Context: an optimization exercise on an open-source flow, tuned for small area and a short achievable clock period. The choices shown serve that exercise and are no tape-out recipe. Only simulation tests tie the RTL to the original design; equivalence was not proved. Not every run is shown, and edits may drop behaviour that the tests do not exercise. Power is estimated from default activity; no workload was simulated.

==> flow/design.v <==
module alu16_top(clk, valA, valB, aluop, sub, lr, cc, result);
	input clk;
	input [15:0] valA, valB;
	input [3:0] aluop;
	input sub, lr;
	output reg [3:0] cc;
	output reg [15:0] result;
	reg [15:0] a_q, b_q;
	reg [3:0] op_q;
	reg sub_q, lr_q;
	wire [3:0] cc_w;
	wire [15:0] result_w;
	ALU alu(.valA(a_q), .valB(b_q), .aluop(op_q), .sub(sub_q), .lr(lr_q), .cc(cc_w), .result(result_w));
	always @(posedge clk) begin
		a_q <= valA;
		b_q <= valB;
		op_q <= aluop;
		sub_q <= sub;
		lr_q <= lr;
		cc <= cc_w;
		result <= result_w;
	end
endmodule

module PG_Gen(A, B, P, G);
	input A, B;
	output P, G;
	assign P = A ^ B;  
	assign G = A & B;  
endmodule
module black_cell(Pin1, Pin2, Gin1, Gin2, P, G);
	input Pin1, Pin2, Gin1, Gin2;
	output P, G;
	assign P = Pin1 & Pin2;
	assign G = Gin2 | (Pin2 & Gin1);
endmodule
module Carry_Gen(P, G, Cin, Cout);
	input P, G, Cin;
	output Cout;
	assign Cout = G | (P & Cin);
endmodule
module KSA(A, B, Cin, Sum, Cout);
	input [15:0] A, B;
	input Cin;
	output [15:0] Sum;
	output Cout;
	wire [15:0] P_st_1, G_st_1, P_A, G_A, P_B, G_B, P_C, G_C, P_D, G_D, P_E, G_E;
	wire [16:1] Carry;
	PG_Gen PG_Gen0(.A(A[0]), .B(B[0]), .P(P_st_1[0]), .G(G_st_1[0]));
	PG_Gen PG_Gen1(.A(A[1]), .B(B[1]), .P(P_st_1[1]), .G(G_st_1[1]));
	PG_Gen PG_Gen2(.A(A[2]), .B(B[2]), .P(P_st_1[2]), .G(G_st_1[2]));
	PG_Gen PG_Gen3(.A(A[3]), .B(B[3]), .P(P_st_1[3]), .G(G_st_1[3]));
	PG_Gen PG_Gen4(.A(A[4]), .B(B[4]), .P(P_st_1[4]), .G(G_st_1[4]));
	PG_Gen PG_Gen5(.A(A[5]), .B(B[5]), .P(P_st_1[5]), .G(G_st_1[5]));
	PG_Gen PG_Gen6(.A(A[6]), .B(B[6]), .P(P_st_1[6]), .G(G_st_1[6]));
	PG_Gen PG_Gen7(.A(A[7]), .B(B[7]), .P(P_st_1[7]), .G(G_st_1[7]));
	PG_Gen PG_Gen8(.A(A[8]), .B(B[8]), .P(P_st_1[8]), .G(G_st_1[8]));
	PG_Gen PG_Gen9(.A(A[9]), .B(B[9]), .P(P_st_1[9]), .G(G_st_1[9]));
	PG_Gen PG_Gen10(.A(A[10]), .B(B[10]), .P(P_st_1[10]), .G(G_st_1[10]));
	PG_Gen PG_Gen11(.A(A[11]), .B(B[11]), .P(P_st_1[11]), .G(G_st_1[11]));
	PG_Gen PG_Gen12(.A(A[12]), .B(B[12]), .P(P_st_1[12]), .G(G_st_1[12]));
	PG_Gen PG_Gen13(.A(A[13]), .B(B[13]), .P(P_st_1[13]), .G(G_st_1[13]));
	PG_Gen PG_Gen14(.A(A[14]), .B(B[14]), .P(P_st_1[14]), .G(G_st_1[14]));
	PG_Gen PG_Gen15(.A(A[15]), .B(B[15]), .P(P_st_1[15]), .G(G_st_1[15]));
	black_cell BC_A0(.Pin2(P_st_1[0]), .Gin2(G_st_1[0]), .Pin1(1'b0), .Gin1(Cin), .P(P_A[0]), .G(G_A[0]));
	black_cell BC_A1(.Pin2(P_st_1[1]), .Gin2(G_st_1[1]), .Pin1(P_st_1[0]), .Gin1(G_st_1[0]), .P(P_A[1]), .G(G_A[1]));
	black_cell BC_A2(.Pin2(P_st_1[2]), .Gin2(G_st_1[2]), .Pin1(P_st_1[1]), .Gin1(G_st_1[1]), .P(P_A[2]), .G(G_A[2]));
	black_cell BC_A3(.Pin2(P_st_1[3]), .Gin2(G_st_1[3]), .Pin1(P_st_1[2]), .Gin1(G_st_1[2]), .P(P_A[3]), .G(G_A[3]));
	black_cell BC_A4(.Pin2(P_st_1[4]), .Gin2(G_st_1[4]), .Pin1(P_st_1[3]), .Gin1(G_st_1[3]), .P(P_A[4]), .G(G_A[4]));
	black_cell BC_A5(.Pin2(P_st_1[5]), .Gin2(G_st_1[5]), .Pin1(P_st_1[4]), .Gin1(G_st_1[4]), .P(P_A[5]), .G(G_A[5]));
	black_cell BC_A6(.Pin2(P_st_1[6]), .Gin2(G_st_1[6]), .Pin1(P_st_1[5]), .Gin1(G_st_1[5]), .P(P_A[6]), .G(G_A[6]));
	black_cell BC_A7(.Pin2(P_st_1[7]), .Gin2(G_st_1[7]), .Pin1(P_st_1[6]), .Gin1(G_st_1[6]), .P(P_A[7]), .G(G_A[7]));
	black_cell BC_A8(.Pin2(P_st_1[8]), .Gin2(G_st_1[8]), .Pin1(P_st_1[7]), .Gin1(G_st_1[7]), .P(P_A[8]), .G(G_A[8]));
	black_cell BC_A9(.Pin2(P_st_1[9]), .Gin2(G_st_1[9]), .Pin1(P_st_1[8]), .Gin1(G_st_1[8]), .P(P_A[9]), .G(G_A[9]));
	black_cell BC_A10(.Pin2(P_st_1[10]), .Gin2(G_st_1[10]), .Pin1(P_st_1[9]), .Gin1(G_st_1[9]), .P(P_A[10]), .G(G_A[10]));
	black_cell BC_A11(.Pin2(P_st_1[11]), .Gin2(G_st_1[11]), .Pin1(P_st_1[10]), .Gin1(G_st_1[10]), .P(P_A[11]), .G(G_A[11]));
	black_cell BC_A12(.Pin2(P_st_1[12]), .Gin2(G_st_1[12]), .Pin1(P_st_1[11]), .Gin1(G_st_1[11]), .P(P_A[12]), .G(G_A[12]));
	black_cell BC_A13(.Pin2(P_st_1[13]), .Gin2(G_st_1[13]), .Pin1(P_st_1[12]), .Gin1(G_st_1[12]), .P(P_A[13]), .G(G_A[13]));
	black_cell BC_A14(.Pin2(P_st_1[14]), .Gin2(G_st_1[14]), .Pin1(P_st_1[13]), .Gin1(G_st_1[13]), .P(P_A[14]), .G(G_A[14]));
	black_cell BC_A15(.Pin2(P_st_1[15]), .Gin2(G_st_1[15]), .Pin1(P_st_1[14]), .Gin1(G_st_1[14]), .P(P_A[15]), .G(G_A[15]));
	black_cell BC_B1(.Pin2(P_A[1]), .Gin2(G_A[1]), .Pin1(1'b0), .Gin1(Cin), .P(P_B[1]), .G(G_B[1]));
	black_cell BC_B2(.Pin2(P_A[2]), .Gin2(G_A[2]), .Pin1(P_A[0]), .Gin1(G_A[0]), .P(P_B[2]), .G(G_B[2]));
	black_cell BC_B3(.Pin2(P_A[3]), .Gin2(G_A[3]), .Pin1(P_A[1]), .Gin1(G_A[1]), .P(P_B[3]), .G(G_B[3]));
	black_cell BC_B4(.Pin2(P_A[4]), .Gin2(G_A[4]), .Pin1(P_A[2]), .Gin1(G_A[2]), .P(P_B[4]), .G(G_B[4]));
	black_cell BC_B5(.Pin2(P_A[5]), .Gin2(G_A[5]), .Pin1(P_A[3]), .Gin1(G_A[3]), .P(P_B[5]), .G(G_B[5]));
	black_cell BC_B6(.Pin2(P_A[6]), .Gin2(G_A[6]), .Pin1(P_A[4]), .Gin1(G_A[4]), .P(P_B[6]), .G(G_B[6]));
	black_cell BC_B7(.Pin2(P_A[7]), .Gin2(G_A[7]), .Pin1(P_A[5]), .Gin1(G_A[5]), .P(P_B[7]), .G(G_B[7]));
	black_cell BC_B8(.Pin2(P_A[8]), .Gin2(G_A[8]), .Pin1(P_A[6]), .Gin1(G_A[6]), .P(P_B[8]), .G(G_B[8]));
	black_cell BC_B9(.Pin2(P_A[9]), .Gin2(G_A[9]), .Pin1(P_A[7]), .Gin1(G_A[7]), .P(P_B[9]), .G(G_B[9]));
	black_cell BC_B10(.Pin2(P_A[10]), .Gin2(G_A[10]), .Pin1(P_A[8]), .Gin1(G_A[8]), .P(P_B[10]), .G(G_B[10]));
	black_cell BC_B11(.Pin2(P_A[11]), .Gin2(G_A[11]), .Pin1(P_A[9]), .Gin1(G_A[9]), .P(P_B[11]), .G(G_B[11]));
	black_cell BC_B12(.Pin2(P_A[12]), .Gin2(G_A[12]), .Pin1(P_A[10]), .Gin1(G_A[10]), .P(P_B[12]), .G(G_B[12]));
	black_cell BC_B13(.Pin2(P_A[13]), .Gin2(G_A[13]), .Pin1(P_A[11]), .Gin1(G_A[11]), .P(P_B[13]), .G(G_B[13]));
	black_cell BC_B14(.Pin2(P_A[14]), .Gin2(G_A[14]), .Pin1(P_A[12]), .Gin1(G_A[12]), .P(P_B[14]), .G(G_B[14]));
	black_cell BC_B15(.Pin2(P_A[15]), .Gin2(G_A[15]), .Pin1(P_A[13]), .Gin1(G_A[13]), .P(P_B[15]), .G(G_B[15]));
	black_cell BC_C3(.Pin2(P_B[3]), .Gin2(G_B[3]), .Pin1(1'b0), .Gin1(Cin), .P(P_C[3]), .G(G_C[3]));
	black_cell BC_C4(.Pin2(P_B[4]), .Gin2(G_B[4]), .Pin1(P_A[0]), .Gin1(G_A[0]), .P(P_C[4]), .G(G_C[4]));
	black_cell BC_C5(.Pin2(P_B[5]), .Gin2(G_B[5]), .Pin1(P_B[1]), .Gin1(G_B[1]), .P(P_C[5]), .G(G_C[5]));
	black_cell BC_C6(.Pin2(P_B[6]), .Gin2(G_B[6]), .Pin1(P_B[2]), .Gin1(G_B[2]), .P(P_C[6]), .G(G_C[6]));
	black_cell BC_C7(.Pin2(P_B[7]), .Gin2(G_B[7]), .Pin1(P_B[3]), .Gin1(G_B[3]), .P(P_C[7]), .G(G_C[7]));
	black_cell BC_C8(.Pin2(P_B[8]), .Gin2(G_B[8]), .Pin1(P_B[4]), .Gin1(G_B[4]), .P(P_C[8]), .G(G_C[8]));
	black_cell BC_C9(.Pin2(P_B[9]), .Gin2(G_B[9]), .Pin1(P_B[5]), .Gin1(G_B[5]), .P(P_C[9]), .G(G_C[9]));
	black_cell BC_C10(.Pin2(P_B[10]), .Gin2(G_B[10]), .Pin1(P_B[6]), .Gin1(G_B[6]), .P(P_C[10]), .G(G_C[10]));
	black_cell BC_C11(.Pin2(P_B[11]), .Gin2(G_B[11]), .Pin1(P_B[7]), .Gin1(G_B[7]), .P(P_C[11]), .G(G_C[11]));
	black_cell BC_C12(.Pin2(P_B[12]), .Gin2(G_B[12]), .Pin1(P_B[8]), .Gin1(G_B[8]), .P(P_C[12]), .G(G_C[12]));
	black_cell BC_C13(.Pin2(P_B[13]), .Gin2(G_B[13]), .Pin1(P_B[9]), .Gin1(G_B[9]), .P(P_C[13]), .G(G_C[13]));
	black_cell BC_C14(.Pin2(P_B[14]), .Gin2(G_B[14]), .Pin1(P_B[10]), .Gin1(G_B[10]), .P(P_C[14]), .G(G_C[14]));
	black_cell BC_C15(.Pin2(P_B[15]), .Gin2(G_B[15]), .Pin1(P_B[11]), .Gin1(G_B[11]), .P(P_C[15]), .G(G_C[15]));
	black_cell BC_D7(.Pin2(P_C[7]), .Gin2(G_C[7]), .Pin1(1'b0), .Gin1(Cin), .P(P_D[7]), .G(G_D[7]));
	black_cell BC_D8(.Pin2(P_C[8]), .Gin2(G_C[8]), .Pin1(P_A[0]), .Gin1(G_A[0]), .P(P_D[8]), .G(G_D[8]));
	black_cell BC_D9(.Pin2(P_C[9]), .Gin2(G_C[9]), .Pin1(P_B[1]), .Gin1(G_B[1]), .P(P_D[9]), .G(G_D[9]));
	black_cell BC_D10(.Pin2(P_C[10]), .Gin2(G_C[10]), .Pin1(P_B[2]), .Gin1(G_B[2]), .P(P_D[10]), .G(G_D[10]));
	black_cell BC_D11(.Pin2(P_C[11]), .Gin2(G_C[11]), .Pin1(P_C[3]), .Gin1(G_C[3]), .P(P_D[11]), .G(G_D[11]));
	black_cell BC_D12(.Pin2(P_C[12]), .Gin2(G_C[12]), .Pin1(P_C[4]), .Gin1(G_C[4]), .P(P_D[12]), .G(G_D[12]));
	black_cell BC_D13(.Pin2(P_C[13]), .Gin2(G_C[13]), .Pin1(P_C[5]), .Gin1(G_C[5]), .P(P_D[13]), .G(G_D[13]));
	black_cell BC_D14(.Pin2(P_C[14]), .Gin2(G_C[14]), .Pin1(P_C[6]), .Gin1(G_C[6]), .P(P_D[14]), .G(G_D[14]));
	black_cell BC_D15(.Pin2(P_C[15]), .Gin2(G_C[15]), .Pin1(P_C[7]), .Gin1(G_C[7]), .P(P_D[15]), .G(G_D[15]));
	black_cell BC_E15(.Pin2(P_D[15]), .Gin2(G_D[15]), .Pin1(1'b0), .Gin1(Cin), .P(P_E[15]), .G(G_E[15]));
	Carry_Gen carry_1(.P(P_A[0]), .G(G_A[0]), .Cin(Cin), .Cout(Carry[1]));
	Carry_Gen carry_2(.P(P_B[1]), .G(G_B[1]), .Cin(Cin), .Cout(Carry[2]));
	Carry_Gen carry_3(.P(P_B[2]), .G(G_B[2]), .Cin(Cin), .Cout(Carry[3]));
	Carry_Gen carry_4(.P(P_C[3]), .G(G_C[3]), .Cin(Cin), .Cout(Carry[4]));
	Carry_Gen carry_5(.P(P_C[4]), .G(G_C[4]), .Cin(Cin), .Cout(Carry[5]));
	Carry_Gen carry_6(.P(P_C[5]), .G(G_C[5]), .Cin(Cin), .Cout(Carry[6]));
	Carry_Gen carry_7(.P(P_C[6]), .G(G_C[6]), .Cin(Cin), .Cout(Carry[7]));
	Carry_Gen carry_8(.P(P_D[7]), .G(G_D[7]), .Cin(Cin), .Cout(Carry[8]));
	Carry_Gen carry_9(.P(P_D[8]), .G(G_D[8]), .Cin(Cin), .Cout(Carry[9]));
	Carry_Gen carry_10(.P(P_D[9]), .G(G_D[9]), .Cin(Cin), .Cout(Carry[10]));
	Carry_Gen carry_11(.P(P_D[10]), .G(G_D[10]), .Cin(Cin), .Cout(Carry[11]));
	Carry_Gen carry_12(.P(P_D[11]), .G(G_D[11]), .Cin(Cin), .Cout(Carry[12]));
	Carry_Gen carry_13(.P(P_D[12]), .G(G_D[12]), .Cin(Cin), .Cout(Carry[13]));
	Carry_Gen carry_14(.P(P_D[13]), .G(G_D[13]), .Cin(Cin), .Cout(Carry[14]));
	Carry_Gen carry_15(.P(P_D[14]), .G(G_D[14]), .Cin(Cin), .Cout(Carry[15]));
	Carry_Gen carry_16(.P(P_D[15]), .G(G_D[15]), .Cin(Cin), .Cout(Carry[16]));
	assign Sum[0] = Cin ^ P_st_1[0];
	assign Sum[1] = Carry[1] ^ P_st_1[1];
	assign Sum[2] = Carry[2] ^ P_st_1[2];
	assign Sum[3] = Carry[3] ^ P_st_1[3];
	assign Sum[4] = Carry[4] ^ P_st_1[4];
	assign Sum[5] = Carry[5] ^ P_st_1[5];
	assign Sum[6] = Carry[6] ^ P_st_1[6];
	assign Sum[7] = Carry[7] ^ P_st_1[7];
	assign Sum[8] = Carry[8] ^ P_st_1[8];
	assign Sum[9] = Carry[9] ^ P_st_1[9];
	assign Sum[10] = Carry[10] ^ P_st_1[10];
	assign Sum[11] = Carry[11] ^ P_st_1[11];
	assign Sum[12] = Carry[12] ^ P_st_1[12];
	assign Sum[13] = Carry[13] ^ P_st_1[13];
	assign Sum[14] = Carry[14] ^ P_st_1[14];
	assign Sum[15] = Carry[15] ^ P_st_1[15];
	assign Cout = Carry[16];
endmodule
module Shifter(shift, lr, in, out);
	input [3:0] shift;
	input lr;
	input [15:0] in;
	output [15:0] out;
	wire [15:0] st1, st2, st3;
	assign st1 = shift[0]? (lr? {in[14:0], 1'b0}:{in[15], in[15:1]}) : in[15:0];
	assign st2 = shift[1]? (lr? {st1[13:0], 2'b00}:{st1[15], st1[15], st1[15:2]}) : st1[15:0];
	assign st3 = shift[2]? (lr? {st2[11:0], 4'b0000}:{st2[15], st2[15], st2[15], st2[15], st2[15:4]}) : st2[15:0];
	assign out = shift[3]? 
	(lr? {st3[7:0], 8'b00000000}:{st3[15], st3[15], st3[15], st3[15], st3[15], st3[15], st3[15], st3[15], st3[15:8]}) : st3[15:0];
endmodule
module LShifter(shift, lr, in, out);
	input [3:0] shift;
	input lr;
	input [15:0] in;
	output [15:0] out;
	wire [15:0] st1, st2, st3;
	assign st1 = shift[0]? (lr? {in[14:0], 1'b0}:{1'b0, in[15:1]}) : in[15:0];
	assign st2 = shift[1]? (lr? {st1[13:0], 2'b00}:{2'b00, st1[15:2]}) : st1[15:0];
	assign st3 = shift[2]? (lr? {st2[11:0], 4'b0000}:{4'b0000, st2[15:4]}) : st2[15:0];
	assign out = shift[3]? 
	(lr? {st3[7:0], 8'b00000000}:{8'b00000000, st3[15:8]}) : st3[15:0];
endmodule
module Rotator(shift, lr, in, out);
	input [3:0] shift;
	input lr;
	input [15:0] in;
	output [15:0] out;
	wire [15:0] st1, st2, st3;
	assign st1 = shift[0]? (lr? {in[14:0], in[15]}:{in[0], in[15:1]}) : in[15:0];
	assign st2 = shift[1]? (lr? {st1[13:0], st1[15:14]}:{st1[1:0], st1[15:2]}) : st1[15:0];
	assign st3 = shift[2]? (lr? {st2[11:0], st2[15:12]}:{st2[3:0], st2[15:4]}) : st2[15:0];
	assign out = shift[3]? (lr? {st3[7:0], st3[15:8]}:{st3[7:0], st3[15:8]}) : st3[15:0];
endmodule
module ALU(valA, valB, aluop, sub, lr, cc, result);
	input [15:0] valA;
	input [15:0] valB;
	input [3:0] aluop;  
	input sub;  
	input lr;  
	output [3:0] cc;  
	output [15:0] result;
	wire [15:0] and16b, or16b, not16b, xor16b, ashift_out, lshift_out, rotate_out, add_out, svalB, result;  
	wire shift_co, add_co;
	wire [3:0] cc;
	wire N, Z, C, V;  
	assign and16b = valA & valB;
	assign or16b = valA | valB;
	assign not16b = ~valA;
	assign xor16b = valA ^ valB;
	Shifter arith_shifter(.shift(valB[3:0]), .lr(lr), .in(valA), .out(ashift_out));  
	LShifter logic_shifter(.shift(valB[3:0]), .lr(lr), .in(valA), .out(lshift_out));  
	Rotator rotator(.shift(valB[3:0]), .lr(lr), .in(valA), .out(rotate_out));
	assign svalB = sub ? ~valB : valB;
	KSA ksadder(.A(valA), .B(svalB), .Cin(sub), .Sum(add_out), .Cout(add_co));
	assign result = 
		(aluop == 4'b0000) ? add_out :  
		(aluop == 4'b0001) ? ashift_out :  
		(aluop == 4'b0010) ? lshift_out :  
		(aluop == 4'b0011) ? rotate_out :  
		(aluop == 4'b0100) ? and16b :  
		(aluop == 4'b0101) ? or16b :  
		(aluop == 4'b0110) ? not16b :  
		(aluop == 4'b0111) ? xor16b :  
		16'b0;  
	assign N = result[15];  
	assign Z = ~|result;  
	assign C = (aluop == 4'b0000) & add_co;  
	assign V = ((aluop == 4'b0001) | (aluop == 4'b0010) | (aluop == 4'b0011)) ? 
					lr & (valA > result) : 1'b0;
	assign cc = {N, Z, C, V};
endmodule
==> flow/run.sh <==
#!/bin/bash
# synth_recipe.tcl (not shown) runs the flow's synth.tcl, then flattens the netlist and writes it again
# the make line also repeats each setting of config.mk as NAME=value (left out here)
make -C /OpenROAD-flow-scripts/flow DESIGN_CONFIG=/design/flow/config.mk WORK_HOME=/design/flow/orfs CLKGATE_MAP_FILE= SYNTH_SCRIPT=/design/flow/synth_recipe.tcl finish
==> flow/config.mk <==
export PLATFORM = sky130hd
export DESIGN_NAME = alu16_top
export DESIGN_NICKNAME = alu16_top
export VERILOG_FILES = /design/flow/design.v
export SDC_FILE = /design/flow/constraint.sdc
export NUM_CORES = 4
export LEC_CHECK = 0
export CAP_MARGIN = 20
export CORE_MARGIN = 2
export CORE_UTILIZATION = 40
export SLEW_MARGIN = 20
==> flow/constraint.sdc <==
create_clock -name core_clock -period 4.7 [get_ports {clk}]
set_input_delay 0.9400 -clock core_clock [delete_from_list [all_inputs] [get_ports {clk}]]
set_output_delay 0.9400 -clock core_clock [all_outputs]
set_load 0.01 [all_outputs]
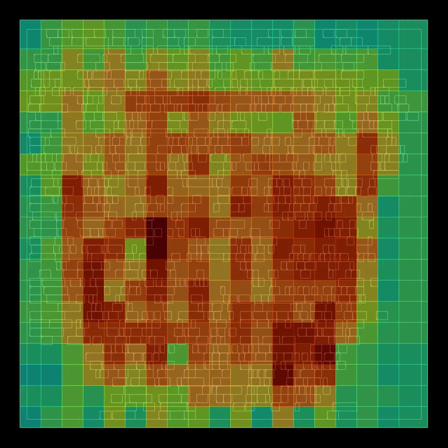
run_1/congestion_map.png
GR Layer Usage met1: 42.6%
met2 Resource Use GR: 48.3%
All-Layer GR Usage: 31.5%
wire per inst: 24.2 um
M3 GR Usage: 7.15%

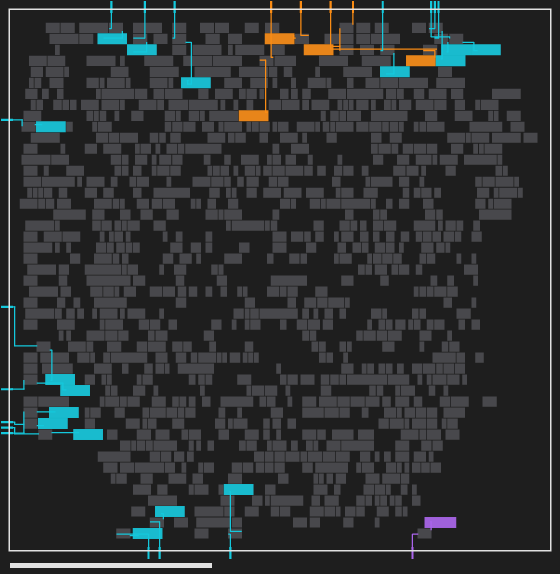
run_1/port_trees.png
The bar under the picture is 50 um long.
- orange: cc (bits 4; direction output; edge top; end cells 4; buffers 4; wire 86.4 um)
- cyan: valA (bits 16; direction input; edge 7 top, 6 left, 3 bottom; end cells 16; buffers 16; wire 222 um)
- purple: lr (bits 1; direction input; edge bottom; end cells 1; buffers 1; wire 7.00 um)

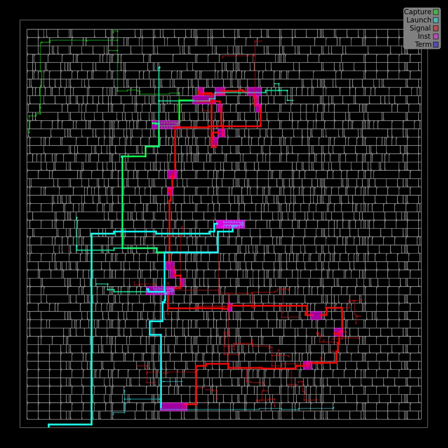
run_1/critical_path.png
setup TNS: 0 ns
Layout Utilization: 48.8%
crit path time final: 4.41 ns
Layout Cells excl Fill: 1150
setup ws final: 0.292 ns

==> summary.txt, run 1 <==
Finish
  – Multi-input combinational area share: 61.3%
  – Layout cell share with drive strength beyond 1: 14.7%
  – Commonest cells after routing, fill and taps aside: 74 x buf_4, 67 x a21oi_1, 64 x nor2_1, 64 x ha_1, 63 x inv_1
  – Clock network share of area: 3.68%
  – Buffer share of cell area: 14.4%

Global routing
  – Vias in the first global route: 6939
  – Layer with the highest usage: met2
  – Antenna violations before repair: 0

Worst setup path
  – Critical path buffers and inverters: 3
  – Crit start category: flop
  – Crit path from: b_q[0]
  – CP Class: reg -> reg

Yosys
  – Compound-Gate Fraction of Synth Area: 29.3%
  – Post-synthesis simple-gate area fraction: 16.6%
  – Main synth FF type: dfxtp_1
  – Adder-Cell Fraction of Synth Area: 11.9%
  – Ys async rst share: 0%

Clock tree
  – Post-CTS Hold Fix Bufs: 0
  – CTS tree: yes
  – Max Root-Sink Buffers: 2

STA
  – Max Clk Rate: 227 MHz
  – Max Transition Viols Final: 0

Die
  – Starting Density: 40.7%

Power
  – Sequential Power Share: 28.3%
  – Pint: 0.00128 W

Routing
  – First-pass DRT Iterations: 5
  – DRT antenna net count: 0
  – Max layer used: met4

Placed design
  – Dpl cells: 1134

Status
  – Status: finished clean

Min path
  – Hold_sp: b_q[15]
run 1: flip-flops by register name, summed over array words and instances (netlist names):
signal and cells:
lr_q 1, result 15, op_q 4, sub_q 1
cc 4, b_q 16, a_q 16
run 1: per-stage QoR:
stage,hold slack (ns),cell area [sq um]
floorplan,0.650,6720
global placement,0.800,7760
detailed placement,0.798,7760
CTS,0.818,8060
global route,0.842,8060
finish,0.801,8060
run 1: cells in the mapped netlist, types with 6 or more instances:
library cell,number,share of area [%]
mux4_2,13,4.4
o21ai_1,7,0.52
xnor2_1,9,1.2
nor2_1,64,3.6
a21oi_1,67,5.0
o221ai_1,8,1.0
o211ai_1,7,0.78
dfxtp_1,57,17
nor4_1,9,0.84
o22ai_1,13,1.2
a311oi_1,6,0.78
a211oi_1,25,2.8
xor2_1,19,2.5
clkbuf_1,30,1.7
a31oi_1,15,1.4
a211o_1,7,0.91
nand4_1,7,0.65
buf_6,9,1.5
nand2_1,53,3.0
buf_2,25,1.9
inv_1,63,3.5
a21o_1,14,1.6
o21ai_0,41,3.1
o32ai_1,8,1.0
ha_1,64,12
nand3_1,13,0.97
nor3_1,25,1.9
nand2b_1,11,1.0
mux2i_1,42,6.3
nor2b_1,8,0.74
run_1/ff_map.png
Other sequential cells in the stronger gray, the rest of the logic in the fainter gray.
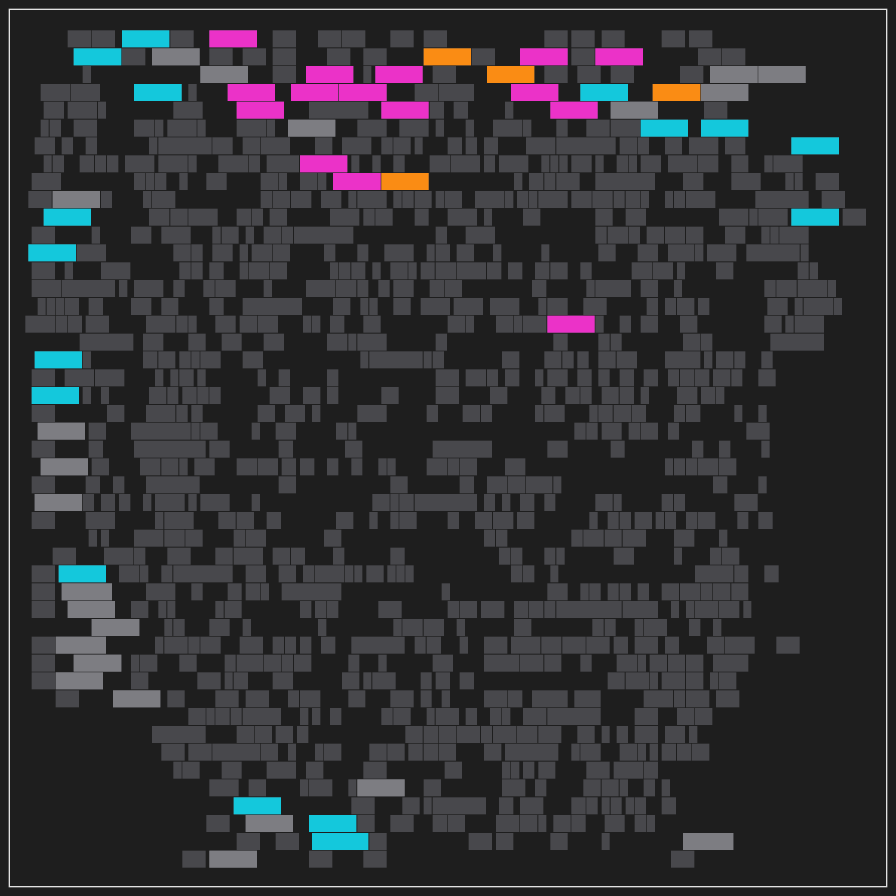

--- run 2 (diff from run 1) ---
==> flow/design.v (replaced) <==
module alu16_top(clk, valA, valB, aluop, sub, lr, cc, result);
	input clk;
	input [15:0] valA, valB;
	input [3:0] aluop;
	input sub, lr;
	output reg [3:0] cc;
	output reg [15:0] result;
	reg [15:0] a_q, b_q;
	reg [3:0] op_q;
	reg sub_q, lr_q;
	wire [3:0] cc_w;
	wire [15:0] result_w;
	ALU alu(.valA(a_q), .valB(b_q), .aluop(op_q), .sub(sub_q), .lr(lr_q), .cc(cc_w), .result(result_w));
	always @(posedge clk) begin
		a_q <= valA;
		b_q <= valB;
		op_q <= aluop;
		sub_q <= sub;
		lr_q <= lr;
		cc <= cc_w;
		result <= result_w;
	end
endmodule

module ALU(valA, valB, aluop, sub, lr, cc, result);
	input [15:0] valA;
	input [15:0] valB;
	input [3:0] aluop;
	input sub;
	input lr;
	output [3:0] cc;
	output [15:0] result;
	wire [15:0] a = valA;
	wire [3:0] s = valB[3:0];
	wire op_hi  = aluop[3];
	wire op_add = ~aluop[3] & ~aluop[2] & ~aluop[1] & ~aluop[0];
	wire op_sh  = ~aluop[3] & ~aluop[2] & (aluop[1] | aluop[0]);
	wire op_rot = ~aluop[3] & ~aluop[2] & aluop[1] & aluop[0];
	wire op_lg  = ~aluop[3] & aluop[2];
	wire [15:0] bx = valB ^ {16{sub}};
	wire [17:0] t = {1'b0, a, 1'b1} + {1'b0, bx, sub};
	wire [15:0] sum = t[16:1];
	wire co = t[17];
	wire [15:0] p = a ^ bx;
	wire [15:0] k = {a[14:0] | bx[14:0], sub};
	wire z_add = &(p ~^ k);
	reg [15:0] lg;
	always @(*) begin
		case (aluop[1:0])
			2'b00: lg = a & valB;
			2'b01: lg = a | valB;
			2'b10: lg = ~a;
			default: lg = a ^ valB;
		endcase
	end
	wire [15:0] x0 = lr ? {a[0], a[15:1]} : a;
	wire [3:0] r = s ^ {4{lr}};
	wire [15:0] x1 = r[0] ? {x0[0], x0[15:1]} : x0;
	wire [15:0] x2 = r[1] ? {x1[1:0], x1[15:2]} : x1;
	wire [15:0] x3 = r[2] ? {x2[3:0], x2[15:4]} : x2;
	wire [15:0] x4 = r[3] ? {x3[7:0], x3[15:8]} : x3;
	wire [15:0] th;
	genvar i;
	generate
		for (i = 0; i < 16; i = i + 1) begin : g_th
			assign th[i] = (i < s);
		end
	endgenerate
	wire [15:0] th_rev;
	generate
		for (i = 0; i < 16; i = i + 1) begin : g_thr
			assign th_rev[i] = th[15 - i];
		end
	endgenerate
	wire [15:0] msk = (lr ? th : th_rev) & {16{~op_rot}};
	wire fill = ~lr & ~aluop[1] & a[15];
	wire [15:0] sh = (x4 & ~msk) | (msk & {16{fill}});
	assign result = ({16{op_add}} & sum) | ({16{op_sh}} & sh) | ({16{op_lg}} & lg);
	wire z_lg = ~|lg;
	wire z_sh = ~|sh;
	wire Z = op_hi | (op_lg & z_lg) | (op_add & z_add) | (op_sh & z_sh);
	wire N = result[15];
	wire C = op_add & co;
	wire V = op_sh & lr & (a > sh);
	assign cc = {N, Z, C, V};
endmodule
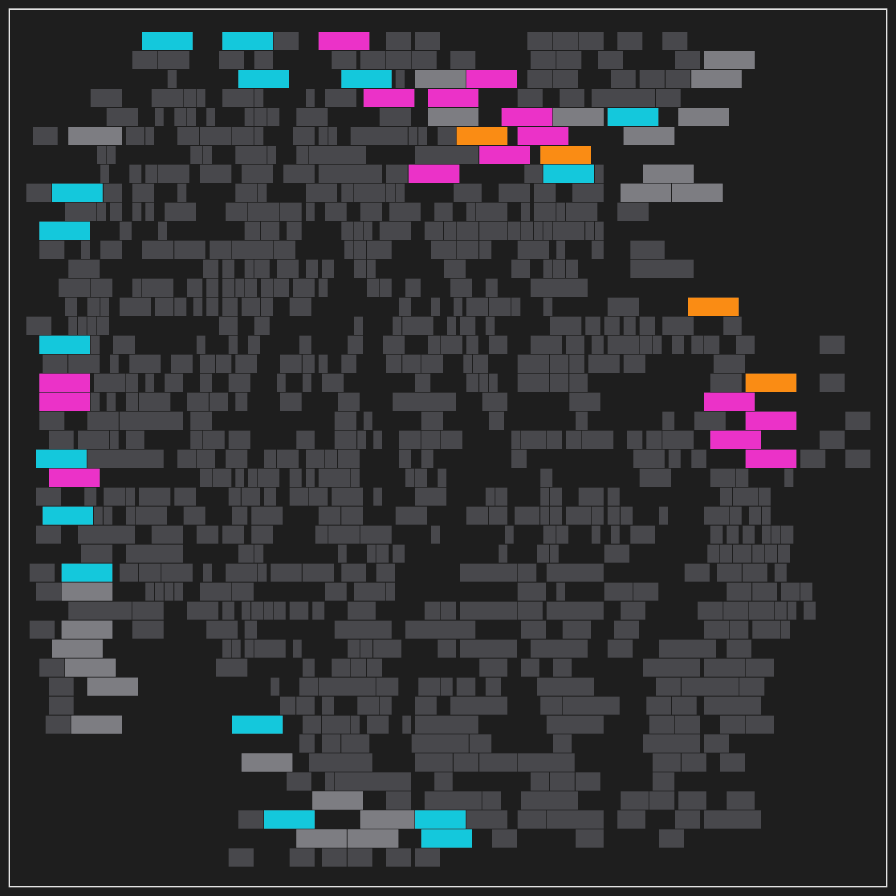
run_2/ff_map.png
Other sequential cells in the stronger gray, the rest of the logic in the fainter gray.
- magenta: result (flops 15)
- orange: cc (flops 4)
- cyan: b_q (flops 16)
sequential cell area share: 16.4%
Sequential Area: 1140 sq um

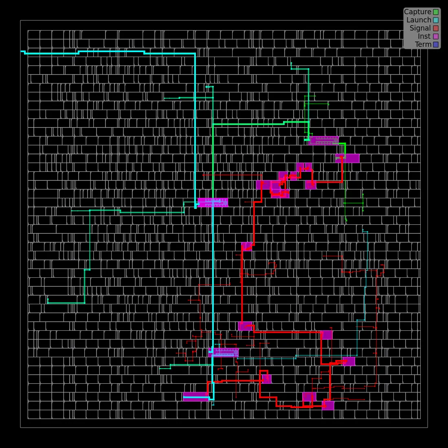
run_2/critical_path.png
Layout Cells excl Fill: 890
setup ws final: 0.509 ns
crit path time final: 4.19 ns
Layout Utilization: 48.0%

==> run 2 against run 1 <==
Against the previous run:
- non-clock buffer count shrank 61
- cell count down 23%
- hold slack worse by 0.025 ns
- total power barely moved
- area after synthesis fell by 12%
- highest routed layer unchanged
- clock-buffer cell count did not move
- utilization down 0.71 points
- critical path depth stayed put
- cell area is 14% lower
==> summary.txt, run 2 <==
Status
  – Status: finished clean

Die
  – Die Y: 125 um
  – Starting Density: 40.8%

Global routing
  – Antenna violations before repair: 0
  – All-Layer GR Usage: 23.4%
  – Vias in the first global route: 5176
  – Largest net degree at the start of global routing: 53

Yosys
  – Synth top area share: 19.3%
  – Synth top cells by count: 79 x ha_1, 58 x inv_1, 57 x dfxtp_1
  – Adder-Cell Fraction of Synth Area: 16.7%
  – Ys async rst share: 0%
  – Synthesized cell area: 5900 sq um
  – Count leader, synth: ha_1
  – Post-synthesis simple-gate area fraction: 10.7%
  – Main synth FF type: dfxtp_1
  – Yosys cell types: 60
  – Top cell type by total area after synthesis: dfxtp_1
  – Synth area leaders: dfxtp_1 19%, ha_1 17%, mux4_2 11%
  – Compound-Gate Fraction of Synth Area: 17.2%

Worst setup path
  – CP endpoint kind: flop
  – Critical path buffers and inverters: 1
  – Worst-path cell chain: buf_4 -> mux2_1 -> mux2i_1 -> mux2i_1 -> mux2i_1 -> mux2_2 -> nand2_1 -> o21ai_0 -> ha_1 -> a21o_1 -> a21o_1 -> a21o_1 -> a21o_1 -> a21oi_1 -> nor2b_1 -> o21ai_0 -> a2111oi_0
  – CP Class: reg -> reg
  – Crit start category: flop
  – Max incr delay on CP: 0.64 ns

Power
  – Pwr Total: 0.00204 W

STA
  – Setup TNS: 0 ns
  – Hold slack: 0.777 ns
  – Max Clk Rate: 239 MHz
  – Slew headroom: 33.8%
  – Endpoints failing setup: 0
  – Max Transition Viols Final: 0
  – Fin crit share: 89.2%

Routing
  – Wire per inst: 20.4 um
  – DRT antenna net count: 0
  – First-pass DRT Iterations: 6
  – DR vias: 5201
  – DRC: 0

Clock tree
  – Htree depth: 3
  – CTS tree: yes
  – Max Root-Sink Buffers: 2
  – Post-CTS Hold Fix Bufs: 0

Run
  – Maxcap violations: 0

Finish
  – Finished Cell Area: 6960 sq um
  – Fillers: 1376
  – Commonest cells after routing, fill and taps aside: 79 x ha_1, 58 x inv_1, 58 x clkdlybuf4s50_1
  – Most common cell after layout, fill and taps aside: ha_1
  – Layout cell share with drive strength beyond 1: 11.6%
  – Biggest regs: a_q (16), b_q (16), result (15)

Placed design
  – Dpl cells: 874
  – Dpl cell area: 6640 sq um
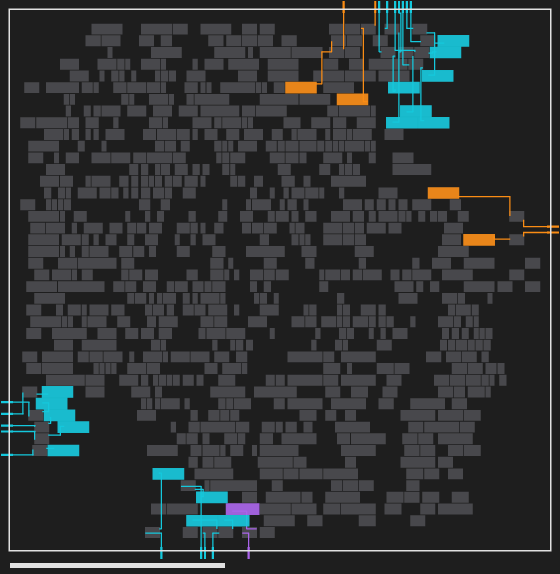
run_2/port_trees.png
The bar under the picture is 50 um long.
- purple: lr (bits 1; direction input; edge bottom; end cells 1; buffers 1; wire 14.6 um)
- orange: cc (bits 4; direction output; edge 2 right, 2 top; end cells 4; buffers 4; wire 78.6 um)
- cyan: valA (bits 16; direction input; edge 7 top, 5 left, 4 bottom; end cells 16; buffers 16; wire 259 um)

[run 2: final timing paths]
check / startpoint / to / slack (ns) / cells after the start
worst max-delay path: lr_q / cc[0] / 0.51 / 17
worst min-delay path: b_q[15] / cc[1] / 0.78 / 4
worst min register to register: b_q[15] / cc[1] / 0.78 / 4
worst max register to register: lr_q / cc[0] / 0.51 / 17
[run 2: power breakdown]
part | internal, W | switching [W]
Combinational | 0.000352 | 0.000400
Sequential | 0.000520 | 0.0000536
Clock | 0.000476 | 0.000236
[run 2: per-layer routing]
layer	GRT usage [%]	wire length, um	vias up
li1	-	-	2472
met1	30.1	7940	2477
met2	37.5	8230	202
met3	4.96	1230	50
met4	11.6	764	0
met5	0	0	-
[run 2: kinds of logic after synthesis]
family / count (synthesis)
DFF: 57
muxes: 91
adders and majority gates: 79
and+or+nand+nor: 129
xor gates and xnor gates: 46
buffers and inverters: 99
AOI/OAI and AO/OA: 157
[run 2: area by class of cell]
class | count | share of cell area, %
Multi-Input combinational cell | 502 | 62.6
Sequential cell | 57 | 16.4
Timing Repair Buffer | 72 | 9.86
Clock buffer | 11 | 3.49
Tap cell | 184 | 3.31
Inverter | 59 | 3.18
Clock inverter | 5 | 1.13
run_2/congestion_map.png
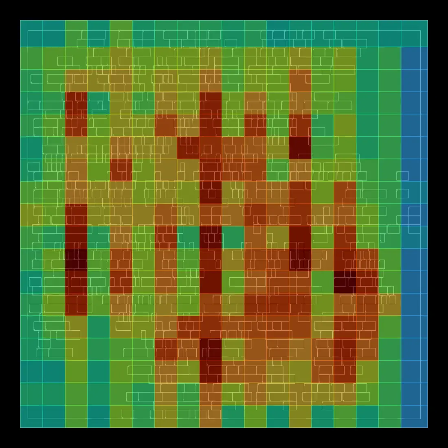

--- run 3 (diff from run 2) ---
--- a/flow/config.mk
+++ b/flow/config.mk
@@ -6,4 +6,5 @@
 export NUM_CORES = 4
 export LEC_CHECK = 0
+export ABC_AREA = 1
 export CAP_MARGIN = 20
 export CORE_MARGIN = 2
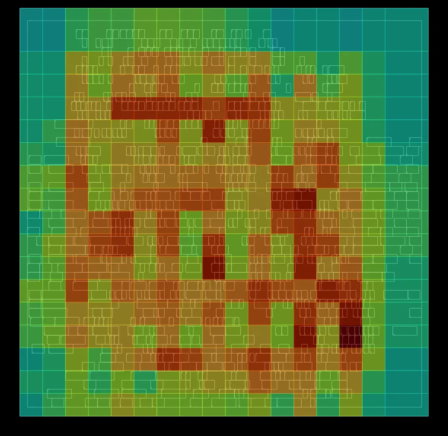
run_3/congestion_map.png
met2 Resource Use GR: 36.1%
layer with the highest usage: met1
All-Layer GR Usage: 26.1%
M3 GR Usage: 6.23%

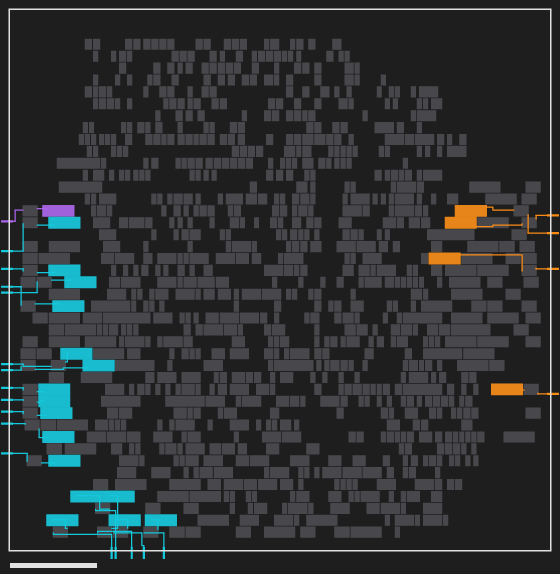
run_3/port_trees.png
The bar under the picture is 20 um long.
- orange: cc (bits 4; direction output; edge right; end cells 4; buffers 4; wire 54.5 um)
- cyan: valA (bits 16; direction input; edge 11 left, 5 bottom; end cells 16; buffers 16; wire 199 um)
- purple: lr (bits 1; direction input; edge left; end cells 1; buffers 1; wire 7.70 um)
port buffer count: 58
I/O pin cnt: 59

==> run 3 against run 2 <==
Against the previous run:
- largest power group unchanged
- clock-buffer cell count decreased by 1
- clock skew decreased by 0.0050 ns
- still clean
- hold slack got worse by 0.18 ns
- wire length increased by 6.0%
- synthesized cell count increased by 30%
==> summary.txt, run 3 <==
Clock tree
  – Post-CTS Hold Fix Bufs: 0
  – CTS tree: yes
  – Max Root-Sink Buffers: 2
  – Htree depth: 3

Worst setup path
  – Crit path from: lr_q
  – CP Class: reg -> reg
  – Worst-path cell chain: nor2_2 -> inv_2 -> nand2_2 -> inv_2 -> nand3_1 -> nand3_1 -> nand3_1 -> nand2_1 -> inv_1 -> ha_1 -> nand2_1 -> nor2_1 -> nand4_1 -> o311ai_0 -> a31oi_1
  – Critical path buffers and inverters: 3
  – CP Capture Point: cc[0]
  – Register-to-register setup slack: 1.31 ns
  – FF-to-FF path depth: 15

Finish
  – Fillers: 1449
  – Most common cell after layout, fill and taps aside: nand2_1
  – Biggest regs: a_q (16), b_q (16), result (15)
  – Sequential Area: 1140 sq um

Yosys
  – Count leader, synth: nand2_1
  – Synth top area share: 20.0%
  – Ys async rst share: 0%
  – Compound-Gate Fraction of Synth Area: 14.3%

Power
  – Combinational power share: 36.2%
  – Clk. pwr: 0.000695 W
  – Sequential Power Share: 28.7%
  – Comb pwr: 0.000717 W
  – Main power group: combinational logic
  – Sw frac: 36.6%

Routing
  – DR vias: 5870
  – Met3 WL: 1.56 mm
  – DRT antenna net count: 0
  – Met2 routed WL: 7.64 mm
  – Wire length on met1: 9.42 mm

STA
  – Slew headroom: 38.8%
  – Endpoints failing setup: 0
  – Max Clk Rate: 295 MHz

Min path
  – Hold_sp: op_q[3]
  – Worst Hold End: cc[2]
  – Worst Hold Depth: 4

Global routing
  – Largest net degree at the start of global routing: 18
  – Antenna violations before repair: 0
  – Vias in the first global route: 5281

Status
  – Status: finished clean

Die
  – Starting Density: 41.0%
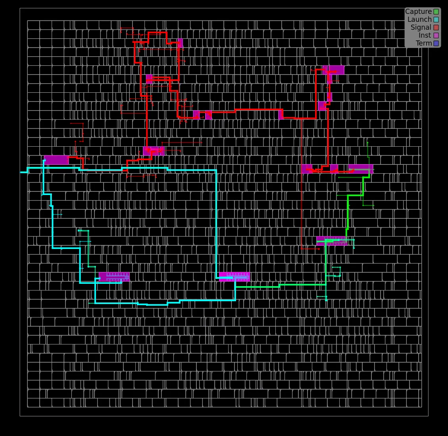
run_3/critical_path.png
Layout Utilization: 47.9%
crit path time final: 3.39 ns
Layout Cells excl Fill: 1085
setup ws final: 1.31 ns

-- run 3: cell count changes after synthesis, moves of 11 or more --
cell      change
a21o_1       -13
clkbuf_1     -15
inv_1        +37
inv_2        +11
mux2_2       -13
mux2i_1      -42
mux4_2       -28
nand2_1     +158
nand3_1     +122
nor2_1       +24
o21ai_0      -18
or2_2        +11
xor2_1       -27
-- run 3: area by class of cell --
| cell class | count | share of cell area [%] |
|---|---|---|
| Tap cell | 180 | 3.37 |
| Sequential cell | 57 | 17.1 |
| Inverter | 109 | 6.17 |
| Clock buffer | 10 | 3.43 |
| Timing Repair Buffer | 62 | 9.15 |
| Clock inverter | 6 | 1.37 |
| Multi-Input combinational cell | 661 | 59.4 |
-- run 3: per-stage QoR --
step / hold slack, ns / cells / power (W) / utilization (%) / cell area [sq um]
final: 0.596 / 1085 / 0.00198 / 47.9 / 6670
after global routing: 0.676 / 1085 / 0.00211 / 47.9 / 6670
after CTS: 0.596 / 1085 / 0.00198 / 47.9 / 6670
after detailed placement: 0.570 / 1069 / 0.00128 / 45.6 / 6350
after global placement: 0.582 / 1069 / 0.00128 / 45.6 / 6350
after floorplan: 0.508 / 856 / 0.00105 / - / 5710
run_3/gates.png
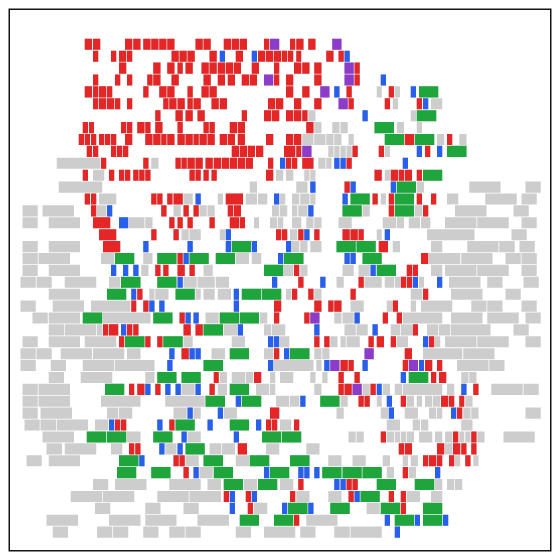

--- run 4 (diff from run 3) ---
--- a/flow/config.mk
+++ b/flow/config.mk
@@ -10,3 +10,4 @@
 export CORE_MARGIN = 2
 export CORE_UTILIZATION = 40
+export SETUP_SLACK_MARGIN = 2.2
 export SLEW_MARGIN = 20
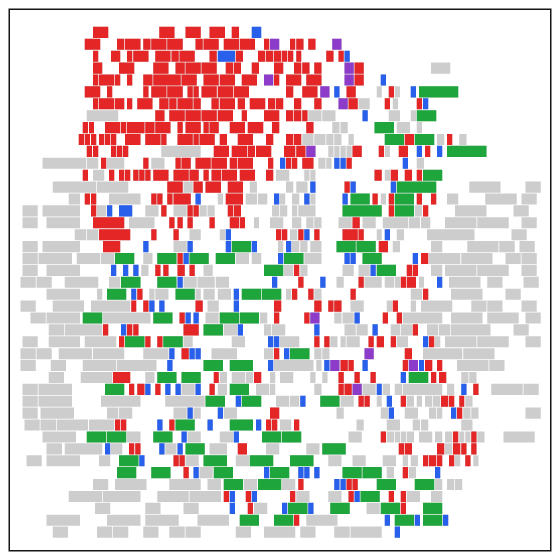
run_4/gates.png
- red: nand cells (cells 347)
- blue: inv cells (cells 109)
- purple: and/or cells (cells 13)
- green: fa/ha/maj cells (cells 79)
multi-input combinational area share: 61.0%
most common cell after layout, fill and taps aside: nand2_1
Layout Cells excl Fill: 1098

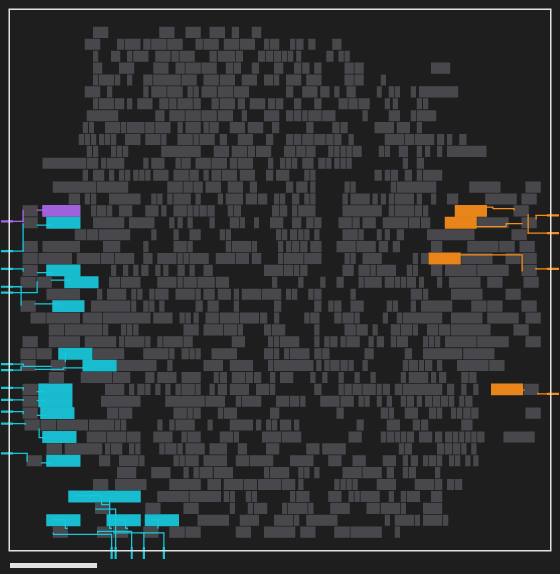
run_4/port_trees.png
The bar under the picture is 20 um long.
- cyan: valA (bits 16; direction input; edge 11 left, 5 bottom; end cells 16; buffers 16; wire 193 um)
- orange: cc (bits 4; direction output; edge right; end cells 4; buffers 4; wire 54.5 um)
- purple: lr (bits 1; direction input; edge left; end cells 1; buffers 1; wire 7.80 um)

==> run 4 against run 3 <==
Against the previous run:
- die area is the same
- utilization rose by 6.0 points
- clock-buffer cell count did not move
- worst setup slack better by 0.77 ns
- clock power is essentially flat
==> summary.txt, run 4 <==
Worst setup path
  – CP Capture Point: cc[0]
  – FF-to-FF path depth: 16
  – CP endpoint kind: flop
  – Register-to-register setup slack: 2.08 ns
  – CP Class: reg -> reg
  – Reg-to-Reg End: cc[0]
  – Critical path buffers and inverters: 4

Clock tree
  – Htree depth: 3

Yosys
  – Post-synthesis simple-gate area fraction: 32.9%
  – Ys async rst share: 0%
  – Synth top cells by count: 202 x nand2_1, 132 x nand3_1, 95 x inv_1
  – Synth area leaders: dfxtp_1 20%, ha_1 17%, nand2_1 13%
  – Adder-Cell Fraction of Synth Area: 17.3%
  – Main synth FF type: dfxtp_1

STA
  – Fin crit share: 55.7%
  – Max Transition Viols Final: 0
  – Hold slack: 0.624 ns
  – Slew headroom: 48.2%
  – Max Clk Rate: 382 MHz

Die
  – Starting Density: 41.0%
  – Die Y: 123 um

Status
  – Status: finished clean

Placed design
  – Dpl cell area: 6350 sq um

Finish
  – Biggest regs: a_q (16), b_q (16), result (15)
  – Fillers: 1376

Routing
  – DRC: 0
  – DR vias: 6005

Power
  – Pwr Total: 0.00211 W
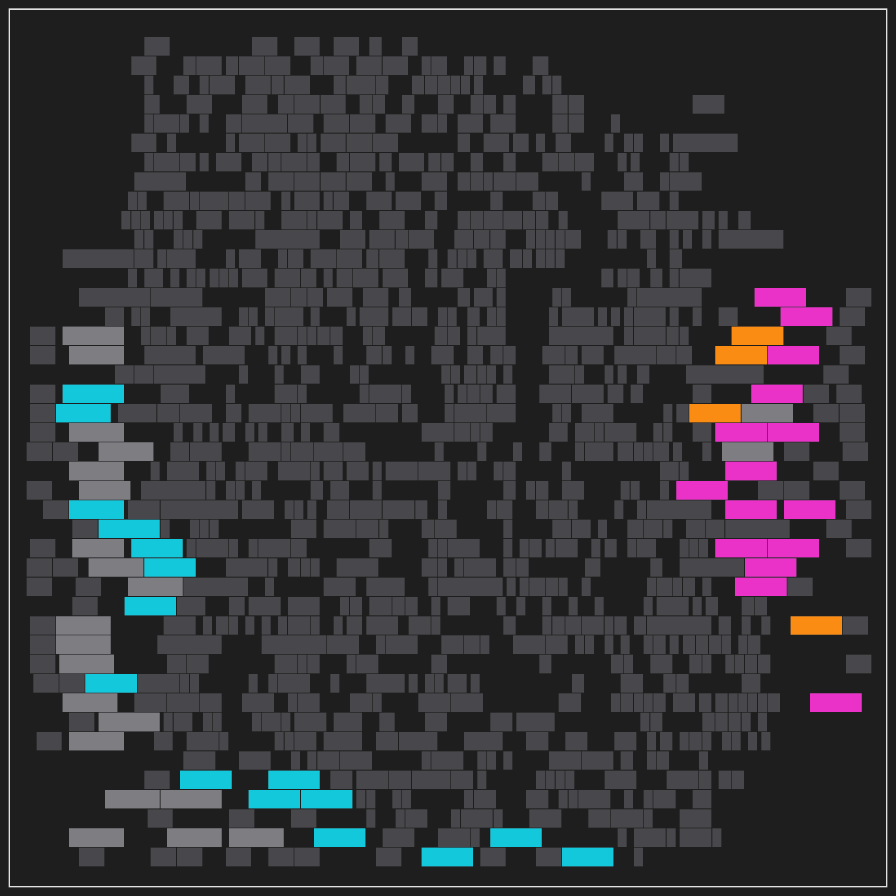
run_4/ff_map.png
Other sequential cells in the stronger gray, the rest of the logic in the fainter gray.
- cyan: b_q (flops 16)
- orange: cc (flops 4; where right middle)
- magenta: result (flops 15; where right middle)
- not colored: 22
seq pwr: 0.000569 W
Layout Utilization: 53.9%
Sequential Area: 1180 sq um
sequential cell area share: 15.7%

[run 4: cell counts after synthesis]
Identical to the previous run, type by type.
[run 4: worst min-delay path by stage]
stage / from / end
floorplan: op_q[3] / cc[2]
global placement: op_q[3] / cc[2]
detailed placement: op_q[3] / cc[2]
CTS: op_q[3] / cc[2]
global route: op_q[3] / cc[2]
finish: op_q[3] / cc[2]
[run 4: layout make-up]
cell class | instances | area [sq um] | area share (%)
well taps | 180 | 225 | 3.00
flip-flops and latches | 57 | 1180 | 15.7
repair buffers | 75 | 774 | 10.3
multi-input cells | 661 | 4580 | 61.0
clock inverters | 6 | 91.3 | 1.22
clock buffers | 10 | 229 | 3.05
inverters | 109 | 424 | 5.65
[run 4: power by group]
group	internal [W]	total (W)	leakage, nW	switching [W]
clock network	0.000465	0.000696	0.145	0.000230
logic	0.000339	0.000849	2.85	0.000511
registers	0.000519	0.000569	0.480	0.0000502
[run 4: layer usage]
layer / global-route usage, % / share of wire [%]
met1: 39.2 / 49
met2: 36.5 / 41
met3: 6.18 / 7.2
met4: 8.74 / 3.0
met5: 0 / 0
run_4/congestion_map.png
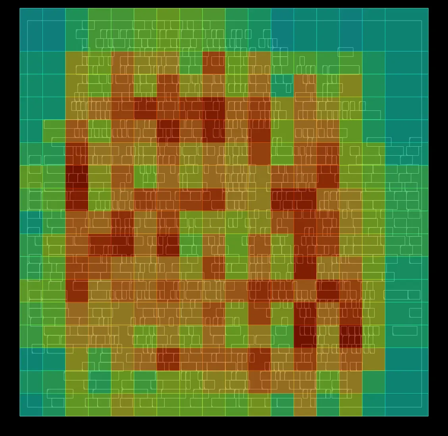

--- run 5 (changed files replaced; the others as in run 4) ---
==> flow/design.v <==
module alu16_top(clk, valA, valB, aluop, sub, lr, cc, result);
	input clk;
	input [15:0] valA, valB;
	input [3:0] aluop;
	input sub, lr;
	output reg [3:0] cc;
	output reg [15:0] result;
	reg [15:0] a_q, b_q;
	reg [3:0] op_q;
	reg sub_q, lr_q;
	wire [3:0] cc_w;
	wire [15:0] result_w;
	ALU alu(.valA(a_q), .valB(b_q), .aluop(op_q), .sub(sub_q), .lr(lr_q), .cc(cc_w), .result(result_w));
	always @(posedge clk) begin
		a_q <= valA;
		b_q <= valB;
		op_q <= aluop;
		sub_q <= sub;
		lr_q <= lr;
		cc <= cc_w;
		result <= result_w;
	end
endmodule

module ALU(valA, valB, aluop, sub, lr, cc, result);
	input [15:0] valA;
	input [15:0] valB;
	input [3:0] aluop;
	input sub;
	input lr;
	output [3:0] cc;
	output [15:0] result;
	wire [15:0] a = valA;
	wire [15:0] b = valB;
	wire [3:0] s = valB[3:0];
	wire op_hi  = aluop[3];
	wire op_add = ~aluop[3] & ~aluop[2] & ~aluop[1] & ~aluop[0];
	wire op_sh  = ~aluop[3] & ~aluop[2] & (aluop[1] | aluop[0]);
	wire op_rot = ~aluop[3] & ~aluop[2] & aluop[1] & aluop[0];
	wire op_lg  = ~aluop[3] & aluop[2];
	wire [15:0] ax = a ^ {16{sub}};
	wire [15:0] g0 = b & ax;
	wire [15:0] t0 = b | ax;
	wire [15:0] g1, t1, g2, t2, g3, t3, g4;
	genvar i;
	generate
		for (i = 0; i < 16; i = i + 1) begin : g_l1
			if (i >= 1) begin
				assign g1[i] = g0[i] | (t0[i] & g0[i-1]);
				assign t1[i] = t0[i] & t0[i-1];
			end else begin
				assign g1[i] = g0[i];
				assign t1[i] = t0[i];
			end
		end
		for (i = 0; i < 16; i = i + 1) begin : g_l2
			if (i >= 2) begin
				assign g2[i] = g1[i] | (t1[i] & g1[i-2]);
				assign t2[i] = t1[i] & t1[i-2];
			end else begin
				assign g2[i] = g1[i];
				assign t2[i] = t1[i];
			end
		end
		for (i = 0; i < 16; i = i + 1) begin : g_l3
			if (i >= 4) begin
				assign g3[i] = g2[i] | (t2[i] & g2[i-4]);
				assign t3[i] = t2[i] & t2[i-4];
			end else begin
				assign g3[i] = g2[i];
				assign t3[i] = t2[i];
			end
		end
		for (i = 0; i < 16; i = i + 1) begin : g_l4
			if (i >= 8)
				assign g4[i] = g3[i] | (t3[i] & g3[i-8]);
			else
				assign g4[i] = g3[i];
		end
	endgenerate
	wire [16:0] k = {g4, 1'b0};
	wire [15:0] hx = a ^ b;
	wire [15:0] sum = hx ^ k[15:0];
	wire co = k[16] ^ sub;
	wire [15:0] kz = {sub ? g0[14:0] : t0[14:0], 1'b0};
	wire z_add = &(hx ~^ kz);
	wire lt11 = ~aluop[1];
	wire lt01 = aluop[1] | aluop[0];
	wire lt10 = aluop[0];
	wire lt00 = aluop[1] & ~aluop[0];
	wire [15:0] lg;
	generate
		for (i = 0; i < 16; i = i + 1) begin : g_lg
			assign lg[i] = b[i] ? (a[i] ? lt11 : lt01) : (a[i] ? lt10 : lt00);
		end
	endgenerate
	wire [15:0] ra1 = {a[0], a[15:1]};
	wire [15:0] ra2 = {a[1:0], a[15:2]};
	wire [15:0] x1 = s[0] ? ra1 : (lr ? ra2 : a);
	wire [3:0] r = s ^ {4{lr}};
	wire [15:0] x2 = r[1] ? {x1[1:0], x1[15:2]} : x1;
	wire [15:0] x3 = r[2] ? {x2[3:0], x2[15:4]} : x2;
	wire [15:0] x4 = r[3] ? {x3[7:0], x3[15:8]} : x3;
	wire [15:0] th;
	wire [15:0] th_rev;
	generate
		for (i = 0; i < 16; i = i + 1) begin : g_th
			assign th[i] = (i < s);
			assign th_rev[i] = (15 - i < s);
		end
	endgenerate
	wire [15:0] msk = (lr ? th : th_rev) & {16{~op_rot}};
	wire fill = ~lr & ~aluop[1] & a[15];
	wire [15:0] sh = (x4 & ~msk) | (msk & {16{fill}});
	assign result = ({16{op_add}} & sum) | ({16{op_sh}} & sh) | ({16{op_lg}} & lg);
	wire z_sh = ~|(a & ~(lr ? th_rev : th) | (a & {16{op_rot}}));
	wire z_lg = ~|lg;
	wire Z = op_hi | (op_lg & z_lg) | (op_add & z_add) | (op_sh & z_sh);
	wire N = result[15];
	wire C = op_add & co;
	wire [15:0] cg = a & ~sh;
	wire [15:0] ct = a | ~sh;
	wire [15:0] c1g, c1t, c2g, c2t, c3g, c3t;
	generate
		for (i = 0; i < 8; i = i + 1) begin : g_c1
			assign c1g[i] = cg[2*i+1] | (ct[2*i+1] & cg[2*i]);
			assign c1t[i] = ct[2*i+1] & ct[2*i];
		end
		for (i = 0; i < 4; i = i + 1) begin : g_c2
			assign c2g[i] = c1g[2*i+1] | (c1t[2*i+1] & c1g[2*i]);
			assign c2t[i] = c1t[2*i+1] & c1t[2*i];
		end
		for (i = 0; i < 2; i = i + 1) begin : g_c3
			assign c3g[i] = c2g[2*i+1] | (c2t[2*i+1] & c2g[2*i]);
		end
	endgenerate
	assign c1g[15:8] = 8'b0; assign c1t[15:8] = 8'b0;
	assign c2g[15:4] = 12'b0; assign c2t[15:4] = 12'b0;
	assign c3g[15:2] = 14'b0; assign c3t = 16'b0;
	wire gt = c3g[1] | (c2t[3] & c2t[2] & c3g[0]);
	wire V = op_sh & lr & gt;
	assign cc = {N, Z, C, V};
endmodule
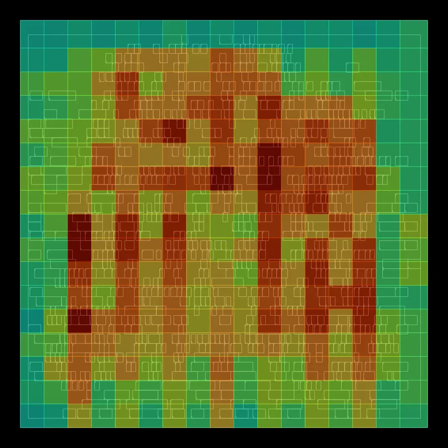
run_5/congestion_map.png
Layout Utilization: 48.4%
met2 Resource Use GR: 42.6%
GR Layer Usage met1: 38.9%
wire per inst: 17.4 um
All-Layer GR Usage: 28.0%

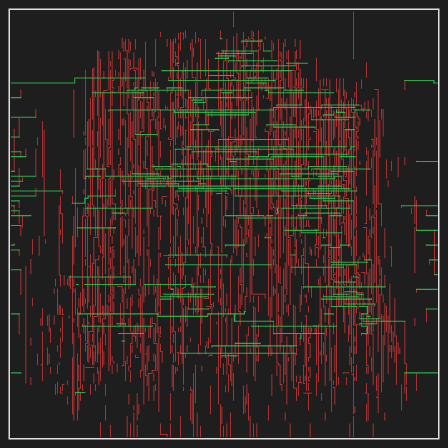
run_5/layers.png
Only two layers are drawn.
- red: M2 (wire length 8730 um)
- green: M3 (wire length 1900 um)
drt total wl: 19.8 mm
DR vias: 6318

==> run 5 against run 4 <==
Against the previous run:
- critical endpoint is now result[12]
- critical path type unchanged
- hold slack gained 0.017 ns
- utilization decreased by 5.5 points
- clock-buffer cell count rose by 2
- register-to-register slack improved by 0.14 ns
- clock skew is 0.0011 ns lower
- cell count grew 3.4%
- synthesized cell count up 8.3%
- total power decreased by 17%
- highest routed layer unchanged
- first-iteration DRC count increased by 34%
==> summary.txt, run 5 <==
STA
  – Endpoints failing setup: 0
  – Setup ws final: 2.22 ns
  – Fin crit share: 52.7%

Routing
  – DRT antenna net count: 0
  – First-pass DRT Iterations: 6

Yosys
  – Synth top cells by count: 312 x nand2_1, 167 x nand3_1, 77 x inv_1
  – Top cell type by total area after synthesis: nand2_1
  – Synth area leaders: nand2_1 22%, dfxtp_1 22%, nand3_1 16%
  – Adder-Cell Fraction of Synth Area: 0%
  – Synth top area share: 22.4%
  – Compound-Gate Fraction of Synth Area: 15.4%

Status
  – Status: finished clean

Placed design
  – Dpl cell area: 5800 sq um
  – Dpl cells: 1116

Power
  – Main power group: combinational logic
  – Pwr Total: 0.00177 W
  – Clk. pwr: 0.000587 W
  – P_sw: 0.000658 W
  – Sequential Power Share: 32.2%

Worst setup path
  – FF-to-FF path depth: 10
  – Register-to-register setup slack: 2.22 ns
  – Worst-path cell chain: xor2_1 -> nand2_1 -> a21oi_4 -> nand2_1 -> nand2_2 -> a21o_1 -> a21oi_2 -> or2_1 -> nand3_1 -> o211ai_1
  – R2R Path Start: a_q[2]

Finish
  – Most common cell after layout, fill and taps aside: nand2_1
  – Finished Cell Area: 6150 sq um

Global routing
  – Vias in the first global route: 5609
  – Largest net degree at the start of global routing: 29

Clock tree
  – Htree depth: 3

Run
  – Maxcap violations: 0

Min path
  – Hold_sp: op_q[3]
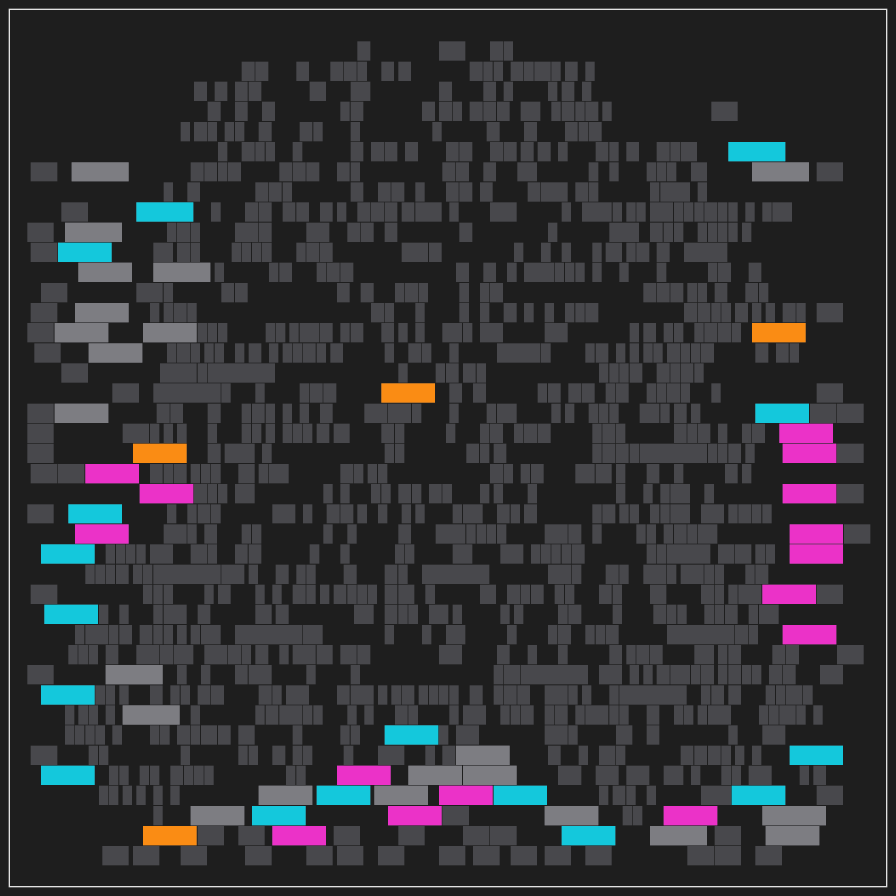
run_5/ff_map.png
Other sequential cells in the stronger gray, the rest of the logic in the fainter gray.
- cyan: b_q (flops 16; where spread over the die)
- magenta: result (flops 15)
- orange: cc (flops 4)
- not colored: 22
sequential cell area share: 18.8%
Sequential Area: 1160 sq um

[run 5: cells by family (layout without fill, tap and decap cells)]
group	Yosys count	after routing
buffers and inverters	133	169
AND/OR/NAND/NOR	575	575
AO/OA/AOI/OAI	137	137
XOR/XNOR	25	25
flip-flops	57	57
[run 5: cell type report]
cell class,instances,area (sq um)
clock buffer,12,246
clock inverter,3,17.5
fill,1412,6570
inverter,87,338
multi-input combinational,737,3520
sequential,57,1160
tap,172,215
timing repair buffer,67,656
[run 5: worst max-delay path by stage]
stage | start | to | slack [ns]
2_1_floorplan | sub_q | cc[3] | 2.86
3_3_place_gp | lr_q | cc[0] | 1.87
3_5_place_dp | lr_q | cc[0] | 1.94
4_1_cts | lr_q | cc[0] | 2.06
5_1_grt | lr_q | cc[0] | 2.12
6_report | a_q[2] | result[12] | 2.22
[run 5: per-layer routing]
layer | up-vias | share of wire (%) | global-route usage [%]
met2 | 329 | 44 | 42.6
met1 | 2830 | 44 | 38.9
met5 | - | 0 | 0
li1 | 3117 | - | -
met3 | 42 | 9.6 | 5.98
met4 | 0 | 2.6 | 9.97
[run 5: timing repair]
item,4_1_cts,5_1_grt
pin swaps,2,0
endpoints found under the setup margin,10,12
buffers inserted,4,0
resized for setup,4,20
run_5/gates.png
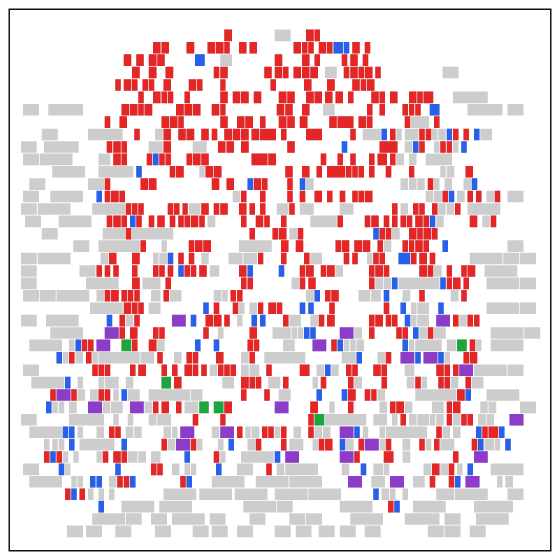

--- run 6 (diff from run 5) ---
--- a/flow/config.mk
+++ b/flow/config.mk
@@ -10,4 +10,4 @@
 export CORE_MARGIN = 2
 export CORE_UTILIZATION = 40
-export SETUP_SLACK_MARGIN = 2.2
+export SETUP_SLACK_MARGIN = 2.5
 export SLEW_MARGIN = 20
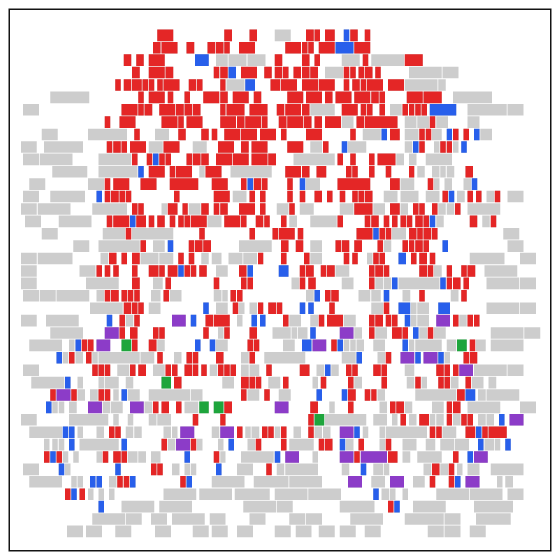
run_6/gates.png
- red: nand cells (cells 492)
- blue: inv cells (cells 89; where spread over the die)
- purple: xor and xnor cells (cells 25)
- green: and/or cells (cells 6)

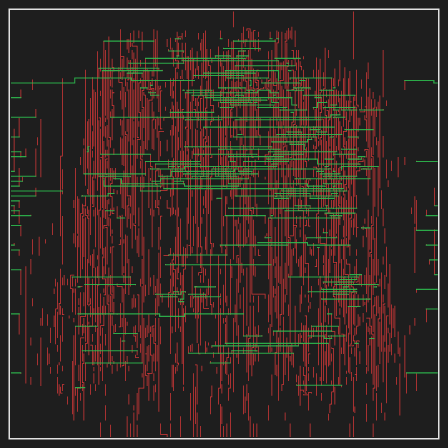
run_6/layers.png
Only two layers are drawn.
- red: M2 (wire length 9370 um)
- green: M3 (wire length 2130 um)
All-Layer GR Usage: 28.4%
DR vias: 6682
drt total wl: 21.2 mm

==> run 6 against run 5 <==
Against the previous run:
- clock-buffer cell count unchanged
- fmax up 12%
- sequential cell count unchanged
- sequential power down 0.7%
- non-clock buffer count up 32
- sequential share of layout area down 2.0 points
- first-iteration DRC count up 16%
- area after synthesis unchanged
- still clean
==> summary.txt, run 6 <==
Status
  – Status: finished clean

Worst setup path
  – CP endpoint kind: flop
  – Cell count along the critical path: 16
  – Worst-path cell chain: buf_12 -> nor2_4 -> nor2_4 -> buf_12 -> buf_6 -> buf_8 -> nand3_2 -> nand3_1 -> nand3_2 -> nand3_1 -> nand3_2 -> a21oi_1 -> nand2_1 -> nand2_1 -> nand2_1 -> a21oi_2
  – Crit start category: flop
  – Register-to-register setup slack: 2.50 ns
  – Reg-to-Reg End: cc[0]
  – CP Capture Point: cc[0]
  – R2R Path Start: lr_q
  – CP Class: reg -> reg
  – Critical path buffers and inverters: 4
  – FF-to-FF path depth: 16

STA
  – Hold slack: 0.639 ns
  – Crit path time final: 2.20 ns
  – Endpoints failing setup: 0
  – Setup TNS: 0 ns
  – Fin crit share: 46.9%
  – Slew headroom: 56.2%

Clock tree
  – Post-CTS Hold Fix Bufs: 0
  – Max Root-Sink Buffers: 2

Power
  – Clk. pwr: 0.000588 W
  – Main power group: combinational logic
  – Clock power frac: 31.1%
  – P_sw: 0.000722 W
  – Sw frac: 38.2%
  – Comb pwr: 0.000738 W
  – Sequential Power Share: 29.9%
  – Combinational power share: 39.0%

Yosys
  – Main synth FF type: dfxtp_1
  – Count leader, synth: nand2_1
  – Synth area leaders: nand2_1 22%, dfxtp_1 22%, nand3_1 16%
  – Top cell type by total area after synthesis: nand2_1
  – Ys async rst share: 0%
  – Synth top area share: 22.4%
  – Synth top cells by count: 312 x nand2_1, 167 x nand3_1, 77 x inv_1
  – Synthesized cell area: 5240 sq um

Run
  – Maxcap violations: 0

Global routing
  – Largest net degree at the start of global routing: 29
  – Vias in the first global route: 5665
  – Antenna violations before repair: 0

Finish
  – Fillers: 1338
  – Commonest cells after routing, fill and taps aside: 296 x nand2_1, 108 x nand3_1, 73 x inv_1
  – Sequential Area: 1190 sq um
  – Layout cell share with drive strength beyond 1: 21.4%
  – Biggest regs: a_q (16), b_q (16), result (15)
  – Layout Cells excl Fill: 1171

Routing
  – First-pass DRT Iterations: 9
  – DRT antenna net count: 0
  – DRC: 0

Die
  – I/O pin cnt: 59
  – Starting Density: 41.2%
  – Die Y: 118 um

Placed design
  – Port buffer count: 58
  – Dpl cells: 1116
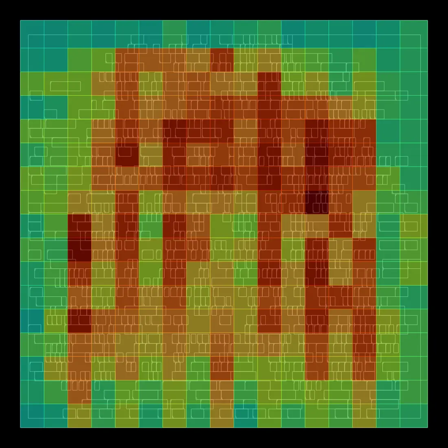
run_6/congestion_map.png
wire per inst: 18.1 um
M3 GR Usage: 5.50%
layer with the highest usage: met2
Layout Utilization: 55.8%

-- run 6: worst min path at each step --
stage / startpoint / endpoint / cells after the start
after CTS: op_q[3] / cc[2] / 4
final: op_q[3] / cc[2] / 4
after global placement: op_q[3] / cc[2] / 4
after global routing: op_q[3] / cc[2] / 4
after detailed placement: op_q[3] / cc[2] / 4
after floorplan: op_q[3] / cc[2] / 4
-- run 6: cell families (layout without fill, tap and decap cells) --
family          Yosys count  after routing  share of synthesized area, %
simple gates            575            577                          47.2
compound gates          137            137                          15.4
buf+inv                 133            203                          11.5
flops                    57             57                          21.8
xor+xnor                 25             25                          4.18
-- run 6: routing by layer --
layer | GRT usage, % | up-vias | wire, um
met3 | 5.50 | 61 | 2130
met4 | 9.90 | 0 | 659
met2 | 43.8 | 402 | 9370
met1 | 39.4 | 3032 | 9000
li1 | - | 3187 | -
met5 | 0 | - | 0
-- run 6: cell type report --
| class | instances | share of cell area, % |
|---|---|---|
| sequential | 57 | 16.8 |
| inverter | 87 | 5.18 |
| timing repair buffer | 99 | 14.5 |
| clock buffer | 12 | 3.47 |
| clock inverter | 3 | 0.247 |
| timing repair inverter | 2 | 0.159 |
| multi-input combinational | 739 | 56.7 |
| tap | 172 | 3.03 |
run_6/critical_path.png
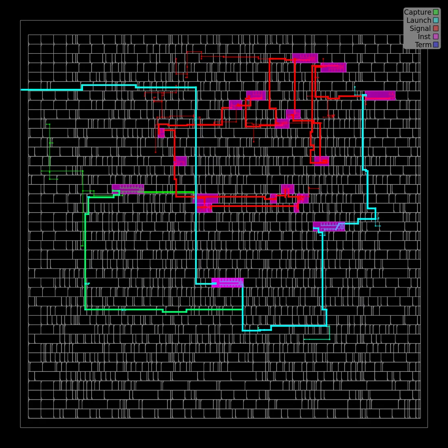

## Run 7: files that changed since run 6, shown whole
removed: flow/run.sh
==> flow/design.v <==
module alu16_top(clk, valA, valB, aluop, sub, lr, cc, result);
	input clk;
	input [15:0] valA, valB;
	input [3:0] aluop;
	input sub, lr;
	output reg [3:0] cc;
	output reg [15:0] result;
	reg [15:0] a_q, b_q;
	reg [3:0] op_q;
	reg sub_q, lr_q;
	wire [3:0] cc_w;
	wire [15:0] result_w;
	ALU alu(.valA(a_q), .valB(b_q), .aluop(op_q), .sub(sub_q), .lr(lr_q), .cc(cc_w), .result(result_w));
	always @(posedge clk) begin
		a_q <= valA;
		b_q <= valB;
		op_q <= aluop;
		sub_q <= sub;
		lr_q <= lr;
		cc <= cc_w;
		result <= result_w;
	end
endmodule

module ALU(valA, valB, aluop, sub, lr, cc, result);
	input [15:0] valA;
	input [15:0] valB;
	input [3:0] aluop;
	input sub;
	input lr;
	output [3:0] cc;
	output [15:0] result;
	wire [15:0] a = valA;
	wire [15:0] b = valB;
	wire [3:0] s = valB[3:0];
	wire op_add = ~aluop[3] & ~aluop[2] & ~aluop[1] & ~aluop[0];
	wire op_sh  = ~aluop[3] & ~aluop[2] & (aluop[1] | aluop[0]);
	wire op_rot = ~aluop[3] & ~aluop[2] & aluop[1] & aluop[0];
	wire op_lg  = ~aluop[3] & aluop[2];
	genvar i;
	wire [15:0] ax = a ^ {16{sub}};
	wire [15:0] g0 = b & ax;
	wire [15:0] t0 = b | ax;
	wire [15:0] g1, t1, g2, t2, g3, t3, g4;
	generate
		for (i = 0; i < 16; i = i + 1) begin : g_l1
			if (i % 2 == 1) begin
				assign g1[i] = g0[i] | (t0[i] & g0[i-1]);
				assign t1[i] = t0[i] & t0[i-1];
			end else begin
				assign g1[i] = g0[i];
				assign t1[i] = t0[i];
			end
		end
		for (i = 0; i < 16; i = i + 1) begin : g_l2
			if ((i / 2) % 2 == 1) begin
				assign g2[i] = g1[i] | (t1[i] & g1[(i / 2) * 2 - 1]);
				assign t2[i] = t1[i] & t1[(i / 2) * 2 - 1];
			end else begin
				assign g2[i] = g1[i];
				assign t2[i] = t1[i];
			end
		end
		for (i = 0; i < 16; i = i + 1) begin : g_l3
			if ((i / 4) % 2 == 1) begin
				assign g3[i] = g2[i] | (t2[i] & g2[(i / 4) * 4 - 1]);
				assign t3[i] = t2[i] & t2[(i / 4) * 4 - 1];
			end else begin
				assign g3[i] = g2[i];
				assign t3[i] = t2[i];
			end
		end
		for (i = 0; i < 16; i = i + 1) begin : g_l4
			if (i >= 8)
				assign g4[i] = g3[i] | (t3[i] & g3[7]);
			else
				assign g4[i] = g3[i];
		end
	endgenerate
	wire [16:0] k = {g4, 1'b0};
	wire [15:0] hx = a ^ b;
	wire [15:0] sum = hx ^ k[15:0];
	wire co = k[16] ^ sub;
	wire [15:0] kz = {sub ? g0[14:0] : t0[14:0], 1'b0};
	wire z_add = &(hx ~^ kz);
	wire lt11 = op_lg & ~aluop[1];
	wire lt01 = op_lg & (aluop[1] | aluop[0]);
	wire lt10 = op_lg & aluop[0];
	wire lt00 = op_lg & aluop[1] & ~aluop[0];
	wire [15:0] lg;
	generate
		for (i = 0; i < 16; i = i + 1) begin : g_lg
			assign lg[i] = b[i] ? (a[i] ? lt11 : lt01) : (a[i] ? lt10 : lt00);
		end
	endgenerate
	wire [3:0] ra = lr ? (~s + 4'd1) : s;
	wire [15:0] x1 = ra[0] ? {a[0], a[15:1]} : a;
	wire [15:0] x2 = ra[1] ? {x1[1:0], x1[15:2]} : x1;
	wire [15:0] x3 = ra[2] ? {x2[3:0], x2[15:4]} : x2;
	wire [15:0] x4 = ra[3] ? {x3[7:0], x3[15:8]} : x3;
	wire [15:0] wr;
	generate
		for (i = 0; i < 16; i = i + 1) begin : g_wr
			assign wr[i] = lr ? (i < s) : (15 - i < s);
		end
	endgenerate
	wire [15:0] keep = {16{op_sh}} & ~(wr & {16{~op_rot}});
	wire fill = op_sh & ~lr & ~aluop[1] & a[15];
	wire [15:0] fl = wr & {16{fill}};
	wire [15:0] sh = (x4 & keep) | fl;
	wire [15:0] nadd = sh | lg;
	assign result = ({16{op_add}} & sum) | nadd;
	wire Z = ~|nadd & (~op_add | z_add);
	wire N = result[15];
	wire C = op_add & co;
	wire [15:0] cg = a & ~sh;
	wire [15:0] ct = a | ~sh;
	wire [7:0] c1g, c1t;
	wire [3:0] c2g, c2t;
	wire [1:0] c3g, c3t;
	generate
		for (i = 0; i < 8; i = i + 1) begin : g_c1
			assign c1g[i] = cg[2*i+1] | (ct[2*i+1] & cg[2*i]);
			assign c1t[i] = ct[2*i+1] & ct[2*i];
		end
		for (i = 0; i < 4; i = i + 1) begin : g_c2
			assign c2g[i] = c1g[2*i+1] | (c1t[2*i+1] & c1g[2*i]);
			assign c2t[i] = c1t[2*i+1] & c1t[2*i];
		end
		for (i = 0; i < 2; i = i + 1) begin : g_c3
			assign c3g[i] = c2g[2*i+1] | (c2t[2*i+1] & c2g[2*i]);
			assign c3t[i] = c2t[2*i+1] & c2t[2*i];
		end
	endgenerate
	wire gt = c3g[1] | (c3t[1] & c3g[0]);
	wire V = op_sh & lr & gt;
	assign cc = {N, Z, C, V};
endmodule
==> flow/flow/run.sh <==
#!/bin/bash
# The standard layout, with the port buffers made from the small
# sky130_fd_sc_hd__buf_1 instead of the cell buffer_ports picks by default.
set -euo pipefail
bash standard.sh BUFFER_PORTS_ARGS="-buffer_cell sky130_fd_sc_hd__buf_1" finish > standard.log 2>&1
==> flow/standard.sh <==
#!/bin/bash
# synth_recipe.tcl (not shown) runs the flow's synth.tcl, then flattens the netlist and writes it again
# the make line also repeats each setting of config.mk as NAME=value (left out here)
make -C /OpenROAD-flow-scripts/flow DESIGN_CONFIG=/design/flow/config.mk WORK_HOME=/design/flow/orfs CLKGATE_MAP_FILE= SYNTH_SCRIPT=/design/flow/synth_recipe.tcl "${@:-finish}"
==> flow/config.mk <==
export PLATFORM = sky130hd
export DESIGN_NAME = alu16_top
export DESIGN_NICKNAME = alu16_top
export VERILOG_FILES = /design/flow/design.v
export SDC_FILE = /design/flow/constraint.sdc
export NUM_CORES = 4
export LEC_CHECK = 0
export ABC_AREA = 1
export CAP_MARGIN = 20
export CORE_MARGIN = 2
export CORE_UTILIZATION = 40
export SETUP_SLACK_MARGIN = 2.2
export SLEW_MARGIN = 20
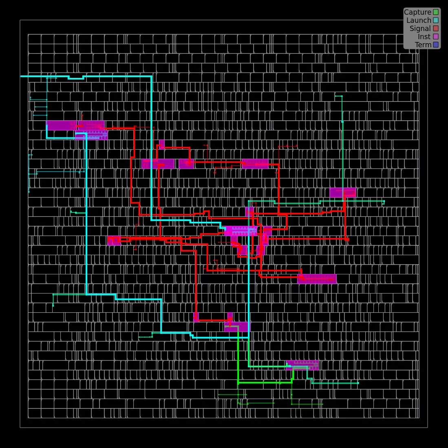
run_7/critical_path.png
setup ws final: 2.24 ns
Layout Utilization: 50.6%
crit path time final: 2.46 ns

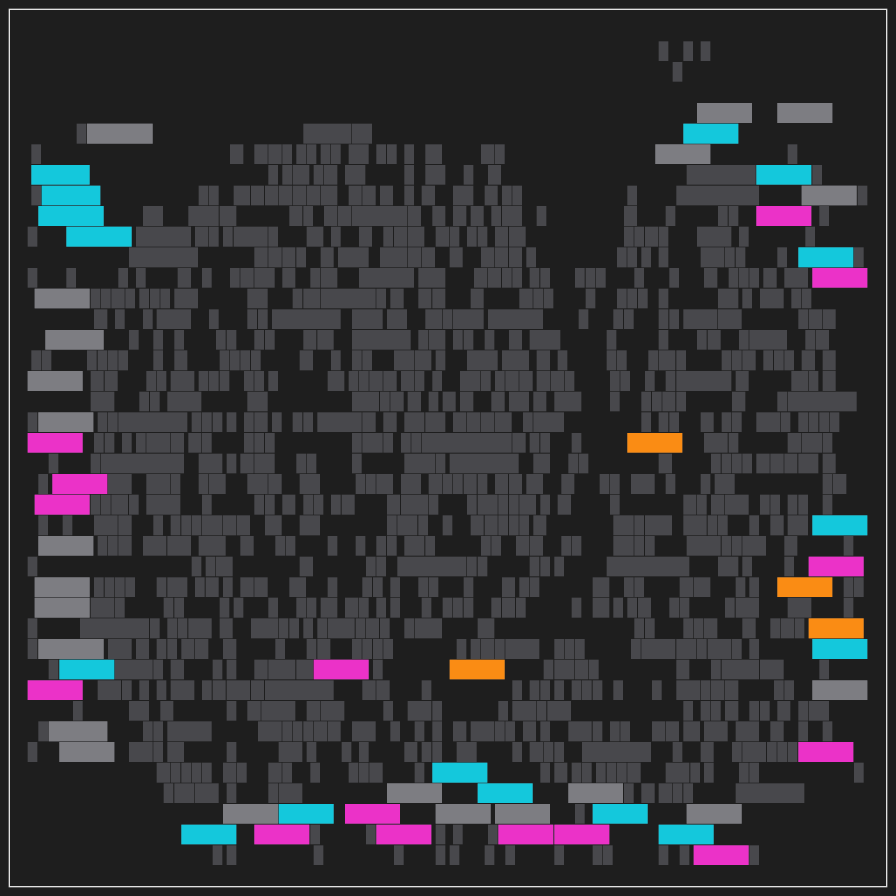
run_7/ff_map.png
Other sequential cells in the stronger gray, the rest of the logic in the fainter gray.
- orange: cc (flops 4)
- cyan: b_q (flops 16; where spread over the die)
- magenta: result (flops 15)

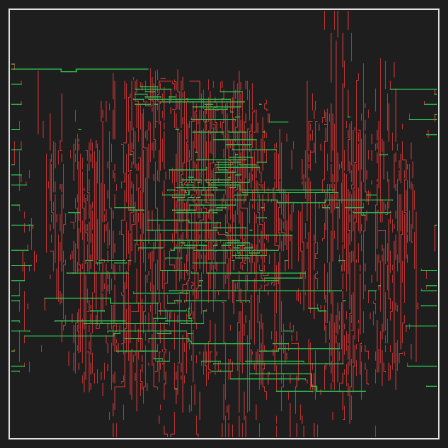
run_7/layers.png
Only two layers are drawn.
- red: M2 (wire length 7840 um)
- green: M3 (wire length 1390 um)

==> run 7 against run 6 <==
Against the previous run:
- register-to-register slack worse by 0.26 ns
- sequential power fell by 0.7%
- critical path depth is 1 higher
- critical endpoint is now cc[2]
- worst setup slack worse by 0.26 ns
- synthesized cell count is 6.9% lower
- utilization fell by 5.2 points
- still clean on timing, DRC and antenna
- non-clock buffer count shrank 15
- largest power group is now clock
- highest routed layer unchanged
- first-iteration DRC count decreased by 31%
- clock-buffer cell count grew 1
- fmax shrank 10%
- hold slack improved by 0.041 ns
==> summary.txt, run 7 <==
Routing
  – First-pass DRT Iterations: 6
  – DRC: 0
  – Drt total wl: 17.5 mm
  – Wire per inst: 16.0 um
  – DR vias: 5986
  – DRT antenna net count: 0

Yosys
  – Main synth FF type: dfxtp_1
  – Synthesized cell area: 4980 sq um
  – Synth top area share: 24.3%
  – Ys async rst share: 0%
  – Top cell type by total area after synthesis: nand2_1

Worst setup path
  – Crit start category: flop
  – Worst-path cell chain: buf_12 -> clkinv_16 -> ha_4 -> inv_2 -> nand2_4 -> nand2_8 -> nand2_2 -> nand2_2 -> nand2_2 -> nand3_1 -> nand3b_1 -> nand2_2 -> a211oi_4 -> nand2_1 -> nor2_2 -> nand2_1 -> nor2_1
  – Max incr delay on CP: 0.35 ns
  – Critical path buffers and inverters: 3
  – FF-to-FF path depth: 17
  – Register-to-register setup slack: 2.24 ns
  – CP Capture Point: cc[2]
  – CP endpoint kind: flop
  – R2R Path Start: b_q[0]

Placed design
  – Dpl cell area: 5210 sq um
  – Dpl cells: 1057
  – Port buffer count: 58

Clock tree
  – Htree depth: 3
  – Max Root-Sink Buffers: 2
  – CTS tree: yes
  – Setup Fix Bufs, Post-CTS: 3
  – Post_cts resized: 22

Power
  – Comb pwr: 0.000539 W
  – Seq pwr: 0.000561 W
  – Sequential Power Share: 30.7%
  – Pint: 0.00121 W
  – Main power group: clock
  – Clk. pwr: 0.000729 W

STA
  – Max Transition Viols Final: 0
  – Slew headroom: 54.5%
  – Fin crit share: 52.4%
  – Setup TNS: 0 ns
  – Endpoints failing setup: 0

Die
  – I/O pin cnt: 59

Finish
  – Biggest regs: a_q (16), b_q (16), result (15)
  – Most common cell after layout, fill and taps aside: nand2_1
  – Layout Cells excl Fill: 1098
  – Commonest cells after routing, fill and taps aside: 305 x nand2_1, 84 x nand3_1, 72 x inv_1

Global routing
  – All-Layer GR Usage: 25.6%
  – Antenna violations before repair: 0

Status
  – Status: finished clean

Min path
  – Worst Hold Depth: 1
run 7: worst min-delay path by stage:
stage,slack (ns),startpoint,endpoint
after floorplan,0.58,a_q[0],result[0]
after global placement,0.68,b_q[12],result[12]
after detailed placement,0.68,b_q[12],result[12]
after CTS,0.67,valB[3],b_q[3]
after global routing,0.68,lr,lr_q
final,0.68,valB[13],b_q[13]
run 7: final cells by class:
class | instances | area [sq um]
repair buffers | 84 | 468
multi-input cells | 688 | 3540
inverters | 84 | 363
fillers | 1258 | 5960
repair inverters | 2 | 22.5
well taps | 168 | 210
clock buffers | 13 | 270
flip-flops and latches | 57 | 1160
clock inverters | 2 | 60.1
run 7: cells by family after synthesis:
family | after synthesis | synth area share, %
flip-flops | 57 | 22.9
AND/OR/NAND/NOR | 529 | 45.0
XOR/XNOR | 27 | 4.75
adder cells (fa/ha/maj) | 2 | 0.502
AO/OA/AOI/OAI | 127 | 15.7
buffers and inverters | 121 | 11.2
run 7: metal layers:
metal | track usage, % | vias up | part of all wire (%)
met5 | 0 | - | 0
li1 | - | 2934 | -
met1 | 31.8 | 2665 | 42
met4 | 16.1 | 0 | 5.2
met3 | 5.96 | 73 | 7.9
met2 | 40.2 | 314 | 45
run_7/port_trees.png
The bar under the picture is 20 um long.
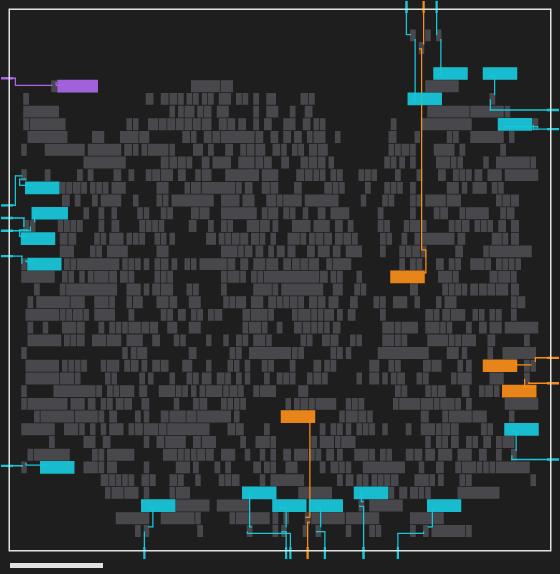

--- run 8 (diff from run 7) ---
==> flow/run.sh (new file) <==
#!/bin/bash
# synth_recipe.tcl (not shown) runs the flow's synth.tcl, then flattens the netlist and writes it again
# the make line also repeats each setting of config.mk as NAME=value (left out here)
make -C /OpenROAD-flow-scripts/flow DESIGN_CONFIG=/design/flow/config.mk WORK_HOME=/design/flow/orfs CLKGATE_MAP_FILE= SYNTH_SCRIPT=/design/flow/synth_recipe.tcl finish
--- a/flow/config.mk
+++ b/flow/config.mk
@@ -10,4 +10,6 @@
 export CORE_MARGIN = 2
 export CORE_UTILIZATION = 40
+export CTS_CLUSTER_DIAMETER = 300
+export CTS_CLUSTER_SIZE = 60
 export SETUP_SLACK_MARGIN = 2.2
 export SLEW_MARGIN = 20
removed: flow/flow/run.sh
removed: flow/standard.sh
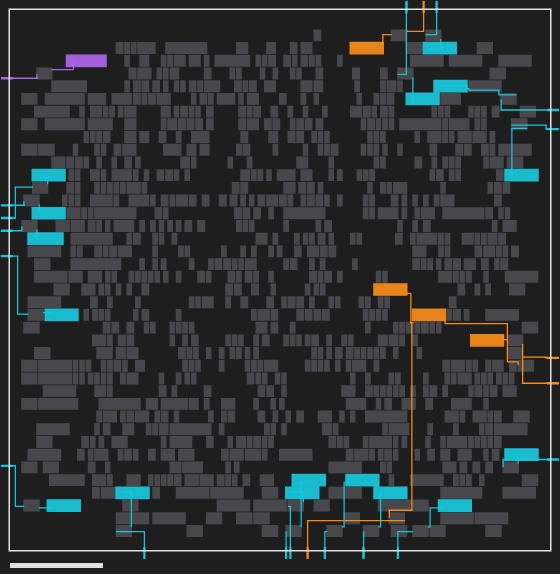
run_8/port_trees.png
The bar under the picture is 20 um long.
- purple: lr (bits 1; direction input; edge left; end cells 1; buffers 1; wire 12.4 um)
- orange: cc (bits 4; direction output; edge 2 right, 1 top, 1 bottom; end cells 4; buffers 4; wire 139 um)
- cyan: valA (bits 16; direction input; edge 6 bottom, 5 left, 3 right, 2 top; end cells 16; buffers 16; wire 242 um)

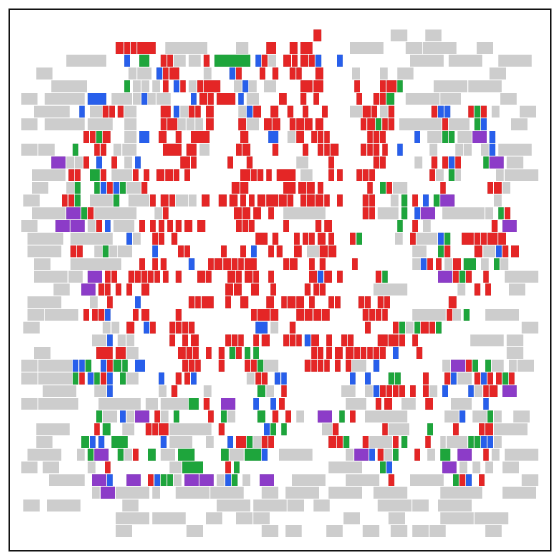
run_8/gates.png
- red: nand cells (cells 441)
- purple: xor and xnor cells (cells 27)
- blue: inv cells (cells 85; where spread over the die)
- green: nor cells (cells 88)
multi-input combinational area share: 55.3%
Layout Cells excl Fill: 1090

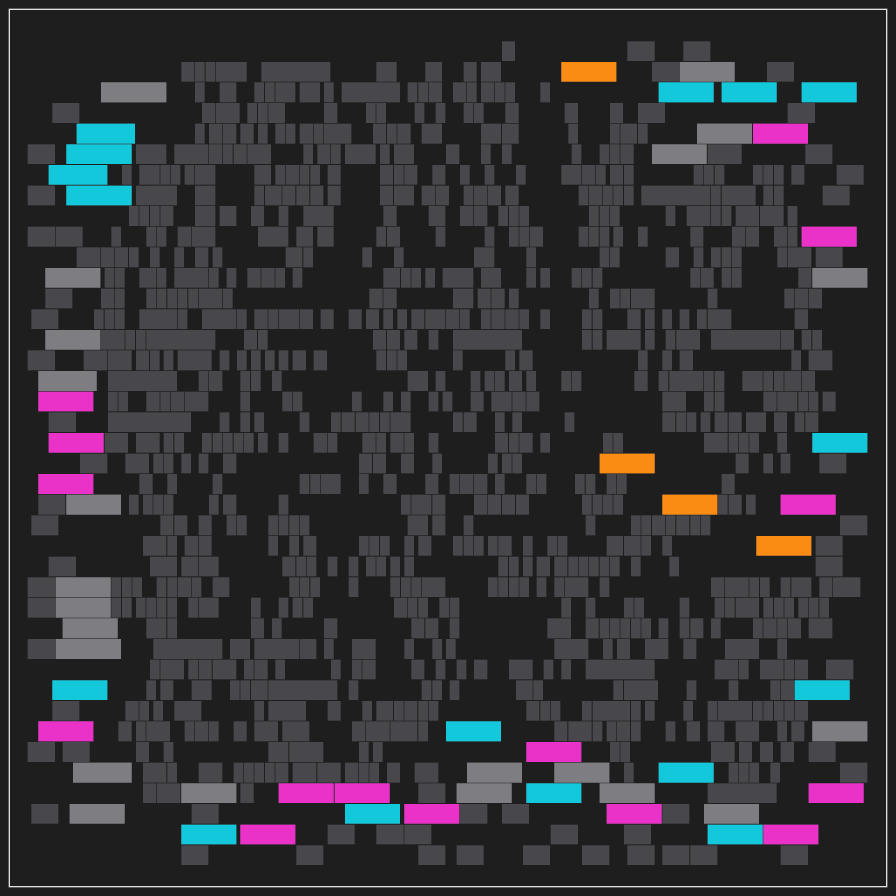
run_8/ff_map.png
Other sequential cells in the stronger gray, the rest of the logic in the fainter gray.
- magenta: result (flops 15)
- orange: cc (flops 4)
- cyan: b_q (flops 16; where spread over the die)
Sequential Area: 1160 sq um
Layout Utilization: 51.0%
sequential cell area share: 18.9%

==> run 8 against run 7 <==
Against the previous run:
- still clean
- synthesized cell count is the same
- wire length increased by 4.1%
- register-to-register slack improved by 0.08 ns
- critical path type unchanged
- largest power group unchanged
==> summary.txt, run 8 <==
Routing
  – DRC: 0
  – Wire length on met1: 7.76 mm
  – Met2 routed WL: 8.54 mm
  – First-pass DRT Iterations: 6

STA
  – Setup TNS: 0 ns
  – Crit path time final: 2.39 ns
  – Setup ws final: 2.31 ns
  – Endpoints failing setup: 0
  – Hold slack: 0.624 ns
  – Slew headroom: 49.5%

Die
  – Starting Density: 41.3%
  – Die Y: 116 um
  – I/O pin cnt: 59

Worst setup path
  – Critical path buffers and inverters: 1
  – R2R Path Start: b_q[2]
  – CP Class: reg -> reg
  – Worst-path cell chain: nor2_1 -> nand2_1 -> nand2_1 -> nand2_1 -> nand2_4 -> inv_2 -> nand3_1 -> nand3_1 -> nand2_1 -> a211oi_2 -> nand2_1 -> nor2_1 -> nand2_1 -> nor2_1
  – Register-to-register setup slack: 2.31 ns
  – Crit path from: b_q[2]
  – FF-to-FF path depth: 14
  – Cell count along the critical path: 14
  – CP endpoint kind: flop

Yosys
  – Synth top area share: 24.3%
  – Top cell type by total area after synthesis: nand2_1
  – Ys async rst share: 0%
  – Synth area leaders: nand2_1 24%, dfxtp_1 23%, nand3_1 9.2%

Min path
  – Worst Hold Depth: 2
  – Hold_sp: lr_q

Finish
  – Finished Cell Area: 6150 sq um
  – Fillers: 1265
  – Biggest regs: a_q (16), b_q (16), result (15)

Clock tree
  – Max Root-Sink Buffers: 2
  – Post-CTS Hold Fix Bufs: 0

Status
  – Status: finished clean

Global routing
  – GR Layer Usage met1: 33.2%
  – All-Layer GR Usage: 27.3%
  – Layer with the highest usage: met2

Power
  – Clock power frac: 38.1%
## run 8: cell count changes in the layout (fill, tap and decap cells not counted), sizes merged
cell	previous run	this run
buf	82	19
clkdlybuf4s50	0	58
bufinv	2	1
bufbuf	1	0
inv	83	84
clkinv	2	1
o21ai	42	43
nand2	334	332
## run 8: area by class of cell
type                    instances  share of cell area, %
multi-input cells             687                   55.3
inverters                      84                   5.44
repair buffers                 77                   11.9
well taps                     168                   3.42
clock buffers                  14                   4.46
clock inverters                 2                  0.570
flip-flops and latches         57                   18.9
repair inverters                1                 0.0611
## run 8: power groups by stage
| stage | clock, W | sequential [W] | combinational [W] |
|---|---|---|---|
| finish | 0.000685 | 0.000562 | 0.000550 |
| global route | 0.000718 | 0.000568 | 0.000605 |
| CTS | 0.000696 | 0.000563 | 0.000523 |
| detailed placement | 0 | 0.000571 | 0.000509 |
| global placement | 0 | 0.000570 | 0.000509 |
| floorplan | 0 | 0.000558 | 0.000361 |
## run 8: repair_timing
action / in CTS / in global routing
hold endpoints to repair: 0 / 0
pin swaps: 3 / 7
setup buffers: 9 / 5
resized for setup: 19 / 25
endpoints found under the setup margin: 12 / 13
cloned: 1 / 2
--- run 9 (diff from run 8) ---
--- a/flow/config.mk
+++ b/flow/config.mk
@@ -10,6 +10,4 @@
 export CORE_MARGIN = 2
 export CORE_UTILIZATION = 40
-export CTS_CLUSTER_DIAMETER = 300
-export CTS_CLUSTER_SIZE = 60
 export SETUP_SLACK_MARGIN = 2.2
 export SLEW_MARGIN = 20
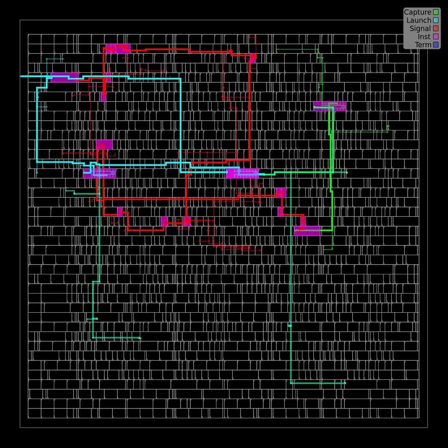
run_9/critical_path.png
crit path time final: 2.39 ns
setup ws final: 2.31 ns

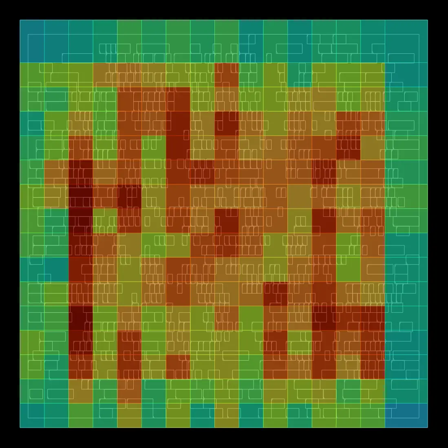
run_9/congestion_map.png
M3 GR Usage: 6.07%
met2 Resource Use GR: 45.5%

==> run 9 against run 8 <==
Against the previous run:
- area after synthesis stayed put
- register-to-register slack about the same
- via count unchanged
- global-route usage unchanged
- fmax did not move
- critical path depth unchanged
- synthesized cell count is the same
- total power did not move
- clock-buffer cell count is the same
- critical path type unchanged
- largest cell class unchanged
- highest routed layer unchanged
==> summary.txt, run 9 <==
Routing
  – DRT antenna net count: 0
  – Met3 WL: 1.19 mm
  – First-pass DRT Iterations: 6
  – DRC: 0
  – Met2 routed WL: 8.54 mm
  – Wire per inst: 16.7 um

Yosys
  – Synth top area share: 24.3%
  – Synthesized cell area: 4980 sq um
  – Ys async rst share: 0%
  – Synth top cells by count: 323 x nand2_1, 92 x nand3_1, 74 x inv_1
  – Synth area leaders: nand2_1 24%, dfxtp_1 23%, nand3_1 9.2%
  – Count leader, synth: nand2_1
  – Top cell type by total area after synthesis: nand2_1

Clock tree
  – Setup Fix Bufs, Post-CTS: 9
  – Post-CTS Hold Fix Bufs: 0
  – Max Root-Sink Buffers: 2
  – Post_cts resized: 19

Placed design
  – Dpl cell area: 5570 sq um
  – Port buffer count: 58

Finish
  – Sequential cell area share: 18.9%
  – Commonest cells after routing, fill and taps aside: 319 x nand2_1, 91 x nand3_1, 73 x inv_1
  – Multi-input logic area: 3400 sq um
  – Layout Utilization: 51.0%
  – Sequential Area: 1160 sq um
  – Fillers: 1265
  – Clock buffer count: 14
  – Buffer share of cell area: 11.9%

STA
  – Slew headroom: 49.5%
  – Setup TNS: 0 ns
  – Endpoints failing setup: 0

Worst setup path
  – R2R Path Start: b_q[2]
  – CP Class: reg -> reg
  – Crit start category: flop
  – Max incr delay on CP: 0.49 ns
  – FF-to-FF path depth: 14
  – Crit path from: b_q[2]
  – Worst-path cell chain: nor2_1 -> nand2_1 -> nand2_1 -> nand2_1 -> nand2_4 -> inv_2 -> nand3_1 -> nand3_1 -> nand2_1 -> a211oi_2 -> nand2_1 -> nor2_1 -> nand2_1 -> nor2_1
  – CP endpoint kind: flop

Die
  – Starting Density: 41.3%
  – I/O pin cnt: 59
  – Tap Count: 168
  – Die Y: 116 um

Min path
  – Worst Hold Depth: 2
  – Worst Hold End: cc[0]

Global routing
  – Vias in the first global route: 5384

Status
  – Status: finished clean
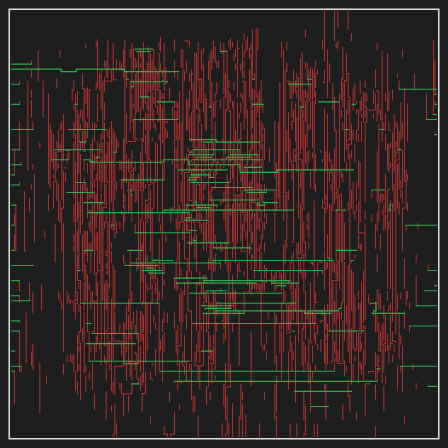
run_9/layers.png
Only two layers are drawn.
- red: M2 (wire length 8540 um)
- green: M3 (wire length 1190 um)

-- run 9: cell counts in the layout (fill, tap and decap cells not counted) --
Identical to the previous run, type by type.
-- run 9: worst max-delay path: cells and delay by family (launching register included) --
kind	cells	cell delay, ns
DFF	1	0.49
AOI/OAI and AO/OA	1	0.39
buffers and inverters	1	0.28
and+or+nand+nor	12	1.17
-- run 9: power by group --
part / leakage (nW) / internal, W / total (W) / switching, W
logic: 2.39 / 0.000215 / 0.000550 / 0.000335
registers: 0.481 / 0.000520 / 0.000562 / 0.0000420
clock network: 0.153 / 0.000452 / 0.000685 / 0.000233
-- run 9: worst max path at each step --
stage | cells past startpoint | endpoint
after floorplan | 19 | cc[0]
after global placement | 11 | cc[0]
after detailed placement | 11 | cc[0]
after CTS | 13 | cc[0]
after global routing | 13 | cc[1]
final | 14 | cc[2]
-- run 9: cell families after synthesis --
group / after synthesis / share of synthesized area, %
fa+ha+maj: 2 / 0.502
xor+xnor: 27 / 4.75
flops: 57 / 22.9
buf+inv: 121 / 11.2
simple gates: 529 / 45.0
compound gates: 127 / 15.7
--- run 10 (diff from run 9) ---
--- a/flow/config.mk
+++ b/flow/config.mk
@@ -9,5 +9,8 @@
 export CAP_MARGIN = 20
 export CORE_MARGIN = 2
-export CORE_UTILIZATION = 40
+export CORE_UTILIZATION = 55
+export CTS_BUF_LIST = sky130_fd_sc_hd__clkbuf_8
+export CTS_CLUSTER_DIAMETER = 200
+export CTS_CLUSTER_SIZE = 30
 export SETUP_SLACK_MARGIN = 2.2
 export SLEW_MARGIN = 20
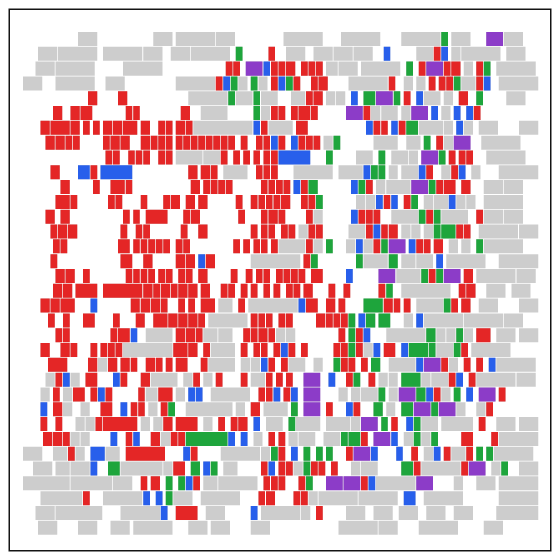
run_10/gates.png
- purple: xor and xnor cells (cells 27)
- blue: inv cells (cells 84; where spread over the die)
- green: nor cells (cells 88)
- red: nand cells (cells 443)
multi-input combinational area share: 56.8%
Layout Cells excl Fill: 1026

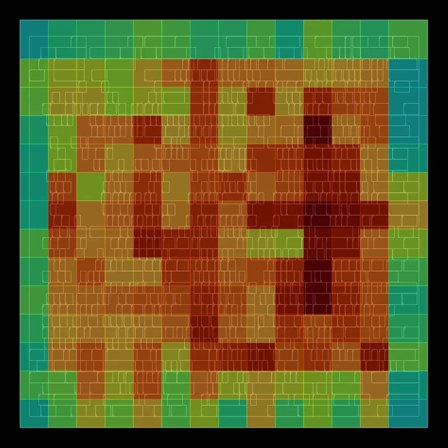
run_10/congestion_map.png
met2 Resource Use GR: 57.1%
wire per inst: 17.9 um
GR Layer Usage met1: 46.2%
Layout Utilization: 69.1%
All-Layer GR Usage: 35.2%

==> run 10 against run 9 <==
Against the previous run:
- fmax decreased by 3.5%
- sequential power about the same
- via count up 6.7%
- critical path depth is 5 higher
- synthesized cell count stayed put
- area after synthesis did not move
==> summary.txt, run 10 <==
Clock tree
  – Setup Fix Bufs, Post-CTS: 1
  – Post-CTS Hold Fix Bufs: 0
  – CTS tree: yes
  – Htree depth: 3
  – Post_cts resized: 25

Yosys
  – Main synth FF type: dfxtp_1
  – Ys async rst share: 0%
  – Top cell type by total area after synthesis: nand2_1
  – Yosys cell types: 38

Min path
  – Worst Hold End: cc[0]

Power
  – P_sw: 0.000604 W
  – Sw frac: 37.7%
  – Clk. pwr: 0.000465 W
  – Pwr Total: 0.00160 W
  – Comb pwr: 0.000575 W

Worst setup path
  – R2R Path Start: b_q[0]
  – Critical path buffers and inverters: 4
  – Reg-to-Reg End: cc[0]
  – Cell count along the critical path: 19
  – CP endpoint kind: flop
  – Delay-heaviest family, CP: simple AND/OR/NAND/NOR gates
  – Crit path from: b_q[0]

STA
  – Max Transition Viols Final: 0
  – Endpoints failing setup: 0
  – Hold slack: 0.657 ns
  – Max Clk Rate: 404 MHz
  – Slew headroom: 40.7%
  – Setup TNS: 0 ns

Routing
  – First-pass DRT Iterations: 12
  – Met2 routed WL: 8.09 mm
  – Met3 WL: 2.09 mm
  – DR vias: 6270
  – Max layer used: met4
  – Wire length on met1: 7.05 mm

Die
  – Die Y: 99.2 um
  – Tap Count: 108

Finish
  – Top cell category: multi-input gates
  – Fillers: 765
  – Multi-input logic area: 3440 sq um
  – Sequential Area: 1160 sq um
  – Most common cell after layout, fill and taps aside: nand2_1
  – Sequential cell area share: 19.1%
  – Buffer share of cell area: 12.9%
  – Nonclk buf count: 73
  – Layout cell share with drive strength beyond 1: 10.2%
  – Inverter count: 84
  – Commonest cells after routing, fill and taps aside: 318 x nand2_1, 90 x nand3_1, 73 x inv_1
  – Seq Cell Count: 57
  – Finished Cell Area: 6060 sq um

Global routing
  – Vias in the first global route: 5602
  – M3 GR Usage: 5.13%

Placed design
  – Port buffer count: 58
  – Dpl cells: 996
  – Dpl cell area: 5490 sq um

Status
  – Status: finished clean
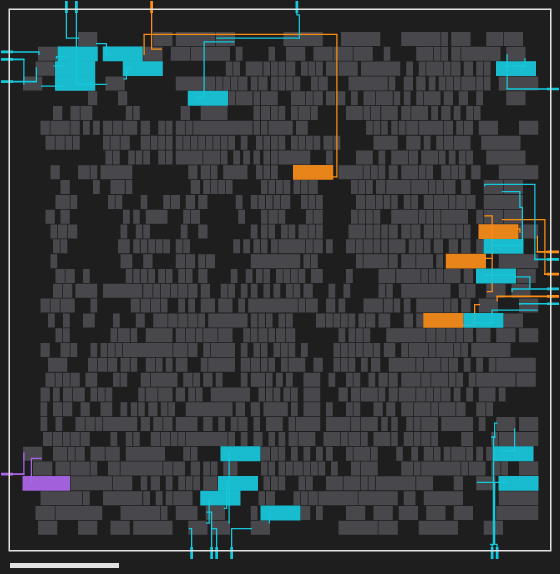
run_10/port_trees.png
The bar under the picture is 20 um long.
- orange: cc (bits 4; direction output; edge 3 right, 1 top; end cells 4; buffers 4; wire 135 um)
- purple: lr (bits 1; direction input; edge left; end cells 1; buffers 1; wire 12.6 um)
- cyan: valA (bits 16; direction input; edge 6 bottom, 4 right, 3 top, 3 left; end cells 16; buffers 16; wire 297 um)

-- run 10: cell count changes in the layout (fill, tap and decap cells not counted), moves of 2 or more --
cell	before	now
buf_4	18	9
clkbuf_8	3	10
clkbuf_16	9	3
buf_12	0	3
a21oi_1	49	51
a21oi_2	3	1
clkbuf_1	2	0
nand2_2	8	10
nand2_8	0	2
nor2_1	70	68
nor2_2	3	5
-- run 10: worst register-to-register path, cell delays in order (launching register included) --
cell	delay, ns
dfxtp_4	0.36
buf_12	0.14
inv_12	0.11
ha_4	0.18
inv_2	0.06
nand2_1	0.12
nand2_4	0.11
nand2_8	0.12
clkinv_8	0.10
nand2_1	0.09
nand3_1	0.09
nand3_1	0.11
nand2_1	0.13
o21ai_0	0.22
nand2_1	0.08
nand2_1	0.08
nand2_1	0.06
nand2_1	0.07
nand2_1	0.05
a21oi_1	0.13
-- run 10: cells by family after synthesis --
kind of cell | after synthesis | share of synthesized area [%]
compound gates | 127 | 15.7
xor+xnor | 27 | 4.75
fa+ha+maj | 2 | 0.502
buf+inv | 121 | 11.2
flops | 57 | 22.9
simple gates | 529 | 45.0
run_10/layers.png
Only two layers are drawn.
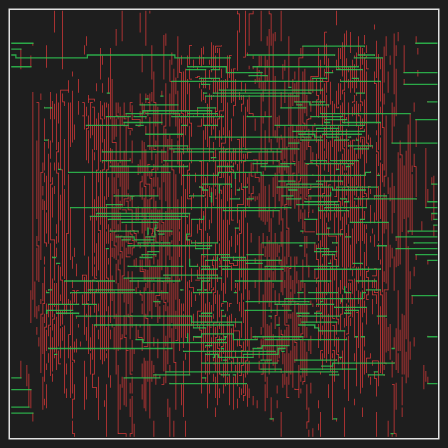

--- run 11 (diff from run 10) ---
--- a/flow/design.v
+++ b/flow/design.v
@@ -84,14 +84,8 @@
 	wire [15:0] kz = {sub ? g0[14:0] : t0[14:0], 1'b0};
 	wire z_add = &(hx ~^ kz);
-	wire lt11 = op_lg & ~aluop[1];
-	wire lt01 = op_lg & (aluop[1] | aluop[0]);
-	wire lt10 = op_lg & aluop[0];
-	wire lt00 = op_lg & aluop[1] & ~aluop[0];
-	wire [15:0] lg;
-	generate
-		for (i = 0; i < 16; i = i + 1) begin : g_lg
-			assign lg[i] = b[i] ? (a[i] ? lt11 : lt01) : (a[i] ? lt10 : lt00);
-		end
-	endgenerate
+	wire l_and = op_lg & ~aluop[1];
+	wire l_hx  = op_lg & aluop[0];
+	wire l_not = op_lg & aluop[1] & ~aluop[0];
+	wire [15:0] lg = ({16{l_and}} & a & b) | ({16{l_hx}} & hx) | ({16{l_not}} & ~a);
 	wire [3:0] ra = lr ? (~s + 4'd1) : s;
 	wire [15:0] x1 = ra[0] ? {a[0], a[15:1]} : a;
@@ -114,6 +108,7 @@
 	wire N = result[15];
 	wire C = op_add & co;
-	wire [15:0] cg = a & ~sh;
-	wire [15:0] ct = a | ~sh;
+	wire [15:0] shl = x4 & keep;
+	wire [15:0] cg = a & ~shl;
+	wire [15:0] ct = a | ~shl;
 	wire [7:0] c1g, c1t;
 	wire [3:0] c2g, c2t;
--- a/flow/config.mk
+++ b/flow/config.mk
@@ -9,8 +9,5 @@
 export CAP_MARGIN = 20
 export CORE_MARGIN = 2
-export CORE_UTILIZATION = 55
-export CTS_BUF_LIST = sky130_fd_sc_hd__clkbuf_8
-export CTS_CLUSTER_DIAMETER = 200
-export CTS_CLUSTER_SIZE = 30
+export CORE_UTILIZATION = 40
 export SETUP_SLACK_MARGIN = 2.2
 export SLEW_MARGIN = 20
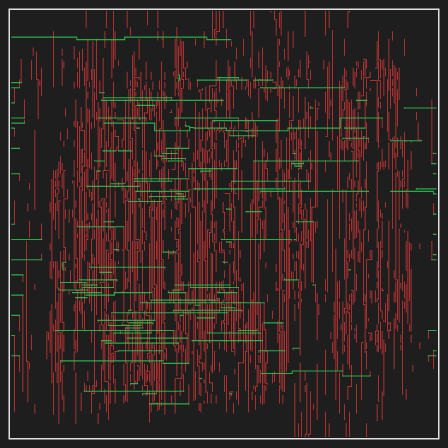
run_11/layers.png
Only two layers are drawn.
- green: M3 (wire length 1230 um)
- red: M2 (wire length 8470 um)
All-Layer GR Usage: 28.3%
DR vias: 5826

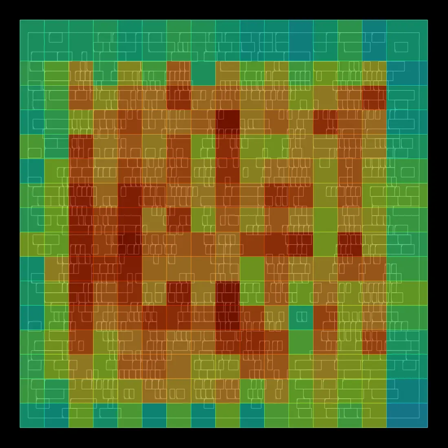
run_11/congestion_map.png
Layout Utilization: 51.7%
GR Layer Usage met1: 36.7%
M3 GR Usage: 4.11%
wire per inst: 17.2 um
met2 Resource Use GR: 47.2%

==> run 11 against run 10 <==
Against the previous run:
- still clean
- critical path depth is 1 lower
- wire length hardly changed
- sequential share of layout area is 0.51 points lower
- total power is 8.7% higher
- largest power group unchanged
- highest routed layer unchanged
==> summary.txt, run 11 <==
Status
  – Status: finished clean

Finish
  – Finished Cell Area: 6210 sq um
  – Commonest cells after routing, fill and taps aside: 261 x nand2_1, 94 x inv_1, 77 x nand3_1
  – Fillers: 1253
  – Biggest regs: a_q (16), b_q (16), result (15)
  – Layout Cells excl Fill: 1066
  – Layout cell share with drive strength beyond 1: 14.7%
  – Multi-input logic area: 3320 sq um
  – Sequential Area: 1150 sq um

Routing
  – First-pass DRT Iterations: 6
  – Met3 WL: 1.23 mm
  – Wire length on met1: 8.00 mm
  – DRC: 0
  – Drt total wl: 18.4 mm
  – Met2 routed WL: 8.47 mm
  – DRT antenna net count: 0

Yosys
  – Synth area leaders: dfxtp_1 23%, nand2_1 21%, nand3_1 8.9%
  – Yosys cell types: 45
  – Count leader, synth: nand2_1
  – Synth top area share: 23.1%
  – Synth top cells by count: 276 x nand2_1, 97 x inv_1, 88 x nand3_1
  – Ys async rst share: 0%

Worst setup path
  – Max incr delay on CP: 0.35 ns
  – Reg-to-Reg End: cc[2]
  – CP endpoint kind: flop
  – Crit start category: flop
  – CP Capture Point: cc[2]
  – Delay-heaviest family, CP: simple AND/OR/NAND/NOR gates
  – Worst-path cell chain: buf_12 -> inv_12 -> ha_4 -> inv_1 -> nand2_4 -> nand2_8 -> buf_4 -> nand2_2 -> nand3_2 -> nand3_2 -> nand2_2 -> nand2_2 -> nand2_2 -> nor2_2 -> nand3_1 -> nor3_2 -> nand2_1 -> nor2_1
  – CP Class: reg -> reg
  – FF-to-FF path depth: 18
  – Cell count along the critical path: 18
  – Crit path from: b_q[0]

Clock tree
  – Setup Fix Bufs, Post-CTS: 5
  – Htree depth: 3
  – Max Root-Sink Buffers: 2
  – Post_cts resized: 16

STA
  – Endpoints failing setup: 0
  – Crit path time final: 2.39 ns
  – Fin crit share: 50.9%
  – Setup ws final: 2.31 ns
  – Max Transition Viols Final: 0
  – Hold slack: 0.606 ns
  – Max Clk Rate: 418 MHz

Global routing
  – Antenna violations before repair: 0
  – Largest net degree at the start of global routing: 27

Placed design
  – Dpl cells: 1022

Min path
  – Worst Hold Depth: 2
  – Worst Hold End: cc[0]

Die
  – Die Y: 115 um

Power
  – Pwr Total: 0.00174 W

Run
  – Maxcap violations: 0
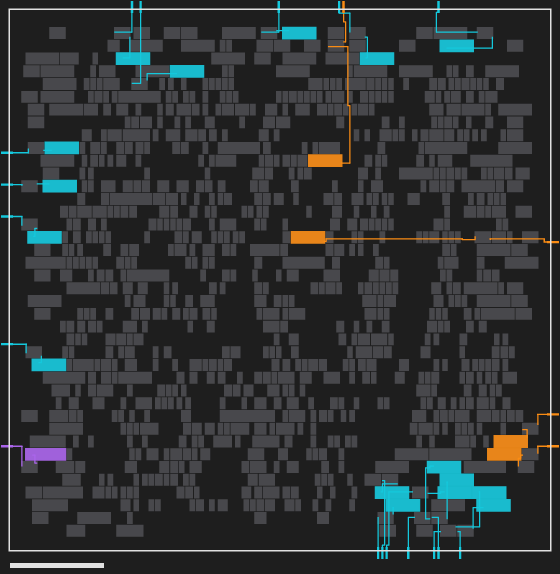
run_11/port_trees.png
The bar under the picture is 20 um long.
- purple: lr (bits 1; direction input; edge left; end cells 1; buffers 1; wire 8.90 um)
- cyan: valA (bits 16; direction input; edge 7 bottom, 5 top, 4 left; end cells 16; buffers 16; wire 227 um)
- orange: cc (bits 4; direction output; edge 3 right, 1 top; end cells 4; buffers 4; wire 99.1 um)

-- run 11: cell types whose count changed after synthesis, sizes merged, moves of 10 or more --
cell / change
nand2: -34
inv: +20
o22ai: +18
o21ai: +15
a221oi: -14
a21oi: -10
-- run 11: area by class of cell --
class,count,area share [%]
multi-input cells,654,53.5
flip-flops and latches,57,18.6
repair buffers,89,13.9
inverters,104,6.79
clock buffers,11,3.91
well taps,147,2.96
clock inverters,4,0.322
-- run 11: kinds of logic (layout without fill, tap and decap cells) --
logic type	after synthesis	after routing	synth area share (%)
and+or+nand+nor	491	494	43.2
DFF	57	57	23.1
xor gates and xnor gates	21	21	3.73
AOI/OAI and AO/OA	137	137	16.2
adders and majority gates	2	2	0.507
buffers and inverters	142	208	13.2
-- run 11: metal layers --
layer	GRT usage, %	vias to the layer above
li1	-	2861
met2	47.2	236
met4	11.4	0
met5	0	-
met1	36.7	2689
met3	4.11	40
-- run 11: where the power goes --
group | internal [W] | switching (W) | total, W
registers | 0.000519 | 0.0000403 | 0.000559
clock network | 0.000363 | 0.000227 | 0.000590
logic | 0.000234 | 0.000358 | 0.000592
total | 0.00112 | 0.000625 | 0.00174
run_11/critical_path.png
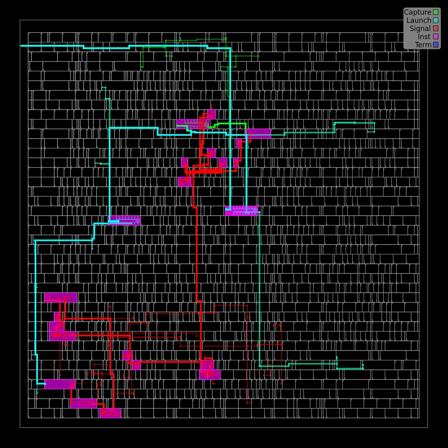

--- run 12 (diff from run 11) ---
==> flow/flow/run.sh (new file) <==
#!/bin/bash
# The standard layout, with the port buffers made from the small
# sky130_fd_sc_hd__buf_1 instead of the cell buffer_ports picks by default.
set -euo pipefail
bash standard.sh BUFFER_PORTS_ARGS="-buffer_cell sky130_fd_sc_hd__buf_1" finish > standard.log 2>&1
==> flow/standard.sh (new file) <==
#!/bin/bash
# synth_recipe.tcl (not shown) runs the flow's synth.tcl, then flattens the netlist and writes it again
# the make line also repeats each setting of config.mk as NAME=value (left out here)
make -C /OpenROAD-flow-scripts/flow DESIGN_CONFIG=/design/flow/config.mk WORK_HOME=/design/flow/orfs CLKGATE_MAP_FILE= SYNTH_SCRIPT=/design/flow/synth_recipe.tcl "${@:-finish}"
--- a/flow/config.mk
+++ b/flow/config.mk
@@ -10,4 +10,5 @@
 export CORE_MARGIN = 2
 export CORE_UTILIZATION = 40
+export CTS_BUF_LIST = sky130_fd_sc_hd__clkbuf_8
 export SETUP_SLACK_MARGIN = 2.2
 export SLEW_MARGIN = 20
removed: flow/run.sh
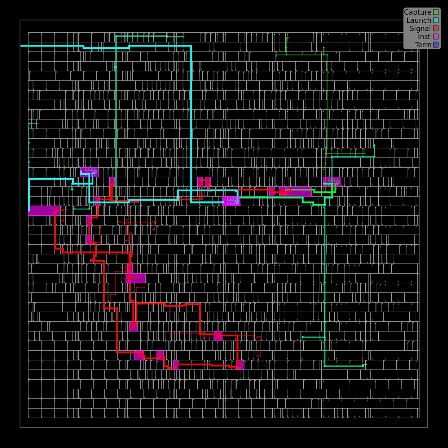
run_12/critical_path.png
crit path time final: 2.32 ns
setup ws final: 2.38 ns
Layout Cells excl Fill: 1045

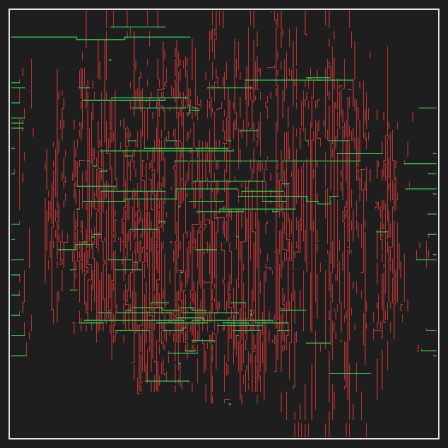
run_12/layers.png
Only two layers are drawn.
- green: M3 (wire length 875 um)
- red: M2 (wire length 7380 um)

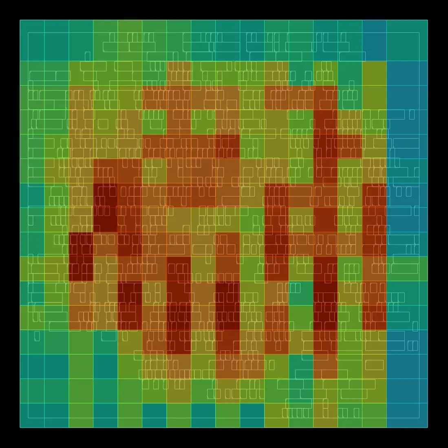
run_12/congestion_map.png
Layout Utilization: 45.5%
All-Layer GR Usage: 24.6%
M3 GR Usage: 4.74%
GR Layer Usage met1: 31.5%
wire per inst: 15.3 um

==> run 12 against run 11 <==
Against the previous run:
- register-to-register slack improved by 0.07 ns
- sequential share of layout area is 2.5 points higher
- critical path depth down 2
- via count down 5.6%
- clock-buffer cell count is the same
- global-route usage is 3.6 points lower
- wire length decreased by 13%
- cell area down 12%
- cell count shrank 2.0%
==> summary.txt, run 12 <==
Power
  – Pwr Total: 0.00157 W
  – Pint: 0.00100 W
  – Comb pwr: 0.000485 W
  – Sw frac: 36.2%
  – Clock power frac: 33.7%
  – Clk. pwr: 0.000531 W
  – Sequential Power Share: 35.4%

Routing
  – First-pass DRT Iterations: 7
  – DRC: 0
  – Wire length on met1: 7.21 mm
  – DRT antenna net count: 0
  – Drt total wl: 16.0 mm
  – DR vias: 5498
  – Max layer used: met4
  – Met2 routed WL: 7.38 mm

Yosys
  – Main synth FF type: dfxtp_1
  – Synth top area share: 23.1%
  – Mux contribution to synthesized area: 0%
  – Adder-Cell Fraction of Synth Area: 0.507%
  – Count leader, synth: nand2_1
  – Top cell type by total area after synthesis: dfxtp_1
  – Synthesized cell area: 4930 sq um
  – Synth Area in XOR/XNOR: 3.73%
  – Largest family of logic cells by synthesized area: simple AND/OR/NAND/NOR gates
  – Compound-Gate Fraction of Synth Area: 16.2%
  – Post-synthesis simple-gate area fraction: 43.2%
  – Yosys cell types: 45

STA
  – Fin crit share: 49.5%
  – Max Transition Viols Final: 0
  – Setup TNS: 0 ns
  – Slew headroom: 67.2%
  – Hold slack: 0.621 ns

Finish
  – Biggest regs: a_q (16), b_q (16), result (15)
  – Most common cell after layout, fill and taps aside: nand2_1
  – Commonest cells after routing, fill and taps aside: 274 x nand2_1, 97 x inv_1, 87 x nand3_1
  – Multi-input logic area: 3200 sq um
  – Layout cell share with drive strength beyond 1: 9.69%
  – Finished Cell Area: 5470 sq um

Worst setup path
  – FF-to-FF path depth: 16
  – Reg-to-Reg End: cc[0]
  – Crit start category: flop

Die
  – I/O pin cnt: 59
  – Starting Density: 41.1%
  – Die Y: 115 um

Min path
  – Hold_sp: lr_q
  – Worst Hold End: cc[0]
  – Worst Hold Depth: 2

Placed design
  – Dpl cells: 1021
  – Dpl cell area: 5110 sq um

Clock tree
  – Htree depth: 3

Run
  – Maxcap violations: 0

Global routing
  – Layer with the highest usage: met2

Status
  – Status: finished clean
run 12: changes by cell type in the layout (fill, tap and decap cells not counted), sizes merged:
cell           previous run  this run
buf                      30        67
bufbuf                    1         0
bufinv                    0         2
clkdlybuf4s50            58         0
clkinv                    5         2
inv                     102       104
run 12: what timing repair did:
action                                  in CTS  in global routing
resized for setup                            4                 20
pin swaps                                    1                  3
cloned                                       0                  3
setup buffers                                3                  2
endpoints found under the setup margin      18                 11
run 12: worst max-delay path: stages (launching register included):
cell and delay, ns:
dfxtp_4 0.38, inv_2 0.12, ha_2 0.30, nand2_2 0.16, nand2_2 0.11, o21ai_0 0.24
nand2_1 0.11, nand3_1 0.08, nand3b_1 0.17, nand2_1 0.10, nand2_1 0.05, nand2_1 0.07
nand2_1 0.08, nand2_1 0.07, nand2_1 0.06, nand2_1 0.06, a21oi_1 0.05
run 12: cell type report:
type,count,area share (%)
Multi-Input combinational cell,654,58.6
Sequential cell,57,21.1
Inverter,104,7.46
Timing Repair Buffer,67,5.29
Tap cell,147,3.36
Clock buffer,11,2.77
Clock inverter,5,1.42

## static timing again, ports no longer ideal
No port has a modelled driver above. Below, the same layouts with a new extraction and two added sets of constraints. Step 1, drivers: a clkbuf_16 drives clk and a buf_2 each remaining input, both assumed. Step 2 times the ports against the registers' clock, not the clock port: input delays grow and output delays shrink by t, the midpoint of the rising clock arrivals with the driver on. a / b / c = ideal ports / drivers / drivers and shift; a / b = the first two.
| run | shift t [ns] | slack for setup (ns) | worst hold slack (ns) |
|---|---|---|---|
| run 1 | 0.387 | 0.292 / 0.292 / 0.292 | 0.801 / 0.801 / 0.801 |
| run 2 | 0.383 | 0.509 / 0.509 / 0.509 | 0.777 / 0.777 / 0.777 |
| run 3 | 0.363 | 1.314 / 1.314 / 1.314 | 0.596 / 0.596 / 0.596 |
| run 4 | 0.359 | 2.081 / 2.081 / 2.081 | 0.624 / 0.624 / 0.624 |
| run 5 | 0.371 | 2.222 / 2.222 / 2.222 | 0.641 / 0.641 / 0.641 |
| run 6 | 0.370 | 2.496 / 2.482 / 2.496 | 0.639 / 0.639 / 0.639 |
| run 7 | 0.384 | 2.239 / 2.239 / 2.239 | 0.680 / 0.661 / 0.691 |
| run 8 | 0.380 | 2.315 / 2.315 / 2.315 | 0.624 / 0.624 / 0.624 |
| run 9 | 0.380 | 2.315 / 2.315 / 2.315 | 0.624 / 0.624 / 0.624 |
| run 10 | 0.378 | 2.228 / 2.228 / 2.228 | 0.657 / 0.657 / 0.657 |
| run 11 | 0.378 | 2.309 / 2.309 / 2.309 | 0.606 / 0.606 / 0.606 |
| run 12 | 0.394 | 2.376 / 2.376 / 2.376 | 0.621 / 0.621 / 0.621 |
After both steps setup and hold are still met in every run listed.
